From an optimization exercise on the open Yosys and OpenROAD flow, aimed at small area and a short achievable clock period; shortcuts taken in it are not production practice.
The RTL was checked by simulation tests, not by an equivalence proof against the original design.
Not every run is shown, and edits may drop behaviour that the tests do not exercise.

## flow/design.v in outline (module list and top-level ports)
// module FullAdder: 10 lines
// module HalfAdder: 9 lines
// module XnorCell: 7 lines
// module OrCell: 7 lines
// module XorCell: 7 lines
// module BlackN: 11 lines
// module BlackP: 11 lines
// module GrayN: 8 lines
// module GrayP: 8 lines
// module Inv: 6 lines
// module SumGate: 8 lines
// module SumGateN: 8 lines
// module AndGate: 7 lines
// module BoothEnc: 12 lines
// module BoothEnc0: 11 lines
// module BoothXnor: 7 lines
// module BoothSel: 9 lines
// module BoothSignN: 8 lines
// module Booth: 3611 lines
// module BoothSeq: 22 lines
module BoothSeq(
    A,
    B,
    clk,
    reset,
    result
);
  // ...
==> flow/run.sh <==
#!/bin/bash
# synth_recipe.tcl (not shown) runs the flow's synth.tcl, then flattens the netlist and writes it again
# the make line also repeats each setting of config.mk as NAME=value (left out here)
make -C /OpenROAD-flow-scripts/flow DESIGN_CONFIG=/design/flow/config.mk WORK_HOME=/design/flow/orfs CLKGATE_MAP_FILE= SYNTH_SCRIPT=/design/flow/synth_recipe.tcl finish
==> flow/config.mk <==
export PLATFORM = sky130hd
export DESIGN_NAME = BoothSeq
export DESIGN_NICKNAME = BoothSeq
export VERILOG_FILES = /design/flow/design.v
export SDC_FILE = /design/flow/constraint.sdc
export NUM_CORES = 4
export LEC_CHECK = 0
export CAP_MARGIN = 20
export CORE_MARGIN = 2
export CORE_UTILIZATION = 40
export SLEW_MARGIN = 20
export SYNTH_HIERARCHICAL = 1
==> flow/constraint.sdc <==
create_clock -name core_clock -period 70.0 [get_ports {clk}]
set_input_delay 14.0000 -clock core_clock [delete_from_list [all_inputs] [get_ports {clk}]]
set_output_delay 14.0000 -clock core_clock [all_outputs]
set_load 0.01 [all_outputs]
**Run 1: wires at chosen ports, followed through buffers**

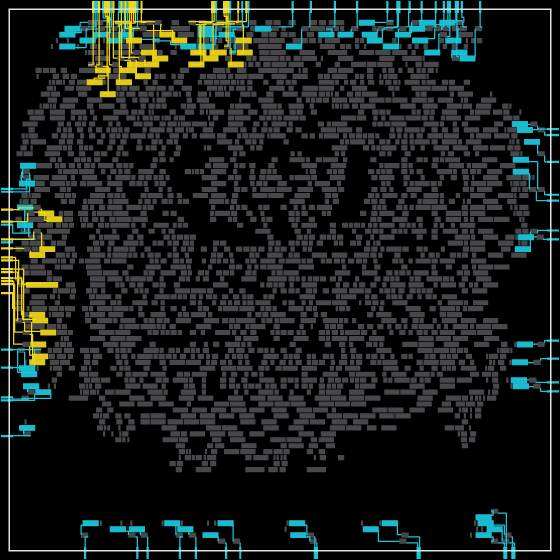
- result: cyan (bits 64; direction output; edge 29 north, 15 south, 11 east, 9 west; end cells 64; buffers 64; wire 1050 um)
- B: yellow (bits 32; direction input; edge 20 north, 12 west; end cells 32; buffers 32; wire 921 um)

**Run 1: placed standard cells**

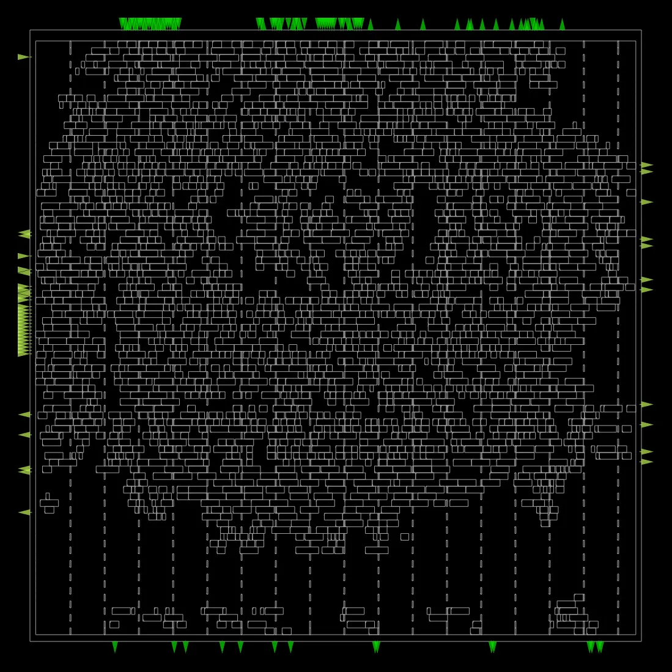
number of sequential storage elements: 129
row count: 88

**Run 1: close-up of the layout**

Bar = 20 um. Region (37, 37) to (87, 87) um. Cells in gray, sequential cells in the stronger gray; small squares are vias.
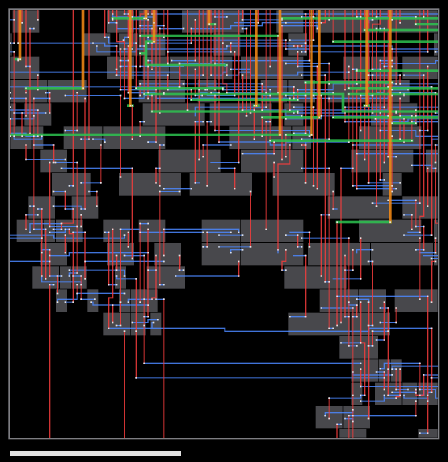
- M4: orange
- M2: red
- M3: green
- M1: blue
- cells with their middle in the window: 98
- most frequent: fa_1 (28), xnor2_1 (15), a21oi_2 (13)
- sequential cells in the window: 0

**Run 1: M4 wires**

Bar = 50 um. Cells faint in the background.
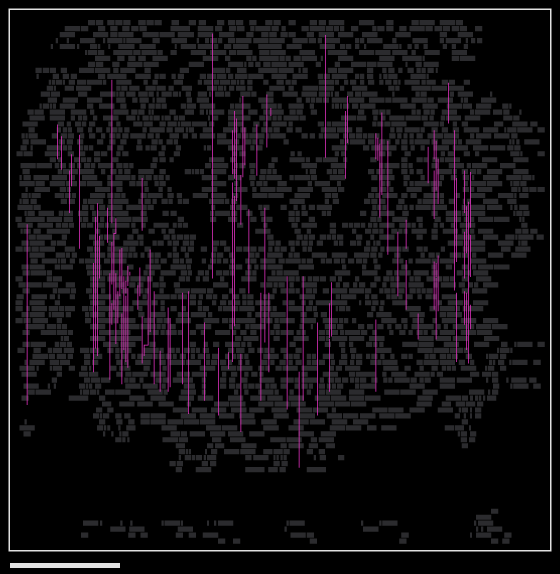
- nets with wire on the layer: 73
- wire length on this layer: 3150 um
- main direction: vertical
- longest straight run: 112 um

==> impl_metrics.py, run 1 <==
metrics = {
    "drt": {
        "first_pass_iters": 5,
        "avgRoutedWirePerCell_um": 24.67,
        "post_drt_via_cell_ratio": 6.123,
        "drtIter0Drc": 1746,
        "met1_length_um": 28910,
        "route.detailed.drc": 0,
        "dr.max_layer_used": "met4",
        "met3_wirelength_um": 7642,
        "vias": 18990,
        "detail_route.wirelength_um": 76510,
    },
    "layout": {
        "finish.net_count": 2936,
        "clockBufferCount": 19,
        "most-common-layout-cells": "sky130_fd_sc_hd__xnor2_1, sky130_fd_sc_hd__o22ai_1, sky130_fd_sc_hd__fa_1, sky130_fd_sc_hd__clkdlybuf4s50_1, sky130_fd_sc_hd__dfxtp_1",
        "final_core_util_pct": 46.11,
        "instances_no_fill": 3102,
        "multi_input_cells": 1923,
        "seq_share_pct": 9.694,
        "final.fill_count": 5471,
        "drive_gt1_share_pct": 9.628,
        "layout-area-overhead-vs-synth_pct": 13.52,
        "clkCellAreaFrac_pct": 2.230,
        "top_area_cell_class": "multi-input gates",
        "layout_commonest_cell": "sky130_fd_sc_hd__xnor2_1",
        "inverters": 46,
        "multi_input_area_share_pct": 76.82,
        "multi_input_comb_area_um2": 20510,
    },
    "place": {
        "count_of_placed_standard_cells_including_taps": 3070,
        "place_worst_setup_slack_ns": 54.51,
        "dp_hpwl_um": 55430,
        "placedInstanceArea_um2": 26110,
    },
    "timing": {
        "tightest_slew_ns": 1.078,
        "hold_ws_ns": 0.7730,
        "drv_slew": 0,
        "skew_ns": 0.02496,
        "finalWorstSetupSlack_ns": 54.62,
        "finalSetupViolations": 0,
        "final.period_utilization_pct": 21.97,
        "rsz_0062_raised_after_global_routing": "no",
    },
    "synth": {
        "yosysMostFrequentCell": "sky130_fd_sc_hd__xnor2_1",
        "post-synth-top-area-fraction_pct": 39.06,
        "netlist_top_cells_count": "sky130_fd_sc_hd__xnor2_1, sky130_fd_sc_hd__o22ai_1, sky130_fd_sc_hd__fa_1, sky130_fd_sc_hd__dfxtp_1, sky130_fd_sc_hd__ha_1",
        "synth_top_family_by_area": "adder cells",
        "synth.yosys.warnings": 7,
        "sequential_element_share_of_the_synthesized_area_pct": 10.98,
        "synth-seq-cells": 129,
        "synth-adder-area-share_pct": 43.69,
        "post_synth_xor_area_fraction_pct": 21.22,
        "yosysUniqueCellTypes": 20,
        "ys_dominant_reg_cell": "sky130_fd_sc_hd__dfxtp_1",
        "compound_gate_portion_of_the_synthesized_area_pct": 17.43,
        "netlist_area_um2": 23530,
        "post_synth_and_or_nand_nor_area_fraction_pct": 3.845,
        "ys_top_cells_by_area": "sky130_fd_sc_hd__fa_1, sky130_fd_sc_hd__xnor2_1, sky130_fd_sc_hd__o22ai_1",
    },
    "die": {
        "chipWidth_um": 246.5,
        "tap-cell-count": 765,
        "boundaryPins": 130,
    },
    "critical_path": {
        "reg2reg_depth": 37,
        "worst_path_dominant_cell_family": "buffers and inverters",
        "crit_slowest_cell": "sky130_fd_sc_hd__clkdlybuf4s50_1",
        "critPathLaunchType": "register",
        "critical_path.endpoint_type": "primary output",
        "critical_path_peak_fanout": 1,
        "critPathBufInv": 1,
        "reg2reg_setup_slack_ns": 57.41,
    },
    "cts": {
        "cts_tree": "yes",
        "holdBufCountCts": 0,
        "tritoncts.num_buffers": 17,
        "cts_max_path_buffers": 2,
        "cts.sinks": 129,
        "postCtsSetupRepairBufs": 0,
        "root_buffer": "sky130_fd_sc_hd__clkbuf_16",
    },
    "global_route": {
        "first_global_vias": 20260,
        "grt-ovfl-total": 0,
        "first_pass_grt_wire_length_um": 117800,
        "grt_max_degree": 45,
        "use_met1_pct": 31.52,
        "globalRouteTotalUtil_pct": 25.63,
        "groute.layer.met3.usage_pct": 6.776,
    },
    "run_status": {
        "outcome": "no timing/DRC/antenna violations",
    },
}
**Run 1: clock wiring as the flow saved it**

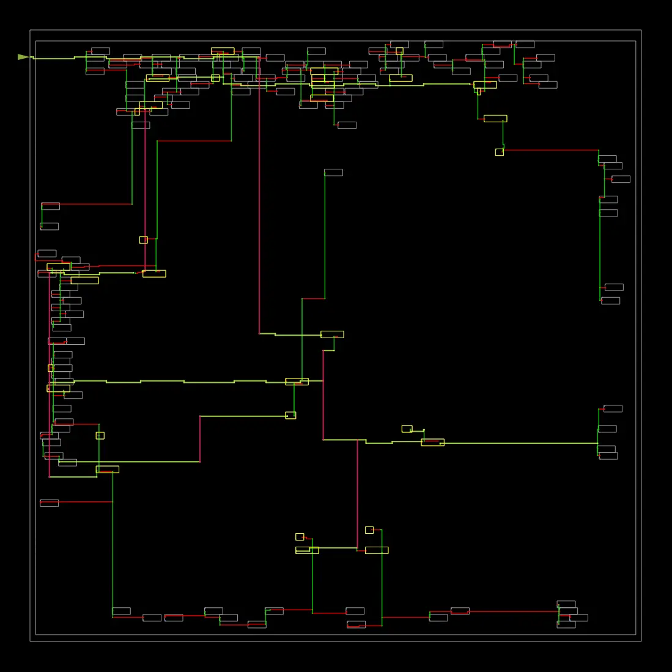

--- run 2 (diff from run 1) ---
--- a/flow/design.v
+++ b/flow/design.v
@@ -105,6 +105,13 @@
 );
     assign q = p & rrn;
 endmodule
+module NorCell (
+    input a,
+    input b,
+    output y
+);
+    assign y = ~(a | b);
+endmodule
 module BoothEnc (
     input b2,
     input b1,
@@ -113,8 +120,25 @@
     output twon,
     output neg
 );
-    assign onen = ~(b1 ^ b0);
-    assign twon = ~((b2 & ~b1 & ~b0) | (~b2 & b1 & b0));
+    wire t;
+    XnorCell u_one (b1, b0, onen);
+    XorCell u_t (b2, b1, t);
+    NandCell u_two (onen, t, twon);
+    NegCell u_neg (b2, b1, b0, neg);
+endmodule
+module NandCell (
+    input a,
+    input b,
+    output y
+);
+    assign y = ~(a & b);
+endmodule
+module NegCell (
+    input b2,
+    input b1,
+    input b0,
+    output neg
+);
     assign neg = b2 & ~(b1 & b0);
 endmodule
 module BoothEnc0 (
@@ -3284,11 +3308,11 @@
     wire q0;
     AndGate u_g0 (fs963, rrn, q0);
     wire fs965, fc966;
-    FullAdder u_fs965 (pp0_1, 1'b0, fc964, fs965, fc966);
+    HalfAdder u_fs965 (pp0_1, fc964, fs965, fc966);
     wire q1;
     AndGate u_g1 (fs965, rrn, q1);
     wire fs967, fc968;
-    FullAdder u_fs967 (s1, 1'b0, fc966, fs967, fc968);
+    HalfAdder u_fs967 (s1, fc966, fs967, fc968);
     wire q2;
     AndGate u_g2 (fs967, rrn, q2);
     wire fs969, fc970;
@@ -3296,7 +3320,7 @@
     wire q3;
     AndGate u_g3 (fs969, rrn, q3);
     wire fs971, fc972;
-    FullAdder u_fs971 (s7, 1'b0, fc970, fs971, fc972);
+    HalfAdder u_fs971 (s7, fc970, fs971, fc972);
     wire q4;
     AndGate u_g4 (fs971, rrn, q4);
     wire fs973, fc974;
@@ -3304,7 +3328,7 @@
     wire q5;
     AndGate u_g5 (fs973, rrn, q5);
     wire fs975, fc976;
-    FullAdder u_fs975 (s17, 1'b0, fc974, fs975, fc976);
+    HalfAdder u_fs975 (s17, fc974, fs975, fc976);
     wire q6;
     AndGate u_g6 (fs975, rrn, q6);
     wire fs977, fc978;
@@ -3312,11 +3336,11 @@
     wire q7;
     AndGate u_g7 (fs977, rrn, q7);
     wire fs979, fc980;
-    FullAdder u_fs979 (s31, 1'b0, fc978, fs979, fc980);
+    HalfAdder u_fs979 (s31, fc978, fs979, fc980);
     wire q8;
     AndGate u_g8 (fs979, rrn, q8);
     wire fs981, fc982;
-    FullAdder u_fs981 (s39, 1'b0, fc980, fs981, fc982);
+    HalfAdder u_fs981 (s39, fc980, fs981, fc982);
     wire q9;
     AndGate u_g9 (fs981, rrn, q9);
     wire fs983, fc984;
@@ -3324,7 +3348,7 @@
     wire q10;
     AndGate u_g10 (fs983, rrn, q10);
     wire fs985, fc986;
-    FullAdder u_fs985 (s59, 1'b0, fc984, fs985, fc986);
+    HalfAdder u_fs985 (s59, fc984, fs985, fc986);
     wire q11;
     AndGate u_g11 (fs985, rrn, q11);
     wire fs987, fc988;
@@ -3332,7 +3356,7 @@
     wire q12;
     AndGate u_g12 (fs987, rrn, q12);
     wire fs989, fc990;
-    FullAdder u_fs989 (s83, 1'b0, fc988, fs989, fc990);
+    HalfAdder u_fs989 (s83, fc988, fs989, fc990);
     wire q13;
     AndGate u_g13 (fs989, rrn, q13);
     wire fs991, fc992;
@@ -3340,7 +3364,7 @@
     wire q14;
     AndGate u_g14 (fs991, rrn, q14);
     wire fs993, fc994;
-    FullAdder u_fs993 (s111, 1'b0, fc992, fs993, fc994);
+    HalfAdder u_fs993 (s111, fc992, fs993, fc994);
     wire q15;
     AndGate u_g15 (fs993, rrn, q15);
     wire fs995, fc996;
@@ -3348,7 +3372,7 @@
     wire q16;
     AndGate u_g16 (fs995, rrn, q16);
     wire fs997, fc998;
-    FullAdder u_fs997 (s143, 1'b0, fc996, fs997, fc998);
+    HalfAdder u_fs997 (s143, fc996, fs997, fc998);
     wire q17;
     AndGate u_g17 (fs997, rrn, q17);
     wire fs999, fc1000;
@@ -3356,412 +3380,403 @@
     wire q18;
     AndGate u_g18 (fs999, rrn, q18);
     wire fs1001, fc1002;
-    FullAdder u_fs1001 (s179, 1'b0, fc1000, fs1001, fc1002);
+    HalfAdder u_fs1001 (s179, fc1000, fs1001, fc1002);
     wire q19;
     AndGate u_g19 (fs1001, rrn, q19);
     wire g1003, p1004;
     HalfAdder u_g1003 (s199, c180, p1004, g1003);
     wire g1005, p1006;
-    HalfAdder u_g1005 (s219, 1'b0, p1006, g1005);
+    HalfAdder u_g1005 (s241, c220, p1006, g1005);
     wire g1007, p1008;
-    HalfAdder u_g1007 (s241, c220, p1008, g1007);
+    HalfAdder u_g1007 (s287, c264, p1008, g1007);
     wire g1009, p1010;
-    HalfAdder u_g1009 (s263, 1'b0, p1010, g1009);
+    HalfAdder u_g1009 (s337, c312, p1010, g1009);
     wire g1011, p1012;
-    HalfAdder u_g1011 (s287, c264, p1012, g1011);
+    HalfAdder u_g1011 (s419, c392, p1012, g1011);
     wire g1013, p1014;
-    HalfAdder u_g1013 (s311, 1'b0, p1014, g1013);
+    HalfAdder u_g1013 (s479, c450, p1014, g1013);
     wire g1015, p1016;
-    HalfAdder u_g1015 (s337, c312, p1016, g1015);
+    HalfAdder u_g1015 (s539, c510, p1016, g1015);
     wire g1017, p1018;
-    HalfAdder u_g1017 (s363, 1'b0, p1018, g1017);
+    HalfAdder u_g1017 (s597, c570, p1018, g1017);
     wire g1019, p1020;
-    HalfAdder u_g1019 (s391, 1'b0, p1020, g1019);
+    HalfAdder u_g1019 (s623, c598, p1020, g1019);
     wire g1021, p1022;
-    HalfAdder u_g1021 (s419, c392, p1022, g1021);
+    HalfAdder u_g1021 (s649, c624, p1022, g1021);
     wire g1023, p1024;
-    HalfAdder u_g1023 (s449, 1'b0, p1024, g1023);
+    HalfAdder u_g1023 (c650, s673, p1024, g1023);
     wire g1025, p1026;
-    HalfAdder u_g1025 (s479, c450, p1026, g1025);
+    HalfAdder u_g1025 (s697, c674, p1026, g1025);
     wire g1027, p1028;
-    HalfAdder u_g1027 (s509, 1'b0, p1028, g1027);
+    HalfAdder u_g1027 (c698, s719, p1028, g1027);
     wire g1029, p1030;
-    HalfAdder u_g1029 (s539, c510, p1030, g1029);
+    HalfAdder u_g1029 (s741, c720, p1030, g1029);
     wire g1031, p1032;
-    HalfAdder u_g1031 (s569, 1'b0, p1032, g1031);
+    HalfAdder u_g1031 (c742, s761, p1032, g1031);
     wire g1033, p1034;
-    HalfAdder u_g1033 (s597, c570, p1034, g1033);
+    HalfAdder u_g1033 (s781, c762, p1034, g1033);
     wire g1035, p1036;
-    HalfAdder u_g1035 (s623, c598, p1036, g1035);
+    HalfAdder u_g1035 (c782, s799, p1036, g1035);
     wire g1037, p1038;
-    HalfAdder u_g1037 (s649, c624, p1038, g1037);
+    HalfAdder u_g1037 (s817, c800, p1038, g1037);
     wire g1039, p1040;
-    HalfAdder u_g1039 (c650, s673, p1040, g1039);
+    HalfAdder u_g1039 (c818, s833, p1040, g1039);
     wire g1041, p1042;
-    HalfAdder u_g1041 (s697, c674, p1042, g1041);
+    HalfAdder u_g1041 (s849, c834, p1042, g1041);
     wire g1043, p1044;
-    HalfAdder u_g1043 (c698, s719, p1044, g1043);
+    HalfAdder u_g1043 (c850, s863, p1044, g1043);
     wire g1045, p1046;
-    HalfAdder u_g1045 (s741, c720, p1046, g1045);
+    HalfAdder u_g1045 (s877, c864, p1046, g1045);
     wire g1047, p1048;
-    HalfAdder u_g1047 (c742, s761, p1048, g1047);
+    HalfAdder u_g1047 (c878, s889, p1048, g1047);
     wire g1049, p1050;
-    HalfAdder u_g1049 (s781, c762, p1050, g1049);
+    HalfAdder u_g1049 (s901, c890, p1050, g1049);
     wire g1051, p1052;
-    HalfAdder u_g1051 (c782, s799, p1052, g1051);
+    HalfAdder u_g1051 (c902, s911, p1052, g1051);
     wire g1053, p1054;
-    HalfAdder u_g1053 (s817, c800, p1054, g1053);
+    HalfAdder u_g1053 (s921, c912, p1054, g1053);
     wire g1055, p1056;
-    HalfAdder u_g1055 (c818, s833, p1056, g1055);
+    HalfAdder u_g1055 (c922, s929, p1056, g1055);
     wire g1057, p1058;
-    HalfAdder u_g1057 (s849, c834, p1058, g1057);
+    HalfAdder u_g1057 (s937, c930, p1058, g1057);
     wire g1059, p1060;
-    HalfAdder u_g1059 (c850, s863, p1060, g1059);
+    HalfAdder u_g1059 (c938, s943, p1060, g1059);
     wire g1061, p1062;
-    HalfAdder u_g1061 (s877, c864, p1062, g1061);
+    HalfAdder u_g1061 (s949, c944, p1062, g1061);
     wire g1063, p1064;
-    HalfAdder u_g1063 (c878, s889, p1064, g1063);
+    HalfAdder u_g1063 (c950, s953, p1064, g1063);
     wire g1065, p1066;
-    HalfAdder u_g1065 (s901, c890, p1066, g1065);
+    HalfAdder u_g1065 (s957, c954, p1066, g1065);
     wire g1067, p1068;
-    HalfAdder u_g1067 (c902, s911, p1068, g1067);
+    HalfAdder u_g1067 (c958, s959, p1068, g1067);
     wire g1069, p1070;
-    HalfAdder u_g1069 (s921, c912, p1070, g1069);
-    wire g1071, p1072;
-    HalfAdder u_g1071 (c922, s929, p1072, g1071);
-    wire g1073, p1074;
-    HalfAdder u_g1073 (s937, c930, p1074, g1073);
-    wire g1075, p1076;
-    HalfAdder u_g1075 (c938, s943, p1076, g1075);
-    wire g1077, p1078;
-    HalfAdder u_g1077 (s949, c944, p1078, g1077);
-    wire g1079, p1080;
-    HalfAdder u_g1079 (c950, s953, p1080, g1079);
-    wire g1081, p1082;
-    HalfAdder u_g1081 (s957, c954, p1082, g1081);
-    wire g1083, p1084;
-    HalfAdder u_g1083 (c958, s959, p1084, g1083);
-    wire g1085, p1086;
-    HalfAdder u_g1085 (s961, 1'b0, p1086, g1085);
-    wire g1087, p1088;
-    HalfAdder u_g1087 (pp15_ns, c962, p1088, g1087);
-    wire g1089, p1090;
-    HalfAdder u_g1089 (1'b1, 1'b0, p1090, g1089);
-    wire G1091;
-    GrayN u_G1091 (g1003, p1004, fc1002, G1091);
+    HalfAdder u_g1069 (pp15_ns, c962, p1070, g1069);
+    wire G1071;
+    GrayN u_G1071 (g1003, p1004, fc1002, G1071);
+    wire P1072;
+    NandCell u_P1072 (p1006, s219, P1072);
+    wire P1073;
+    NandCell u_P1073 (p1008, s263, P1073);
+    wire P1074;
+    NandCell u_P1074 (p1010, s311, P1074);
+    wire P1075;
+    NandCell u_P1075 (s391, s363, P1075);
+    wire G1076;
+    NandCell u_G1076 (s449, g1011, G1076);
+    wire P1077;
+    NandCell u_P1077 (s449, p1012, P1077);
+    wire G1078;
+    NandCell u_G1078 (s509, g1013, G1078);
+    wire P1079;
+    NandCell u_P1079 (s509, p1014, P1079);
+    wire G1080;
+    NandCell u_G1080 (s569, g1015, G1080);
+    wire P1081;
+    NandCell u_P1081 (s569, p1016, P1081);
+    wire G1082;
+    wire P1083;
+    BlackN u_G1082 (g1019, p1020, g1017, p1018, G1082, P1083);
+    wire G1084;
+    wire P1085;
+    BlackN u_G1084 (g1023, p1024, g1021, p1022, G1084, P1085);
+    wire G1086;
+    wire P1087;
+    BlackN u_G1086 (g1027, p1028, g1025, p1026, G1086, P1087);
+    wire G1088;
+    wire P1089;
+    BlackN u_G1088 (g1031, p1032, g1029, p1030, G1088, P1089);
+    wire G1090;
+    wire P1091;
+    BlackN u_G1090 (g1035, p1036, g1033, p1034, G1090, P1091);
     wire G1092;
     wire P1093;
-    BlackN u_G1092 (g1007, p1008, g1005, p1006, G1092, P1093);
+    BlackN u_G1092 (g1039, p1040, g1037, p1038, G1092, P1093);
     wire G1094;
     wire P1095;
-    BlackN u_G1094 (g1011, p1012, g1009, p1010, G1094, P1095);
+    BlackN u_G1094 (g1043, p1044, g1041, p1042, G1094, P1095);
     wire G1096;
     wire P1097;
-    BlackN u_G1096 (g1015, p1016, g1013, p1014, G1096, P1097);
+    BlackN u_G1096 (g1047, p1048, g1045, p1046, G1096, P1097);
     wire G1098;
     wire P1099;
-    BlackN u_G1098 (g1019, p1020, g1017, p1018, G1098, P1099);
+    BlackN u_G1098 (g1051, p1052, g1049, p1050, G1098, P1099);
     wire G1100;
     wire P1101;
-    BlackN u_G1100 (g1023, p1024, g1021, p1022, G1100, P1101);
+    BlackN u_G1100 (g1055, p1056, g1053, p1054, G1100, P1101);
     wire G1102;
     wire P1103;
-    BlackN u_G1102 (g1027, p1028, g1025, p1026, G1102, P1103);
+    BlackN u_G1102 (g1059, p1060, g1057, p1058, G1102, P1103);
     wire G1104;
     wire P1105;
-    BlackN u_G1104 (g1031, p1032, g1029, p1030, G1104, P1105);
+    BlackN u_G1104 (g1063, p1064, g1061, p1062, G1104, P1105);
     wire G1106;
     wire P1107;
-    BlackN u_G1106 (g1035, p1036, g1033, p1034, G1106, P1107);
-    wire G1108;
-    wire P1109;
-    BlackN u_G1108 (g1039, p1040, g1037, p1038, G1108, P1109);
+    BlackN u_G1106 (g1067, p1068, g1065, p1066, G1106, P1107);
+    wire P1108;
+    NandCell u_P1108 (p1070, s961, P1108);
+    wire inv1109;
+    Inv u_inv1109 (g1005, inv1109);
     wire G1110;
-    wire P1111;
-    BlackN u_G1110 (g1043, p1044, g1041, p1042, G1110, P1111);
+    GrayP u_G1110 (inv1109, P1072, G1071, G1110);
+    wire inv1111;
+    Inv u_inv1111 (P1074, inv1111);
     wire G1112;
-    wire P1113;
-    BlackN u_G1112 (g1047, p1048, g1045, p1046, G1112, P1113);
-    wire G1114;
+    wire inv1113;
+    Inv u_inv1113 (P1073, inv1113);
+    wire P1114;
+    BlackN u_G1112 (g1009, inv1111, g1007, inv1113, G1112, P1114);
     wire P1115;
-    BlackN u_G1114 (g1051, p1052, g1049, p1050, G1114, P1115);
+    NorCell u_P1115 (P1077, P1075, P1115);
     wire G1116;
     wire P1117;
-    BlackN u_G1116 (g1055, p1056, g1053, p1054, G1116, P1117);
+    BlackP u_G1116 (G1080, P1081, G1078, P1079, G1116, P1117);
     wire G1118;
     wire P1119;
-    BlackN u_G1118 (g1059, p1060, g1057, p1058, G1118, P1119);
+    BlackP u_G1118 (G1084, P1085, G1082, P1083, G1118, P1119);
     wire G1120;
     wire P1121;
-    BlackN u_G1120 (g1063, p1064, g1061, p1062, G1120, P1121);
+    BlackP u_G1120 (G1088, P1089, G1086, P1087, G1120, P1121);
     wire G1122;
     wire P1123;
-    BlackN u_G1122 (g1067, p1068, g1065, p1066, G1122, P1123);
+    BlackP u_G1122 (G1092, P1093, G1090, P1091, G1122, P1123);
     wire G1124;
     wire P1125;
-    BlackN u_G1124 (g1071, p1072, g1069, p1070, G1124, P1125);
+    BlackP u_G1124 (G1096, P1097, G1094, P1095, G1124, P1125);
     wire G1126;
     wire P1127;
-    BlackN u_G1126 (g1075, p1076, g1073, p1074, G1126, P1127);
+    BlackP u_G1126 (G1100, P1101, G1098, P1099, G1126, P1127);
     wire G1128;
     wire P1129;
-    BlackN u_G1128 (g1079, p1080, g1077, p1078, G1128, P1129);
-    wire G1130;
-    wire P1131;
-    BlackN u_G1130 (g1083, p1084, g1081, p1082, G1130, P1131);
-    wire G1132;
-    wire P1133;
-    BlackN u_G1132 (g1087, p1088, g1085, p1086, G1132, P1133);
+    BlackP u_G1128 (G1104, P1105, G1102, P1103, G1128, P1129);
+    wire inv1130;
+    Inv u_inv1130 (g1069, inv1130);
+    wire G1131;
+    wire P1132;
+    BlackP u_G1131 (inv1130, P1108, G1106, P1107, G1131, P1132);
+    wire inv1133;
+    Inv u_inv1133 (G1110, inv1133);
     wire G1134;
-    GrayP u_G1134 (G1092, P1093, G1091, G1134);
-    wire G1135;
-    wire P1136;
-    BlackP u_G1135 (G1096, P1097, G1094, P1095, G1135, P1136);
-    wire G1137;
-    wire P1138;
-    BlackP u_G1137 (G1100, P1101, G1098, P1099, G1137, P1138);
-    wire G1139;
-    wire P1140;
-    BlackP u_G1139 (G1104, P1105, G1102, P1103, G1139, P1140);
-    wire G1141;
-    wire P1142;
-    BlackP u_G1141 (G1108, P1109, G1106, P1107, G1141, P1142);
-    wire G1143;
-    wire P1144;
-    BlackP u_G1143 (G1112, P1113, G1110, P1111, G1143, P1144);
+    GrayP u_G1134 (G1112, P1114, inv1133, G1134);
+    wire inv1135;
+    Inv u_inv1135 (G1076, inv1135);
+    wire G1136;
+    wire P1137;
+    BlackN u_G1136 (G1116, P1117, inv1135, P1115, G1136, P1137);
+    wire G1138;
+    wire P1139;
+    BlackN u_G1138 (G1120, P1121, G1118, P1119, G1138, P1139);
+    wire G1140;
+    wire P1141;
+    BlackN u_G1140 (G1124, P1125, G1122, P1123, G1140, P1141);
+    wire G1142;
+    wire P1143;
+    BlackN u_G1142 (G1128, P1129, G1126, P1127, G1142, P1143);
+    wire inv1144;
+    Inv u_inv1144 (G1134, inv1144);
     wire G1145;
-    wire P1146;
-    BlackP u_G1145 (G1116, P1117, G1114, P1115, G1145, P1146);
-    wire G1147;
-    wire P1148;
-    BlackP u_G1147 (G1120, P1121, G1118, P1119, G1147, P1148);
-    wire G1149;
-    wire P1150;
-    BlackP u_G1149 (G1124, P1125, G1122, P1123, G1149, P1150);
+    GrayP u_G1145 (G1136, P1137, inv1144, G1145);
+    wire G1146;
+    wire P1147;
+    BlackP u_G1146 (G1140, P1141, G1138, P1139, G1146, P1147);
+    wire G1148;
+    GrayN u_G1148 (G1146, P1147, G1145, G1148);
+    wire inv1149;
+    Inv u_inv1149 (G1145, inv1149);
+    wire G1150;
+    GrayP u_G1150 (G1138, P1139, inv1149, G1150);
     wire G1151;
-    wire P1152;
-    BlackP u_G1151 (G1128, P1129, G1126, P1127, G1151, P1152);
+    GrayP u_G1151 (G1142, P1143, G1148, G1151);
+    wire inv1152;
+    Inv u_inv1152 (G1076, inv1152);
     wire G1153;
-    wire P1154;
-    BlackP u_G1153 (G1132, P1133, G1130, P1131, G1153, P1154);
+    GrayN u_G1153 (inv1152, P1115, G1134, G1153);
+    wire G1154;
+    GrayN u_G1154 (G1118, P1119, G1145, G1154);
     wire G1155;
-    GrayN u_G1155 (G1135, P1136, G1134, G1155);
-    wire G1156;
-    wire P1157;
-    BlackN u_G1156 (G1139, P1140, G1137, P1138, G1156, P1157);
+    GrayN u_G1155 (G1122, P1123, G1150, G1155);
+    wire inv1156;
+    Inv u_inv1156 (G1148, inv1156);
+    wire G1157;
+    GrayN u_G1157 (G1126, P1127, inv1156, G1157);
     wire G1158;
-    wire P1159;
-    BlackN u_G1158 (G1143, P1144, G1141, P1142, G1158, P1159);
+    GrayN u_G1158 (G1131, P1132, G1151, G1158);
+    wire inv1159;
+    Inv u_inv1159 (P1073, inv1159);
     wire G1160;
-    wire P1161;
-    BlackN u_G1160 (G1147, P1148, G1145, P1146, G1160, P1161);
+    GrayN u_G1160 (g1007, inv1159, G1110, G1160);
+    wire inv1161;
+    Inv u_inv1161 (P1075, inv1161);
     wire G1162;
-    wire P1163;
-    BlackN u_G1162 (G1151, P1152, G1149, P1150, G1162, P1163);
-    wire G1164;
-    GrayP u_G1164 (G1156, P1157, G1155, G1164);
+    NandCell u_G1162 (inv1161, G1134, G1162);
+    wire G1163;
+    GrayP u_G1163 (G1078, P1079, G1153, G1163);
+    wire inv1164;
+    Inv u_inv1164 (G1145, inv1164);
     wire G1165;
-    wire P1166;
-    BlackP u_G1165 (G1160, P1161, G1158, P1159, G1165, P1166);
-    wire G1167;
-    GrayN u_G1167 (G1165, P1166, G1164, G1167);
-    wire inv1168;
-    Inv u_inv1168 (G1164, inv1168);
+    GrayP u_G1165 (G1082, P1083, inv1164, G1165);
+    wire G1166;
+    GrayP u_G1166 (G1086, P1087, G1154, G1166);
+    wire inv1167;
+    Inv u_inv1167 (G1150, inv1167);
+    wire G1168;
+    GrayP u_G1168 (G1090, P1091, inv1167, G1168);
     wire G1169;
-    GrayP u_G1169 (G1158, P1159, inv1168, G1169);
+    GrayP u_G1169 (G1094, P1095, G1155, G1169);
     wire G1170;
-    GrayP u_G1170 (G1162, P1163, G1167, G1170);
-    wire inv1171;
-    Inv u_inv1171 (G1155, inv1171);
-    wire G1172;
-    GrayN u_G1172 (G1137, P1138, inv1171, G1172);
+    GrayP u_G1170 (G1098, P1099, G1148, G1170);
+    wire G1171;
+    GrayP u_G1171 (G1102, P1103, G1157, G1171);
+    wire inv1172;
+    Inv u_inv1172 (G1151, inv1172);
     wire G1173;
-    GrayN u_G1173 (G1141, P1142, G1164, G1173);
-    wire G1174;
-    GrayN u_G1174 (G1145, P1146, G1169, G1174);
-    wire inv1175;
-    Inv u_inv1175 (G1167, inv1175);
+    GrayP u_G1173 (G1106, P1107, inv1172, G1173);
+    wire inv1174;
+    Inv u_inv1174 (G1071, inv1174);
+    wire G1175;
+    NandCell u_G1175 (s219, inv1174, G1175);
     wire G1176;
-    GrayN u_G1176 (G1149, P1150, inv1175, G1176);
-    wire G1177;
-    GrayN u_G1177 (G1153, P1154, G1170, G1177);
-    wire inv1178;
-    Inv u_inv1178 (G1134, inv1178);
+    NandCell u_G1176 (s263, G1110, G1176);
+    wire inv1177;
+    Inv u_inv1177 (G1160, inv1177);
+    wire G1178;
+    NandCell u_G1178 (s311, inv1177, G1178);
     wire G1179;
-    GrayP u_G1179 (G1094, P1095, inv1178, G1179);
-    wire G1180;
-    GrayP u_G1180 (G1098, P1099, G1155, G1180);
+    NandCell u_G1179 (s363, G1134, G1179);
+    wire inv1180;
+    Inv u_inv1180 (G1162, inv1180);
     wire G1181;
-    GrayP u_G1181 (G1102, P1103, G1172, G1181);
+    GrayN u_G1181 (g1011, p1012, inv1180, G1181);
     wire inv1182;
-    Inv u_inv1182 (G1164, inv1182);
+    Inv u_inv1182 (G1153, inv1182);
     wire G1183;
-    GrayP u_G1183 (G1106, P1107, inv1182, G1183);
+    GrayN u_G1183 (g1013, p1014, inv1182, G1183);
     wire G1184;
-    GrayP u_G1184 (G1110, P1111, G1173, G1184);
-    wire inv1185;
-    Inv u_inv1185 (G1169, inv1185);
+    GrayN u_G1184 (g1015, p1016, G1163, G1184);
+    wire G1185;
+    GrayN u_G1185 (g1017, p1018, G1145, G1185);
     wire G1186;
-    GrayP u_G1186 (G1114, P1115, inv1185, G1186);
-    wire G1187;
-    GrayP u_G1187 (G1118, P1119, G1174, G1187);
+    GrayN u_G1186 (g1021, p1022, G1165, G1186);
+    wire inv1187;
+    Inv u_inv1187 (G1154, inv1187);
     wire G1188;
-    GrayP u_G1188 (G1122, P1123, G1167, G1188);
+    GrayN u_G1188 (g1025, p1026, inv1187, G1188);
     wire G1189;
-    GrayP u_G1189 (G1126, P1127, G1176, G1189);
-    wire inv1190;
-    Inv u_inv1190 (G1170, inv1190);
+    GrayN u_G1189 (g1029, p1030, G1166, G1189);
+    wire G1190;
+    GrayN u_G1190 (g1033, p1034, G1150, G1190);
     wire G1191;
-    GrayP u_G1191 (G1130, P1131, inv1190, G1191);
+    GrayN u_G1191 (g1037, p1038, G1168, G1191);
     wire inv1192;
-    Inv u_inv1192 (G1091, inv1192);
+    Inv u_inv1192 (G1155, inv1192);
     wire G1193;
-    GrayN u_G1193 (g1005, p1006, inv1192, G1193);
+    GrayN u_G1193 (g1041, p1042, inv1192, G1193);
     wire G1194;
-    GrayN u_G1194 (g1009, p1010, G1134, G1194);
-    wire G1195;
-    GrayN u_G1195 (g1013, p1014, G1179, G1195);
-    wire inv1196;
-    Inv u_inv1196 (G1155, inv1196);
+    GrayN u_G1194 (g1045, p1046, G1169, G1194);
+    wire inv1195;
+    Inv u_inv1195 (G1148, inv1195);
+    wire G1196;
+    GrayN u_G1196 (g1049, p1050, inv1195, G1196);
     wire G1197;
-    GrayN u_G1197 (g1017, p1018, inv1196, G1197);
-    wire G1198;
-    GrayN u_G1198 (g1021, p1022, G1180, G1198);
-    wire inv1199;
-    Inv u_inv1199 (G1172, inv1199);
+    GrayN u_G1197 (g1053, p1054, G1170, G1197);
+    wire inv1198;
+    Inv u_inv1198 (G1157, inv1198);
+    wire G1199;
+    GrayN u_G1199 (g1057, p1058, inv1198, G1199);
     wire G1200;
-    GrayN u_G1200 (g1025, p1026, inv1199, G1200);
+    GrayN u_G1200 (g1061, p1062, G1171, G1200);
     wire G1201;
-    GrayN u_G1201 (g1029, p1030, G1181, G1201);
+    GrayN u_G1201 (g1065, p1066, G1151, G1201);
     wire G1202;
-    GrayN u_G1202 (g1033, p1034, G1164, G1202);
-    wire G1203;
-    GrayN u_G1203 (g1037, p1038, G1183, G1203);
-    wire inv1204;
-    Inv u_inv1204 (G1173, inv1204);
-    wire G1205;
-    GrayN u_G1205 (g1041, p1042, inv1204, G1205);
-    wire G1206;
-    GrayN u_G1206 (g1045, p1046, G1184, G1206);
-    wire G1207;
-    GrayN u_G1207 (g1049, p1050, G1169, G1207);
-    wire G1208;
-    GrayN u_G1208 (g1053, p1054, G1186, G1208);
-    wire inv1209;
-    Inv u_inv1209 (G1174, inv1209);
-    wire G1210;
-    GrayN u_G1210 (g1057, p1058, inv1209, G1210);
-    wire G1211;
-    GrayN u_G1211 (g1061, p1062, G1187, G1211);
-    wire inv1212;
-    Inv u_inv1212 (G1167, inv1212);
-    wire G1213;
-    GrayN u_G1213 (g1065, p1066, inv1212, G1213);
-    wire G1214;
-    GrayN u_G1214 (g1069, p1070, G1188, G1214);
-    wire inv1215;
-    Inv u_inv1215 (G1176, inv1215);
-    wire G1216;
-    GrayN u_G1216 (g1073, p1074, inv1215, G1216);
-    wire G1217;
-    GrayN u_G1217 (g1077, p1078, G1189, G1217);
-    wire G1218;
-    GrayN u_G1218 (g1081, p1082, G1170, G1218);
-    wire G1219;
-    GrayN u_G1219 (g1085, p1086, G1191, G1219);
-    wire inv1220;
-    Inv u_inv1220 (G1177, inv1220);
-    wire G1221;
-    GrayN u_G1221 (g1089, p1090, inv1220, G1221);
+    NandCell u_G1202 (s961, G1173, G1202);
+    wire q1203;
+    SumGate u_q1203 (p1004, fc1002, rr, q1203);
+    wire q1204;
+    SumGateN u_q1204 (s219, G1071, rr, q1204);
+    wire q1205;
+    SumGateN u_q1205 (p1006, G1175, rr, q1205);
+    wire q1206;
+    SumGate u_q1206 (s263, G1110, rr, q1206);
+    wire q1207;
+    SumGateN u_q1207 (p1008, G1176, rr, q1207);
+    wire q1208;
+    SumGateN u_q1208 (s311, G1160, rr, q1208);
+    wire q1209;
+    SumGateN u_q1209 (p1010, G1178, rr, q1209);
+    wire q1210;
+    SumGate u_q1210 (s363, G1134, rr, q1210);
+    wire q1211;
+    SumGateN u_q1211 (s391, G1179, rr, q1211);
+    wire q1212;
+    SumGateN u_q1212 (p1012, G1162, rr, q1212);
+    wire q1213;
+    SumGateN u_q1213 (s449, G1181, rr, q1213);
+    wire q1214;
+    SumGateN u_q1214 (p1014, G1153, rr, q1214);
+    wire q1215;
+    SumGateN u_q1215 (s509, G1183, rr, q1215);
+    wire q1216;
+    SumGate u_q1216 (p1016, G1163, rr, q1216);
+    wire q1217;
+    SumGateN u_q1217 (s569, G1184, rr, q1217);
+    wire q1218;
+    SumGate u_q1218 (p1018, G1145, rr, q1218);
+    wire q1219;
+    SumGateN u_q1219 (p1020, G1185, rr, q1219);
+    wire q1220;
+    SumGate u_q1220 (p1022, G1165, rr, q1220);
+    wire q1221;
+    SumGateN u_q1221 (p1024, G1186, rr, q1221);
     wire q1222;
-    SumGate u_q1222 (p1004, fc1002, rr, q1222);
+    SumGateN u_q1222 (p1026, G1154, rr, q1222);
     wire q1223;
-    SumGateN u_q1223 (p1006, G1091, rr, q1223);
+    SumGateN u_q1223 (p1028, G1188, rr, q1223);
     wire q1224;
-    SumGateN u_q1224 (p1008, G1193, rr, q1224);
+    SumGate u_q1224 (p1030, G1166, rr, q1224);
     wire q1225;
-    SumGate u_q1225 (p1010, G1134, rr, q1225);
+    SumGateN u_q1225 (p1032, G1189, rr, q1225);
     wire q1226;
-    SumGateN u_q1226 (p1012, G1194, rr, q1226);
+    SumGate u_q1226 (p1034, G1150, rr, q1226);
     wire q1227;
-    SumGate u_q1227 (p1014, G1179, rr, q1227);
+    SumGateN u_q1227 (p1036, G1190, rr, q1227);
     wire q1228;
-    SumGateN u_q1228 (p1016, G1195, rr, q1228);
+    SumGate u_q1228 (p1038, G1168, rr, q1228);
     wire q1229;
-    SumGateN u_q1229 (p1018, G1155, rr, q1229);
+    SumGateN u_q1229 (p1040, G1191, rr, q1229);
     wire q1230;
-    SumGateN u_q1230 (p1020, G1197, rr, q1230);
+    SumGateN u_q1230 (p1042, G1155, rr, q1230);
     wire q1231;
-    SumGate u_q1231 (p1022, G1180, rr, q1231);
+    SumGateN u_q1231 (p1044, G1193, rr, q1231);
     wire q1232;
-    SumGateN u_q1232 (p1024, G1198, rr, q1232);
+    SumGate u_q1232 (p1046, G1169, rr, q1232);
     wire q1233;
-    SumGateN u_q1233 (p1026, G1172, rr, q1233);
+    SumGateN u_q1233 (p1048, G1194, rr, q1233);
     wire q1234;
-    SumGateN u_q1234 (p1028, G1200, rr, q1234);
+    SumGateN u_q1234 (p1050, G1148, rr, q1234);
     wire q1235;
-    SumGate u_q1235 (p1030, G1181, rr, q1235);
+    SumGateN u_q1235 (p1052, G1196, rr, q1235);
     wire q1236;
-    SumGateN u_q1236 (p1032, G1201, rr, q1236);
+    SumGate u_q1236 (p1054, G1170, rr, q1236);
     wire q1237;
-    SumGate u_q1237 (p1034, G1164, rr, q1237);
+    SumGateN u_q1237 (p1056, G1197, rr, q1237);
     wire q1238;
-    SumGateN u_q1238 (p1036, G1202, rr, q1238);
+    SumGateN u_q1238 (p1058, G1157, rr, q1238);
     wire q1239;
-    SumGate u_q1239 (p1038, G1183, rr, q1239);
+    SumGateN u_q1239 (p1060, G1199, rr, q1239);
     wire q1240;
-    SumGateN u_q1240 (p1040, G1203, rr, q1240);
+    SumGate u_q1240 (p1062, G1171, rr, q1240);
     wire q1241;
-    SumGateN u_q1241 (p1042, G1173, rr, q1241);
+    SumGateN u_q1241 (p1064, G1200, rr, q1241);
     wire q1242;
-    SumGateN u_q1242 (p1044, G1205, rr, q1242);
+    SumGate u_q1242 (p1066, G1151, rr, q1242);
     wire q1243;
-    SumGate u_q1243 (p1046, G1184, rr, q1243);
+    SumGateN u_q1243 (p1068, G1201, rr, q1243);
     wire q1244;
-    SumGateN u_q1244 (p1048, G1206, rr, q1244);
+    SumGate u_q1244 (s961, G1173, rr, q1244);
     wire q1245;
-    SumGate u_q1245 (p1050, G1169, rr, q1245);
+    SumGateN u_q1245 (p1070, G1202, rr, q1245);
     wire q1246;
-    SumGateN u_q1246 (p1052, G1207, rr, q1246);
-    wire q1247;
-    SumGate u_q1247 (p1054, G1186, rr, q1247);
-    wire q1248;
-    SumGateN u_q1248 (p1056, G1208, rr, q1248);
-    wire q1249;
-    SumGateN u_q1249 (p1058, G1174, rr, q1249);
-    wire q1250;
-    SumGateN u_q1250 (p1060, G1210, rr, q1250);
-    wire q1251;
-    SumGate u_q1251 (p1062, G1187, rr, q1251);
-    wire q1252;
-    SumGateN u_q1252 (p1064, G1211, rr, q1252);
-    wire q1253;
-    SumGateN u_q1253 (p1066, G1167, rr, q1253);
-    wire q1254;
-    SumGateN u_q1254 (p1068, G1213, rr, q1254);
-    wire q1255;
-    SumGate u_q1255 (p1070, G1188, rr, q1255);
-    wire q1256;
-    SumGateN u_q1256 (p1072, G1214, rr, q1256);
-    wire q1257;
-    SumGateN u_q1257 (p1074, G1176, rr, q1257);
-    wire q1258;
-    SumGateN u_q1258 (p1076, G1216, rr, q1258);
-    wire q1259;
-    SumGate u_q1259 (p1078, G1189, rr, q1259);
-    wire q1260;
-    SumGateN u_q1260 (p1080, G1217, rr, q1260);
-    wire q1261;
-    SumGate u_q1261 (p1082, G1170, rr, q1261);
-    wire q1262;
-    SumGateN u_q1262 (p1084, G1218, rr, q1262);
-    wire q1263;
-    SumGate u_q1263 (p1086, G1191, rr, q1263);
-    wire q1264;
-    SumGateN u_q1264 (p1088, G1219, rr, q1264);
-    wire q1265;
-    SumGateN u_q1265 (p1090, G1177, rr, q1265);
-    assign result = {q1265, q1264, q1263, q1262, q1261, q1260, q1259, q1258, q1257, q1256, q1255, q1254, q1253, q1252, q1251, q1250, q1249, q1248, q1247, q1246, q1245, q1244, q1243, q1242, q1241, q1240, q1239, q1238, q1237, q1236, q1235, q1234, q1233, q1232, q1231, q1230, q1229, q1228, q1227, q1226, q1225, q1224, q1223, q1222, q19, q18, q17, q16, q15, q14, q13, q12, q11, q10, q9, q8, q7, q6, q5, q4, q3, q2, q1, q0};
+    AndGate u_q1246 (G1158, rrn, q1246);
+    assign result = {q1246, q1245, q1244, q1243, q1242, q1241, q1240, q1239, q1238, q1237, q1236, q1235, q1234, q1233, q1232, q1231, q1230, q1229, q1228, q1227, q1226, q1225, q1224, q1223, q1222, q1221, q1220, q1219, q1218, q1217, q1216, q1215, q1214, q1213, q1212, q1211, q1210, q1209, q1208, q1207, q1206, q1205, q1204, q1203, q19, q18, q17, q16, q15, q14, q13, q12, q11, q10, q9, q8, q7, q6, q5, q4, q3, q2, q1, q0};
 endmodule
 module BoothSeq(
     A,
**Run 2: clock wiring as the flow saved it**

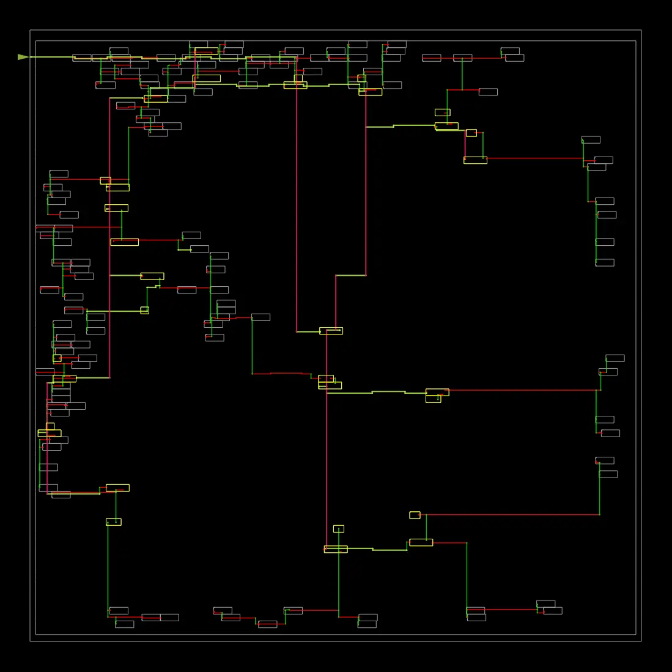
clock buffer count in the final layout: 17
final worst clock skew: 0.01850 ns

**Run 2: wires at chosen ports, followed through buffers**

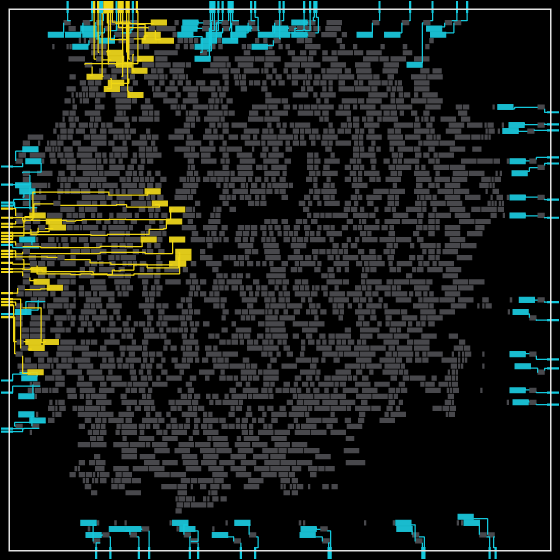
- B: yellow (bits 32; direction input; edge 19 west, 13 north; end cells 32; buffers 32; wire 1310 um)
- result: cyan (bits 64; direction output; edge 27 north, 14 south, 13 east, 10 west; end cells 64; buffers 64; wire 887 um)

**Run 2: M4 wires**

Bar = 50 um. Cells faint in the background.
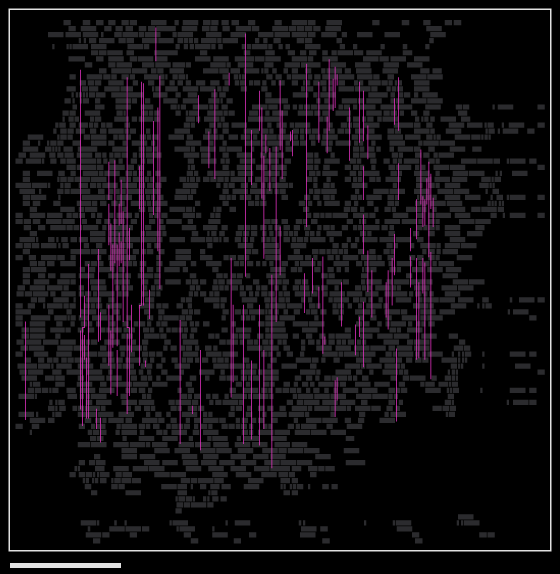
- wire length on this layer: 3580 um
- main direction: vertical
- nets with wire on the layer: 66
- longest straight run: 113 um

==> impl_metrics.py, run 2 <==
metrics = {
    "global_route": {
        "globalRouteTotalUtil_pct": 25.17,
        "use_met1_pct": 30.93,
        "first_pass_grt_wire_length_um": 114700,
        "first_global_vias": 20030,
        "grt_max_degree": 44,
        "groute.layer.met3.usage_pct": 6.731,
        "grt-busiest-layer": "met2",
        "grt-ovfl-total": 0,
    },
    "die": {
        "floorplan.initialDensity_pct": 40.60,
        "tap-cell-count": 756,
        "chipWidth_um": 243.7,
        "fp-row-count": 87,
        "boundaryPins": 130,
    },
    "synth": {
        "ys_dominant_reg_cell": "sky130_fd_sc_hd__dfxtp_1",
        "synth_top_family_by_area": "adder cells",
        "synth-seq-cells": 129,
        "synth_enable_flop_cells": 0,
        "ys_top_cells_by_area": "sky130_fd_sc_hd__fa_1, sky130_fd_sc_hd__xnor2_1, sky130_fd_sc_hd__o22ai_1",
        "synth.yosys.warnings": 7,
        "synth.mux.area_fraction_pct": 0,
        "yosysMostFrequentCell": "sky130_fd_sc_hd__xnor2_1",
        "netlist_area_um2": 22980,
        "sequential_element_share_of_the_synthesized_area_pct": 11.24,
        "synth-async-reset-ratio_pct": 0,
        "synth-adder-area-share_pct": 43.00,
        "yosysUniqueCellTypes": 18,
        "post-synth-top-area-fraction_pct": 39.03,
        "netlist_top_cells_count": "sky130_fd_sc_hd__xnor2_1, sky130_fd_sc_hd__o22ai_1, sky130_fd_sc_hd__fa_1, sky130_fd_sc_hd__dfxtp_1, sky130_fd_sc_hd__ha_1",
        "compound_gate_portion_of_the_synthesized_area_pct": 17.45,
        "post_synth_and_or_nand_nor_area_fraction_pct": 2.706,
        "post_synth_xor_area_fraction_pct": 22.83,
    },
    "critical_path": {
        "critical_path.endpoint_type": "primary output",
        "crit_slowest_cell": "sky130_fd_sc_hd__clkdlybuf4s50_1",
        "reg2reg_setup_slack_ns": 60.10,
        "worst-path-stages": 1,
        "critPathBufInv": 1,
        "critical_path_peak_fanout": 1,
        "reg2reg_depth": 38,
        "required_time_worst_endpoint_ns": 56.00,
        "critPathLaunchType": "register",
        "worst_path_dominant_cell_family": "buffers and inverters",
        "crit_arrival_ns": 1.34,
        "timing.critical_path.slowest_cell_delay_ns": 0.54,
    },
    "drt": {
        "met1_length_um": 27500,
        "dr.max_layer_used": "met4",
        "drt.antenna.violating_nets": 0,
        "post_drt_via_cell_ratio": 6.109,
        "avgRoutedWirePerCell_um": 24.08,
        "detail_route.wirelength_um": 73090,
        "route.detailed.drc": 0,
        "vias": 18540,
        "first_pass_iters": 6,
        "met3_wirelength_um": 7428,
        "drtIter0Drc": 1771,
    },
    "timing": {
        "tightest_slew_ns": 1.154,
        "final.period_utilization_pct": 21.92,
        "slew_headroom_pct": 22.98,
        "finalSetupViolations": 0,
        "rsz_0062_raised_after_global_routing": "no",
        "drv_slew": 0,
        "f_max_mhz": 65.17,
        "hold_ws_ns": 0.6855,
        "finalWorstSetupSlack_ns": 54.66,
    },
    "layout": {
        "seq_share_pct": 9.864,
        "largest_reg_flops": 64,
        "seq_cells": 129,
        "final_design_area_no_fill_um2": 26210,
        "top_area_cell_class": "multi-input gates",
        "most-common-layout-cells": "sky130_fd_sc_hd__xnor2_1, sky130_fd_sc_hd__o22ai_1, sky130_fd_sc_hd__fa_1, sky130_fd_sc_hd__clkdlybuf4s50_1, sky130_fd_sc_hd__dfxtp_1",
        "multi_input_comb_area_um2": 19990,
        "final.fill_count": 5374,
        "inverters": 40,
        "final_core_util_pct": 46.30,
        "layout_commonest_cell": "sky130_fd_sc_hd__xnor2_1",
        "antenna-diode-count": 0,
        "finish.net_count": 2853,
        "instances_no_fill": 3035,
        "drive_gt1_share_pct": 8.732,
        "layout-area-overhead-vs-synth_pct": 14.03,
        "clkCellAreaFrac_pct": 2.440,
        "multi_input_cells": 1869,
        "multi_input_area_share_pct": 76.29,
    },
    "cts": {
        "cts_max_path_buffers": 2,
        "postCtsSetupRepairBufs": 0,
        "holdBufCountCts": 0,
        "cts_tree": "yes",
        "tritoncts.num_buffers": 17,
        "cts.sinks": 129,
        "root_buffer": "sky130_fd_sc_hd__clkbuf_16",
    },
    "place": {
        "count_of_placed_standard_cells_including_taps": 3003,
        "place_worst_setup_slack_ns": 54.50,
        "globalplace.congestion": 0.9060,
        "placedInstanceArea_um2": 25560,
        "dp_hpwl_um": 53470,
    },
    "run_status": {
        "outcome": "no timing/DRC/antenna violations",
    },
    "hold_path": {
        "hold_critical_path_depth": 2,
    },
    "flow_run": {
        "maxCapViolations": 0,
    },
}
**Run 2: placed standard cells**

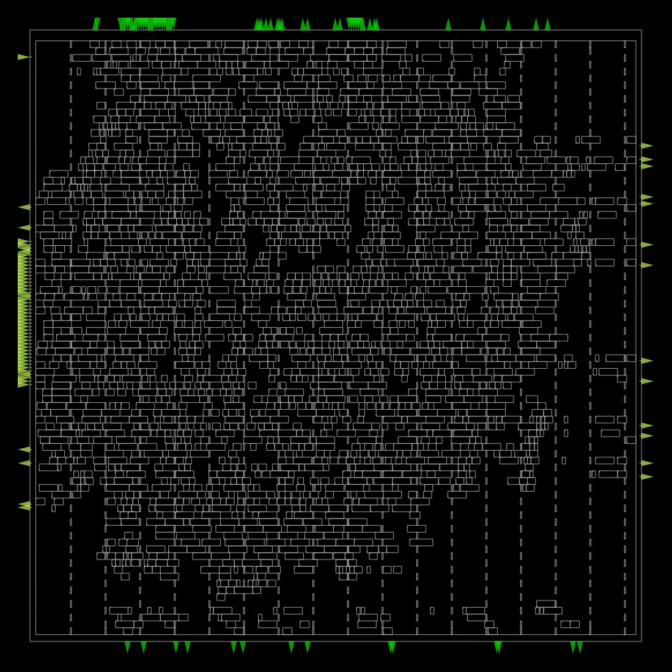

--- run 3 (diff from run 2) ---
==> flow/flow/run.sh (new file) <==
#!/bin/bash
# The standard layout (standard.sh: standard synthesis, then ORFS to
# finish), except that the port buffers are the smallest plain buffer
# instead of the delay cell buffer_ports picks by default.
set -euo pipefail
export BUFFER_PORTS_ARGS="-buffer_cell sky130_fd_sc_hd__buf_1"
bash standard.sh > standard.log 2>&1
==> flow/standard.sh (new file) <==
#!/bin/bash
# synth_recipe.tcl (not shown) runs the flow's synth.tcl, then flattens the netlist and writes it again
# the make line also repeats each setting of config.mk as NAME=value (left out here)
make -C /OpenROAD-flow-scripts/flow DESIGN_CONFIG=/design/flow/config.mk WORK_HOME=/design/flow/orfs CLKGATE_MAP_FILE= SYNTH_SCRIPT=/design/flow/synth_recipe.tcl "${@:-finish}"
removed: flow/run.sh
**Run 3: placed standard cells**

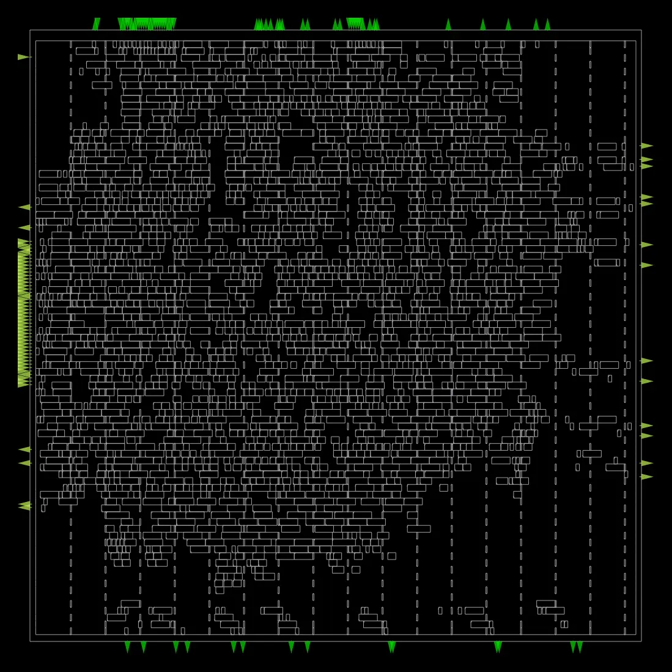
final core utilization: 44.86%
final non-filler cell total: 3035
Filler cells: 5409

**Run 3: wires at chosen ports, followed through buffers**

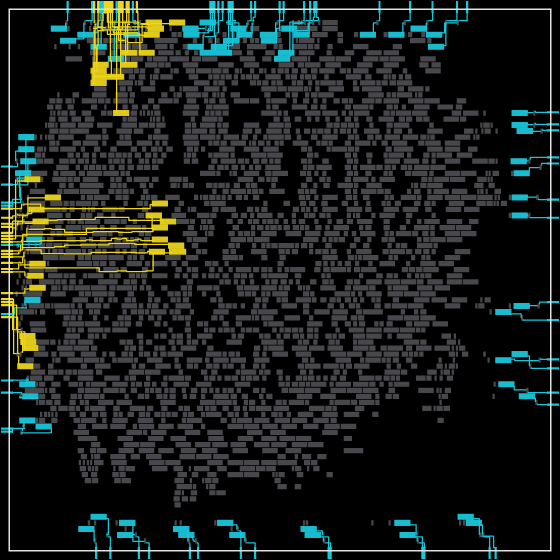
- B: yellow (bits 32; direction input; edge 19 west, 13 north; end cells 32; buffers 32; wire 1260 um)
- result: cyan (bits 64; direction output; edge 27 north, 14 south, 13 east, 10 west; end cells 64; buffers 64; wire 949 um)

**Run 3: clock wiring as the flow saved it**

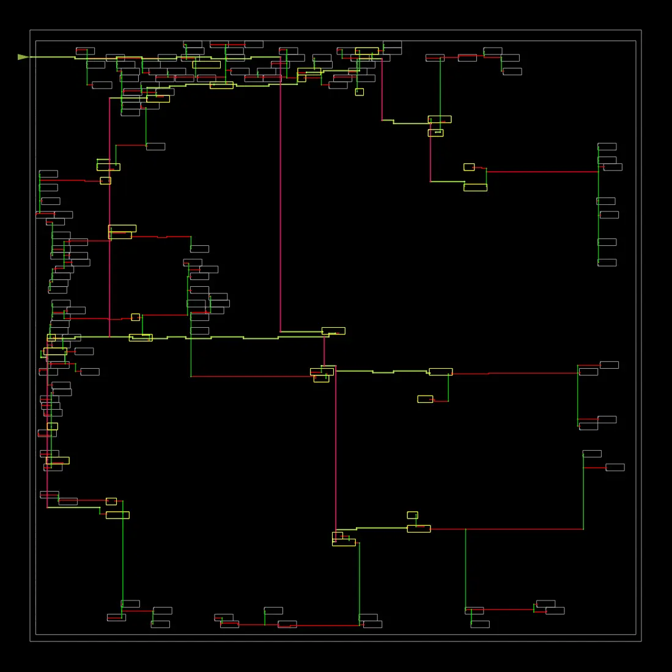
Sink Count: 129
final worst clock skew: 0.01494 ns
Clk Latency, worst-skew pair: 0.49 ns

==> impl_metrics.py, run 3 <==
metrics = {
    "run_status": {
        "outcome": "no timing/DRC/antenna violations",
    },
    "global_route": {
        "first_global_vias": 20230,
        "globalRouteTotalUtil_pct": 25.12,
        "first_pass_grt_wire_length_um": 114800,
        "grt-ovfl-total": 0,
        "groute.layer.met3.usage_pct": 7.336,
        "grt-busiest-layer": "met2",
        "use_met1_pct": 30.90,
        "grt_max_degree": 44,
    },
    "layout": {
        "finish.net_count": 2853,
        "top_area_cell_class": "multi-input gates",
        "final_design_area_no_fill_um2": 25390,
        "clockBufferCount": 17,
        "most-common-layout-cells": "sky130_fd_sc_hd__xnor2_1, sky130_fd_sc_hd__o22ai_1, sky130_fd_sc_hd__fa_1, sky130_fd_sc_hd__buf_1, sky130_fd_sc_hd__dfxtp_1",
        "drive_gt1_share_pct": 8.644,
        "layout_commonest_cell": "sky130_fd_sc_hd__xnor2_1",
        "seq_share_pct": 10.18,
        "multi_input_area_share_pct": 78.72,
        "largest_reg_flops": 64,
        "inverters": 40,
        "antenna-diode-count": 0,
        "seq_cells": 129,
        "layout-area-overhead-vs-synth_pct": 10.49,
        "multi_input_cells": 1869,
        "clkCellAreaFrac_pct": 2.508,
    },
    "drt": {
        "first_pass_iters": 6,
        "met3_wirelength_um": 7593,
        "dr.max_layer_used": "met4",
        "avgRoutedWirePerCell_um": 24.04,
        "vias": 18480,
        "met1_length_um": 27930,
        "drt.antenna.violating_nets": 0,
        "route.detailed.drc": 0,
    },
    "place": {
        "place_worst_setup_slack_ns": 54.85,
        "placedInstanceArea_um2": 24750,
        "globalplace.congestion": 0.8795,
        "dp_hpwl_um": 53260,
        "count_of_placed_standard_cells_including_taps": 3003,
    },
    "synth": {
        "yosysUniqueCellTypes": 18,
        "netlist_area_um2": 22980,
        "sequential_element_share_of_the_synthesized_area_pct": 11.24,
        "synth_enable_flop_cells": 0,
        "post_synth_xor_area_fraction_pct": 22.83,
        "synth.yosys.warnings": 7,
        "ys_top_cells_by_area": "sky130_fd_sc_hd__fa_1, sky130_fd_sc_hd__xnor2_1, sky130_fd_sc_hd__o22ai_1",
        "synth-adder-area-share_pct": 43.00,
        "synth_top_family_by_area": "adder cells",
        "synth-async-reset-ratio_pct": 0,
        "synth.mux.area_fraction_pct": 0,
        "yosysMostFrequentCell": "sky130_fd_sc_hd__xnor2_1",
        "compound_gate_portion_of_the_synthesized_area_pct": 17.45,
    },
    "die": {
        "floorplan.initialDensity_pct": 40.60,
        "tap-cell-count": 756,
        "fp-row-count": 87,
        "chipWidth_um": 243.7,
        "boundaryPins": 130,
    },
    "critical_path": {
        "required_time_worst_endpoint_ns": 56.00,
        "crit_slowest_cell": "sky130_fd_sc_hd__dfxtp_1",
        "critical_path_peak_fanout": 1,
        "crit_arrival_ns": 0.96,
        "worst-path-stages": 1,
        "critPathLaunchType": "register",
        "critPathBufInv": 1,
        "worst_path_dominant_cell_family": "flip-flops",
        "timing.critical_path.slowest_cell_delay_ns": 0.33,
        "reg2reg_depth": 38,
    },
    "cts": {
        "tritoncts.num_buffers": 17,
        "root_buffer": "sky130_fd_sc_hd__clkbuf_16",
        "cts_max_path_buffers": 2,
        "postCtsSetupRepairBufs": 0,
        "holdBufCountCts": 0,
        "cts_tree": "yes",
    },
    "timing": {
        "finalWorstSetupSlack_ns": 55.04,
        "f_max_mhz": 66.85,
        "rsz_0062_raised_after_global_routing": "no",
        "slew_headroom_pct": 28.13,
        "hold_ws_ns": 0.8119,
        "drv_slew": 0,
        "final.period_utilization_pct": 21.37,
        "tightest_slew_ns": 1.077,
        "finalSetupViolations": 0,
    },
    "flow_run": {
        "maxCapViolations": 0,
    },
    "hold_path": {
        "hold_critical_path_depth": 2,
    },
}
**Run 3: close-up of the layout**

Bar = 20 um. Region (36, 36) to (86, 86) um. Cells in gray, sequential cells in the stronger gray; small squares are vias.
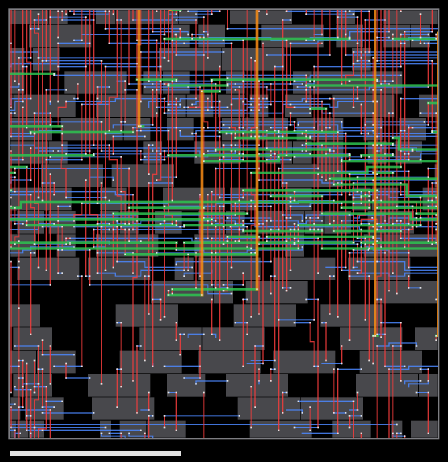

==> run 4: too many edits to list; what changed since run 3 <==
flow/design.v: 3802 -> 3247 lines; modules unchanged: 16
  Sel1: new, 7 lines
  AndCell: new, 7 lines
  PPSel: new, 11 lines
  BoothSelN: new, 9 lines
  BoothSignP: new, 8 lines
  Booth: edited, 3602 -> 3055 lines
  BoothSeq: edited, 22 -> 22 lines
  removed: BoothEnc, NegCell, BoothEnc0, BoothSel, BoothSignN
==> module BoothSignP as of run 4 <==
module BoothSignP (
    input onen,
    input twon,
    input xn,
    output s
);
    assign s = ~((onen & twon) | xn);
endmodule
==> module BoothSelN as of run 4 <==
module BoothSelN (
    input onen,
    input xn,
    input twon,
    input yn,
    output ppn
);
    assign ppn = (onen | xn) & (twon | yn);
endmodule
==> module PPSel as of run 4 <==
module PPSel (
    input s1,
    input x,
    input s2,
    input y,
    input s3,
    input z,
    output ppn
);
    assign ppn = ~((s1 & x) | (s2 & y) | (s3 & z));
endmodule
==> module Sel1 as of run 4 <==
module Sel1 (
    input a,
    input b,
    output y
);
    assign y = b & ~a;
endmodule
==> module BoothSeq as of run 4 <==
module BoothSeq(
    A,
    B,
    clk,
    reset,
    result
);
input clk, reset;
input [31:0] A, B;
output reg [63:0] result;
reg [31:0] AReg, BReg;
reg        resetReg;
wire [63:0] product;
wire rr = reset | resetReg;
Booth multiplier(AReg, BReg, ~AReg[31], rr, ~rr, product);
always @(posedge clk) begin
    AReg <= A;
    BReg <= B;
    resetReg <= reset;
    result <= product;
end
endmodule
==> module AndCell as of run 4 <==
module AndCell (
    input a,
    input b,
    output y
);
    assign y = a & b;
endmodule
**Run 4: close-up of the layout**

Bar = 20 um. Region (34, 34) to (84, 84) um. Cells in gray, sequential cells in the stronger gray; small squares are vias.
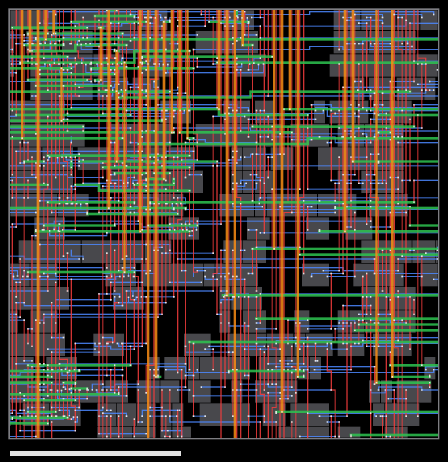
- M4: orange
- M3: green
- M1: blue
- M2: red
- most frequent: a222oi_1 (25), buf_4 (21), fa_1 (19)
- cells with their middle in the window: 161
- sequential cells in the window: 0

**Run 4: M4 wires**

Bar = 50 um. Cells faint in the background.
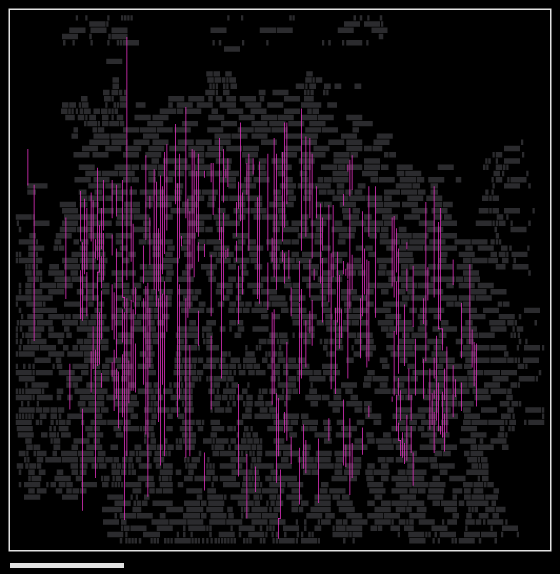
- nets with wire on the layer: 169
- main direction: vertical

==> impl_metrics.py, run 4 <==
metrics = {
    "synth": {
        "netlist_area_um2": 21530,
        "synth.yosys.warnings": 7,
    },
    "layout": {
        "clkCellAreaFrac_pct": 2.384,
        "most-common-layout-cells": "sky130_fd_sc_hd__a222oi_1, sky130_fd_sc_hd__fa_1, sky130_fd_sc_hd__buf_1, sky130_fd_sc_hd__dfxtp_1, sky130_fd_sc_hd__nor2_1",
        "drive_gt1_share_pct": 14.81,
        "multi_input_cells": 1547,
        "instances_no_fill": 2694,
        "seq_cells": 129,
        "layout_commonest_cell": "sky130_fd_sc_hd__a222oi_1",
        "antenna-diode-count": 0,
        "largest_reg_flops": 64,
        "final.fill_count": 4984,
        "final_core_util_pct": 45.23,
        "multi_input_area_share_pct": 77.24,
        "finish.net_count": 2578,
        "inverters": 61,
        "top_area_cell_class": "multi-input gates",
        "clockBufferCount": 18,
    },
    "global_route": {
        "use_met1_pct": 37.19,
        "grt_max_degree": 49,
        "first_pass_grt_wire_length_um": 134500,
        "groute.layer.met3.usage_pct": 14.22,
        "grt-busiest-layer": "met2",
        "grt-ovfl-total": 0,
        "first_global_vias": 21750,
        "globalRouteTotalUtil_pct": 32.03,
    },
    "timing": {
        "tightest_slew_ns": 1.071,
        "skew_ns": 0.01932,
        "hold_ws_ns": 0.6206,
        "drv_slew": 0,
        "slew_headroom_pct": 28.63,
        "rsz_0062_raised_after_global_routing": "no",
        "final.period_utilization_pct": 21.39,
        "finalWorstSetupSlack_ns": 55.03,
        "f_max_mhz": 66.78,
    },
    "die": {
        "floorplan.initialDensity_pct": 40.24,
        "boundaryPins": 130,
        "tap-cell-count": 696,
        "chipWidth_um": 236.0,
        "fp-row-count": 85,
    },
    "cts": {
        "clk-insertion-delay-late_ns": 0.49,
        "cts.sinks": 129,
        "root_buffer": "sky130_fd_sc_hd__clkbuf_16",
        "cts_tree": "yes",
        "cts_max_path_buffers": 2,
        "postCtsSetupRepairBufs": 0,
    },
    "place": {
        "dp_hpwl_um": 57370,
        "place_worst_setup_slack_ns": 54.53,
        "globalplace.congestion": 0.9292,
        "placedInstanceArea_um2": 23580,
    },
    "drt": {
        "drt.antenna.violating_nets": 0,
        "first_pass_iters": 22,
        "route.detailed.drc": 0,
        "avgRoutedWirePerCell_um": 32.95,
        "vias": 20580,
        "met1_length_um": 28520,
        "dr.max_layer_used": "met4",
        "met3_wirelength_um": 14880,
    },
    "flow_run": {
        "maxCapViolations": 0,
    },
    "critical_path": {
        "worst-path-stages": 1,
        "timing.critical_path.slowest_cell_delay_ns": 0.33,
        "required_time_worst_endpoint_ns": 56.00,
        "crit_slowest_cell": "sky130_fd_sc_hd__dfxtp_1",
        "critPathBufInv": 1,
        "critPathLaunchType": "register",
        "critical_path_peak_fanout": 1,
        "worst_path_dominant_cell_family": "flip-flops",
    },
    "run_status": {
        "outcome": "no timing/DRC/antenna violations",
    },
    "hold_path": {
        "hold_critical_path_depth": 3,
    },
}
**Run 4: wires at chosen ports, followed through buffers**

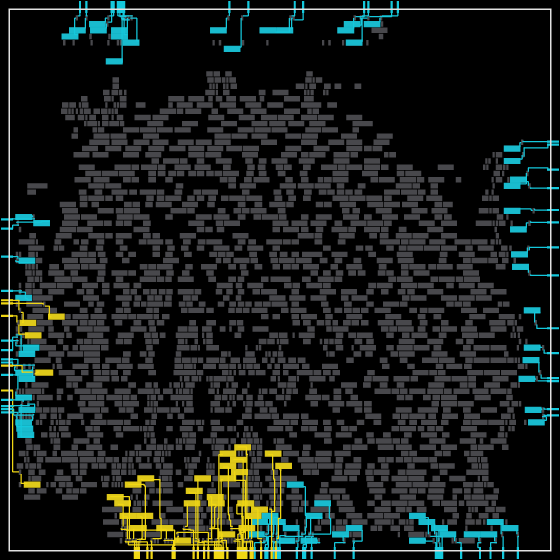
- B: yellow (bits 32; direction input; edge 27 south, 5 west; end cells 32; buffers 32; wire 965 um)
- result: cyan (bits 64; direction output; edge 21 south, 16 north, 14 east, 13 west; end cells 64; buffers 64; wire 884 um)

**Run 4: clock wiring as the flow saved it**

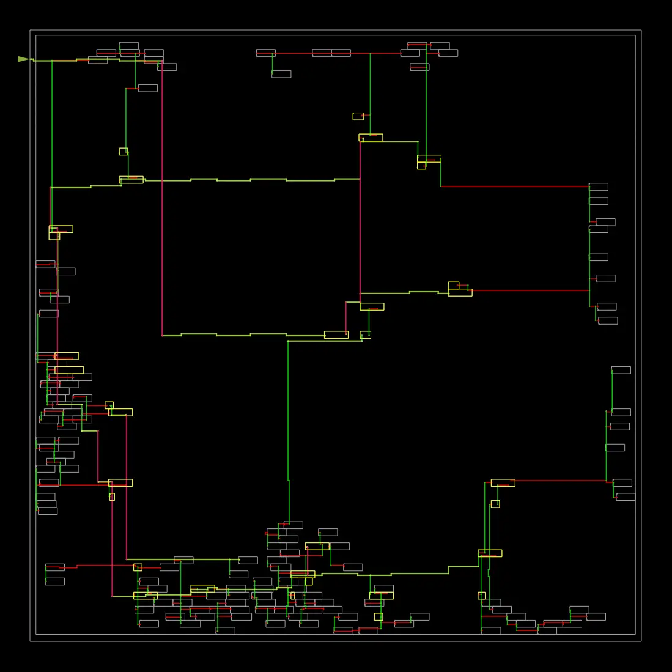

--- run 5 (diff from run 4) ---
--- a/flow/config.mk
+++ b/flow/config.mk
@@ -5,8 +5,10 @@
 export SDC_FILE = /design/flow/constraint.sdc
 export NUM_CORES = 4
 export LEC_CHECK = 0
-export CAP_MARGIN = 20
+export CAP_MARGIN = 5
 export CORE_MARGIN = 2
 export CORE_UTILIZATION = 40
-export SLEW_MARGIN = 20
+export CTS_CLUSTER_SIZE = 30
+export PLACE_DENSITY = 0.45
+export SLEW_MARGIN = 5
 export SYNTH_HIERARCHICAL = 1
**Run 5: clock wiring as the flow saved it**

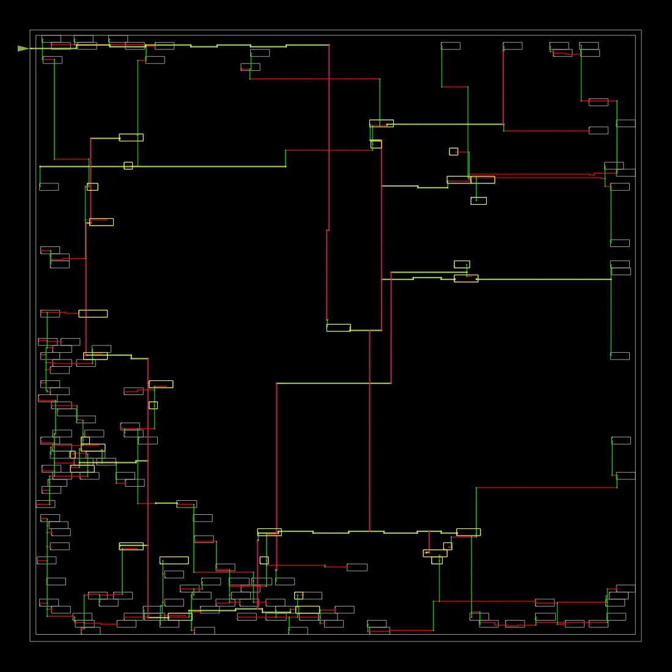
Clk Latency, worst-skew pair: 0.52 ns
final worst clock skew: 0.03892 ns

**Run 5: close-up of the layout**

Bar = 20 um. Region (34, 34) to (84, 84) um. Cells in gray, sequential cells in the stronger gray; small squares are vias.
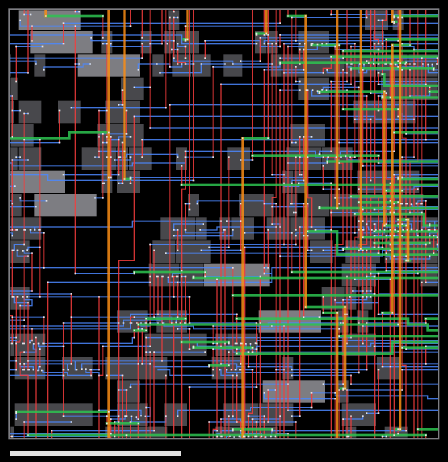

**Run 5: M4 wires**

Bar = 50 um. Cells faint in the background.
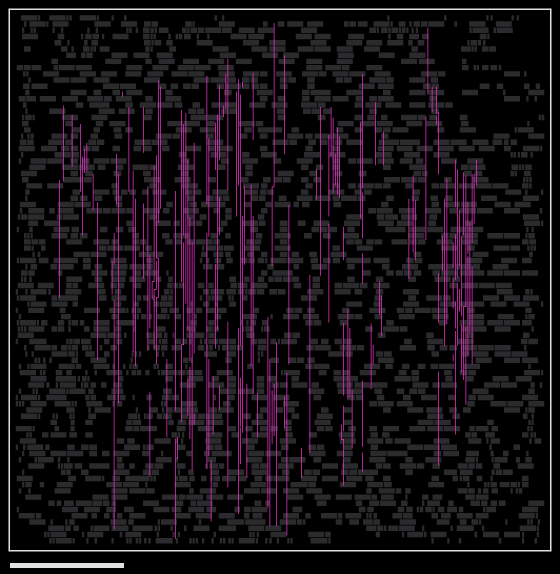
post-detailed-routing wire length: 97790 um
overall via count from detail_route: 20280

==> impl_metrics.py, run 5 <==
metrics = {
    "global_route": {
        "first_pass_grt_wire_length_um": 146600,
        "grt-busiest-layer": "met2",
        "grt-ovfl-total": 0,
        "use_met1_pct": 47.20,
    },
    "layout": {
        "clkCellAreaFrac_pct": 2.562,
        "multi_input_area_share_pct": 77.06,
        "drive_gt1_share_pct": 14.18,
        "largest_reg_flops": 64,
        "inverters": 61,
        "final.fill_count": 5078,
        "antenna-diode-count": 0,
        "instances_no_fill": 2692,
        "most-common-layout-cells": "sky130_fd_sc_hd__a222oi_1, sky130_fd_sc_hd__fa_1, sky130_fd_sc_hd__buf_1, sky130_fd_sc_hd__dfxtp_1, sky130_fd_sc_hd__nor2_1",
        "top_area_cell_class": "multi-input gates",
        "clockBufferCount": 17,
        "multi_input_cells": 1547,
        "finish.net_count": 2576,
    },
    "timing": {
        "final.period_utilization_pct": 21.42,
        "tightest_slew_ns": 1.417,
        "f_max_mhz": 66.68,
        "rsz_0062_raised_after_global_routing": "no",
        "slew_headroom_pct": 5.069,
        "finalWorstSetupSlack_ns": 55.00,
        "hold_ws_ns": 0.5149,
        "drv_slew": 0,
    },
    "cts": {
        "cts.sinks": 129,
        "cts_tree": "yes",
        "postCtsSetupRepairBufs": 0,
        "root_buffer": "sky130_fd_sc_hd__clkbuf_16",
    },
    "place": {
        "place_worst_setup_slack_ns": 54.82,
        "dp_hpwl_um": 62300,
        "placedInstanceArea_um2": 23510,
    },
    "critical_path": {
        "timing.critical_path.slowest_cell_delay_ns": 0.33,
        "worst_path_dominant_cell_family": "flip-flops",
        "worst-path-stages": 1,
        "critical_path_peak_fanout": 1,
        "critPathLaunchType": "register",
        "critPathBufInv": 1,
    },
    "synth": {
        "synth.yosys.warnings": 7,
        "netlist_area_um2": 21530,
    },
    "die": {
        "chipWidth_um": 236.0,
        "boundaryPins": 130,
        "fp-row-count": 85,
        "tap-cell-count": 696,
        "floorplan.initialDensity_pct": 40.24,
    },
    "drt": {
        "first_pass_iters": 15,
        "dr.max_layer_used": "met4",
        "met3_wirelength_um": 14140,
        "met1_length_um": 35820,
    },
    "hold_path": {
        "hold_critical_path_depth": 2,
    },
    "run_status": {
        "outcome": "no timing/DRC/antenna violations",
    },
    "flow_run": {
        "maxCapViolations": 0,
    },
}
**Run 5: cells colored by class**

Bar = 50 um. Fill, decap, tap and diode cells in gray.
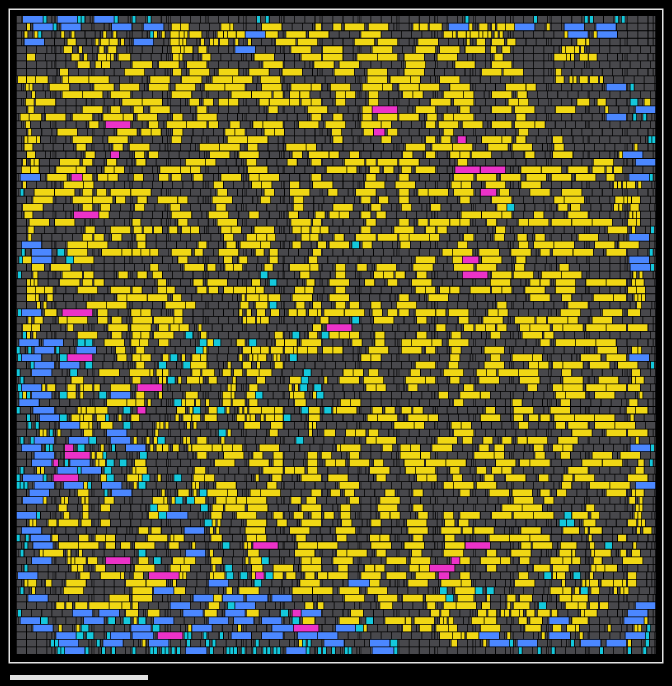

--- run 6 (diff from run 5) ---
==> flow/config.mk (replaced) <==
export PLATFORM = sky130hd
export DESIGN_NAME = BoothSeq
export DESIGN_NICKNAME = BoothSeq
export VERILOG_FILES = /design/flow/design.v
export SDC_FILE = /design/flow/constraint.sdc
export NUM_CORES = 4
export LEC_CHECK = 0
export CAP_MARGIN = 10
export CORE_MARGIN = 2
export CORE_UTILIZATION = 40
export CTS_CLUSTER_SIZE = 30
export SLEW_MARGIN = 10
export SYNTH_HIERARCHICAL = 1
**Run 6: cells colored by class**

Bar = 50 um. Fill, decap, tap and diode cells in gray.
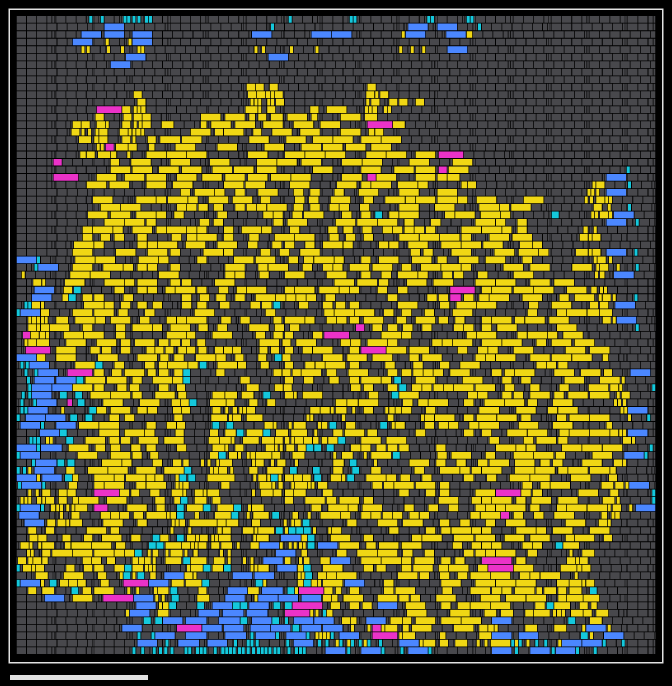
- remaining buffers and delay cells: cyan (cells 229; share of their area 5.3%)
- clock drivers and dummy loads: magenta (cells 31; share of their area 2.6%)
- remaining logic cells: yellow (cells 1608; share of their area 81%)
- registers: blue (cells 129; share of their area 11%)

**Run 6: placed standard cells**

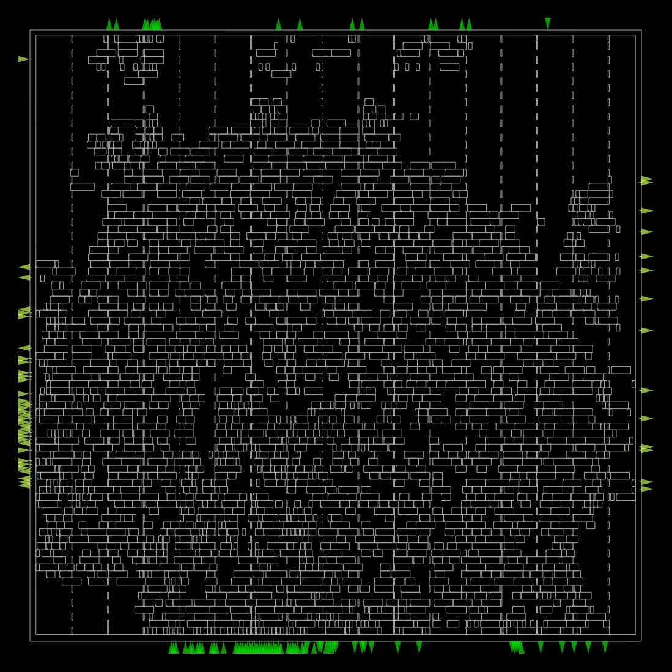
row count: 85
register fraction of the total cell area: 10.73%
final core utilization: 45.23%
Filler cells: 4945
num tapcells: 696

**Run 6: M4 wires**

Bar = 50 um. Cells faint in the background.
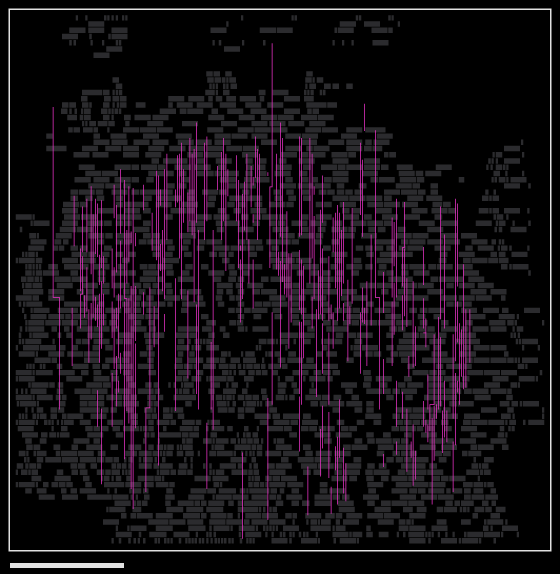
post-detailed-routing wire length: 87960 um
overall via count from detail_route: 20520

==> impl_metrics.py, run 6 <==
metrics = {
    "critical_path": {
        "worst_path_dominant_cell_family": "flip-flops",
        "required_time_worst_endpoint_ns": 56.00,
        "timing.critical_path.slowest_cell_delay_ns": 0.32,
        "critPathLaunchType": "register",
        "crit_slowest_cell": "sky130_fd_sc_hd__dfxtp_1",
        "critical_path_peak_fanout": 1,
        "timing.setup.critical_path_class": "register to primary output",
        "crit_path_cell_trace": "buf_1",
        "critPathBufInv": 1,
        "worst-path-stages": 1,
        "crit_arrival_ns": 0.97,
    },
    "cts": {
        "cts.sinks": 129,
        "postCtsSetupRepairBufs": 0,
        "holdBufCountCts": 0,
        "cts.repair.resized": 0,
        "root_buffer": "sky130_fd_sc_hd__clkbuf_16",
        "cts_tree": "yes",
        "clk-insertion-delay-late_ns": 0.50,
        "cts_max_path_buffers": 2,
    },
    "timing": {
        "final.period_utilization_pct": 21.39,
        "f_max_mhz": 66.78,
        "drv_slew": 0,
        "finalWorstSetupSlack_ns": 55.03,
        "rsz_0062_raised_after_global_routing": "no",
        "slew_headroom_pct": 12.99,
        "tightest_slew_ns": 1.304,
        "hold_ws_ns": 0.6424,
        "skew_ns": 0.03651,
    },
    "layout": {
        "most-common-layout-cells": "sky130_fd_sc_hd__a222oi_1, sky130_fd_sc_hd__fa_1, sky130_fd_sc_hd__buf_1, sky130_fd_sc_hd__dfxtp_1, sky130_fd_sc_hd__nor2_1",
        "clkCellAreaFrac_pct": 2.539,
        "antenna-diode-count": 0,
        "largest_reg_flops": 64,
        "nonClkBufAreaFrac_pct": 5.103,
        "multi_input_area_share_pct": 77.08,
        "finish.net_count": 2578,
        "instances_no_fill": 2693,
        "clockBufferCount": 18,
        "multi_input_comb_area_um2": 18650,
        "inverters": 61,
        "drive_gt1_share_pct": 14.82,
        "top_area_cell_class": "multi-input gates",
        "layout-area-overhead-vs-synth_pct": 12.41,
        "multi_input_cells": 1547,
    },
    "synth": {
        "netlist_area_um2": 21530,
        "synth.yosys.warnings": 7,
    },
    "global_route": {
        "first_pass_grt_wire_length_um": 134200,
        "grt-ovfl-total": 0,
        "grtUsageMet2_pct": 48.95,
        "use_met1_pct": 36.90,
        "grt-busiest-layer": "met2",
    },
    "run_status": {
        "outcome": "no timing/DRC/antenna violations",
    },
    "place": {
        "numPortBuffers": 129,
        "dp_hpwl_um": 57410,
        "placedInstanceArea_um2": 23560,
        "place_worst_setup_slack_ns": 54.52,
    },
    "die": {
        "dieHeight_um": 236.0,
        "chipWidth_um": 236.0,
        "boundaryPins": 130,
        "floorplan.initialDensity_pct": 40.24,
    },
    "flow_run": {
        "maxCapViolations": 0,
    },
    "drt": {
        "met3_wirelength_um": 14240,
        "met1_length_um": 28500,
        "first_pass_iters": 19,
        "post_drt_via_cell_ratio": 7.621,
        "dr.max_layer_used": "met4",
    },
    "hold_path": {
        "hold_critical_path_depth": 3,
    },
}

==> layout pictures side by side <==
Cells colored by class.
Bar = 50 um. Fill, decap, tap and diode cells in gray.
(a)
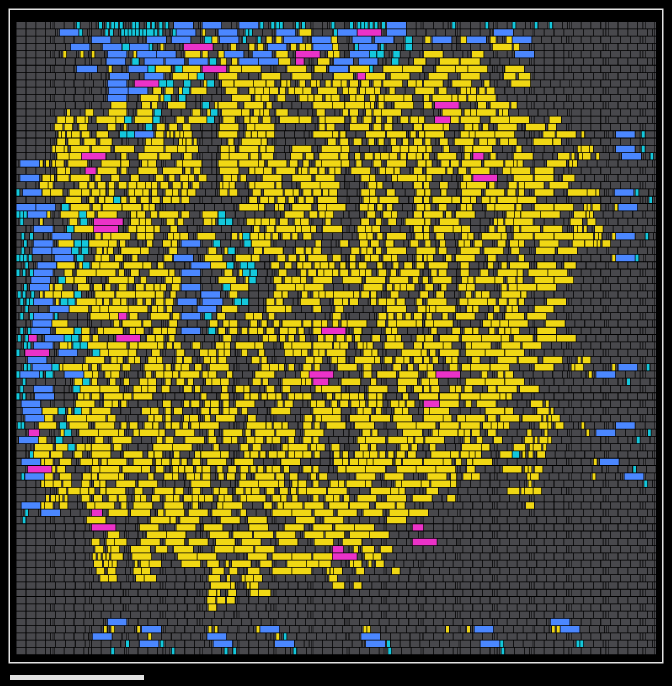
(b)
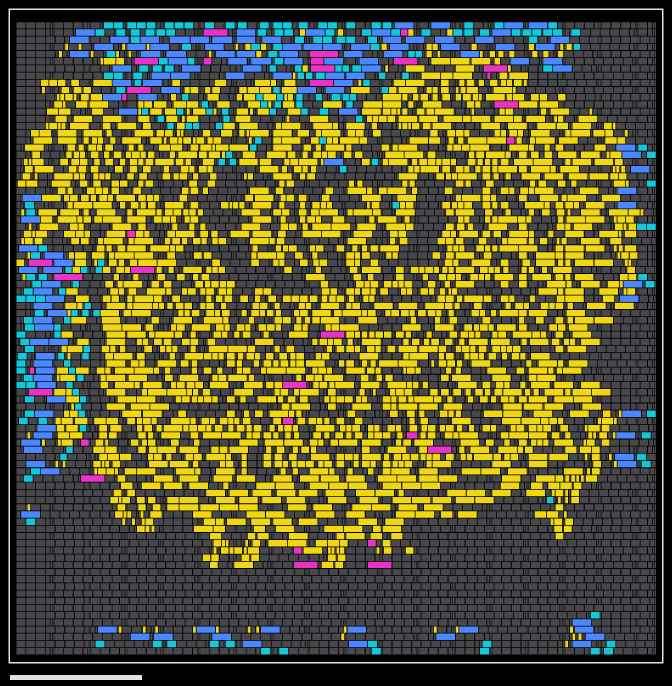
(c)
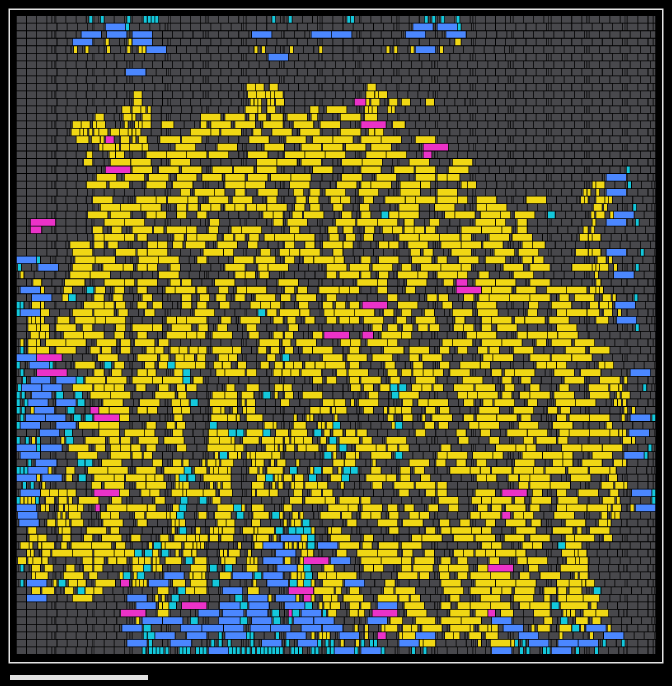
For run 4, see (c).
For run 1, see (b).
For run 3, see (a).

-- afterwards: timing with drivers on the ports --
How much do the figures lean on ideal ports? The routed layouts below were timed once more, with nothing changed but the port constraints. Step 1 assumes that a clkbuf_16 drives the clock port and a buf_2 every other input. Step 2 times the ports against the registers' clock, not the clock port: input delays grow and output delays shrink by t, the midpoint of the rising clock arrivals with the driver on. a / b / c = ideal / step 1 / step 2; a / b = the first two.
| run | t (ns) | setup slack, ns | worst setup path after step 2 | slew at the worst register clock pin (ns) | worst slew at a driven data input, ns |
|---|---|---|---|---|---|
| run 1 | 0.536 | 54.618 / 54.556 / 54.549 | input to register | 0.09 / 0.09 | 0.05 |
| run 2 | 0.543 | 54.655 / 54.594 / 54.511 | input to register | 0.07 / 0.07 | 0.05 |
| run 3 | 0.546 | 55.040 / 54.975 / 54.817 | input to register | 0.07 / 0.07 | 0.04 |
| run 4 | 0.542 | 55.025 / 54.963 / 54.591 | input to register | 0.07 / 0.07 | 0.06 |
| run 5 | 0.559 | 55.003 / 54.943 / 54.813 | input to register | 0.11 / 0.11 | 0.05 |
| run 6 | 0.542 | 55.027 / 54.969 / 54.555 | input to register | 0.08 / 0.08 | 0.07 |
After both steps every run listed still meets setup and hold. The setup slack of run 6, which loses most, moves by -0.058 ns with the drivers and by -0.472 ns with both steps.
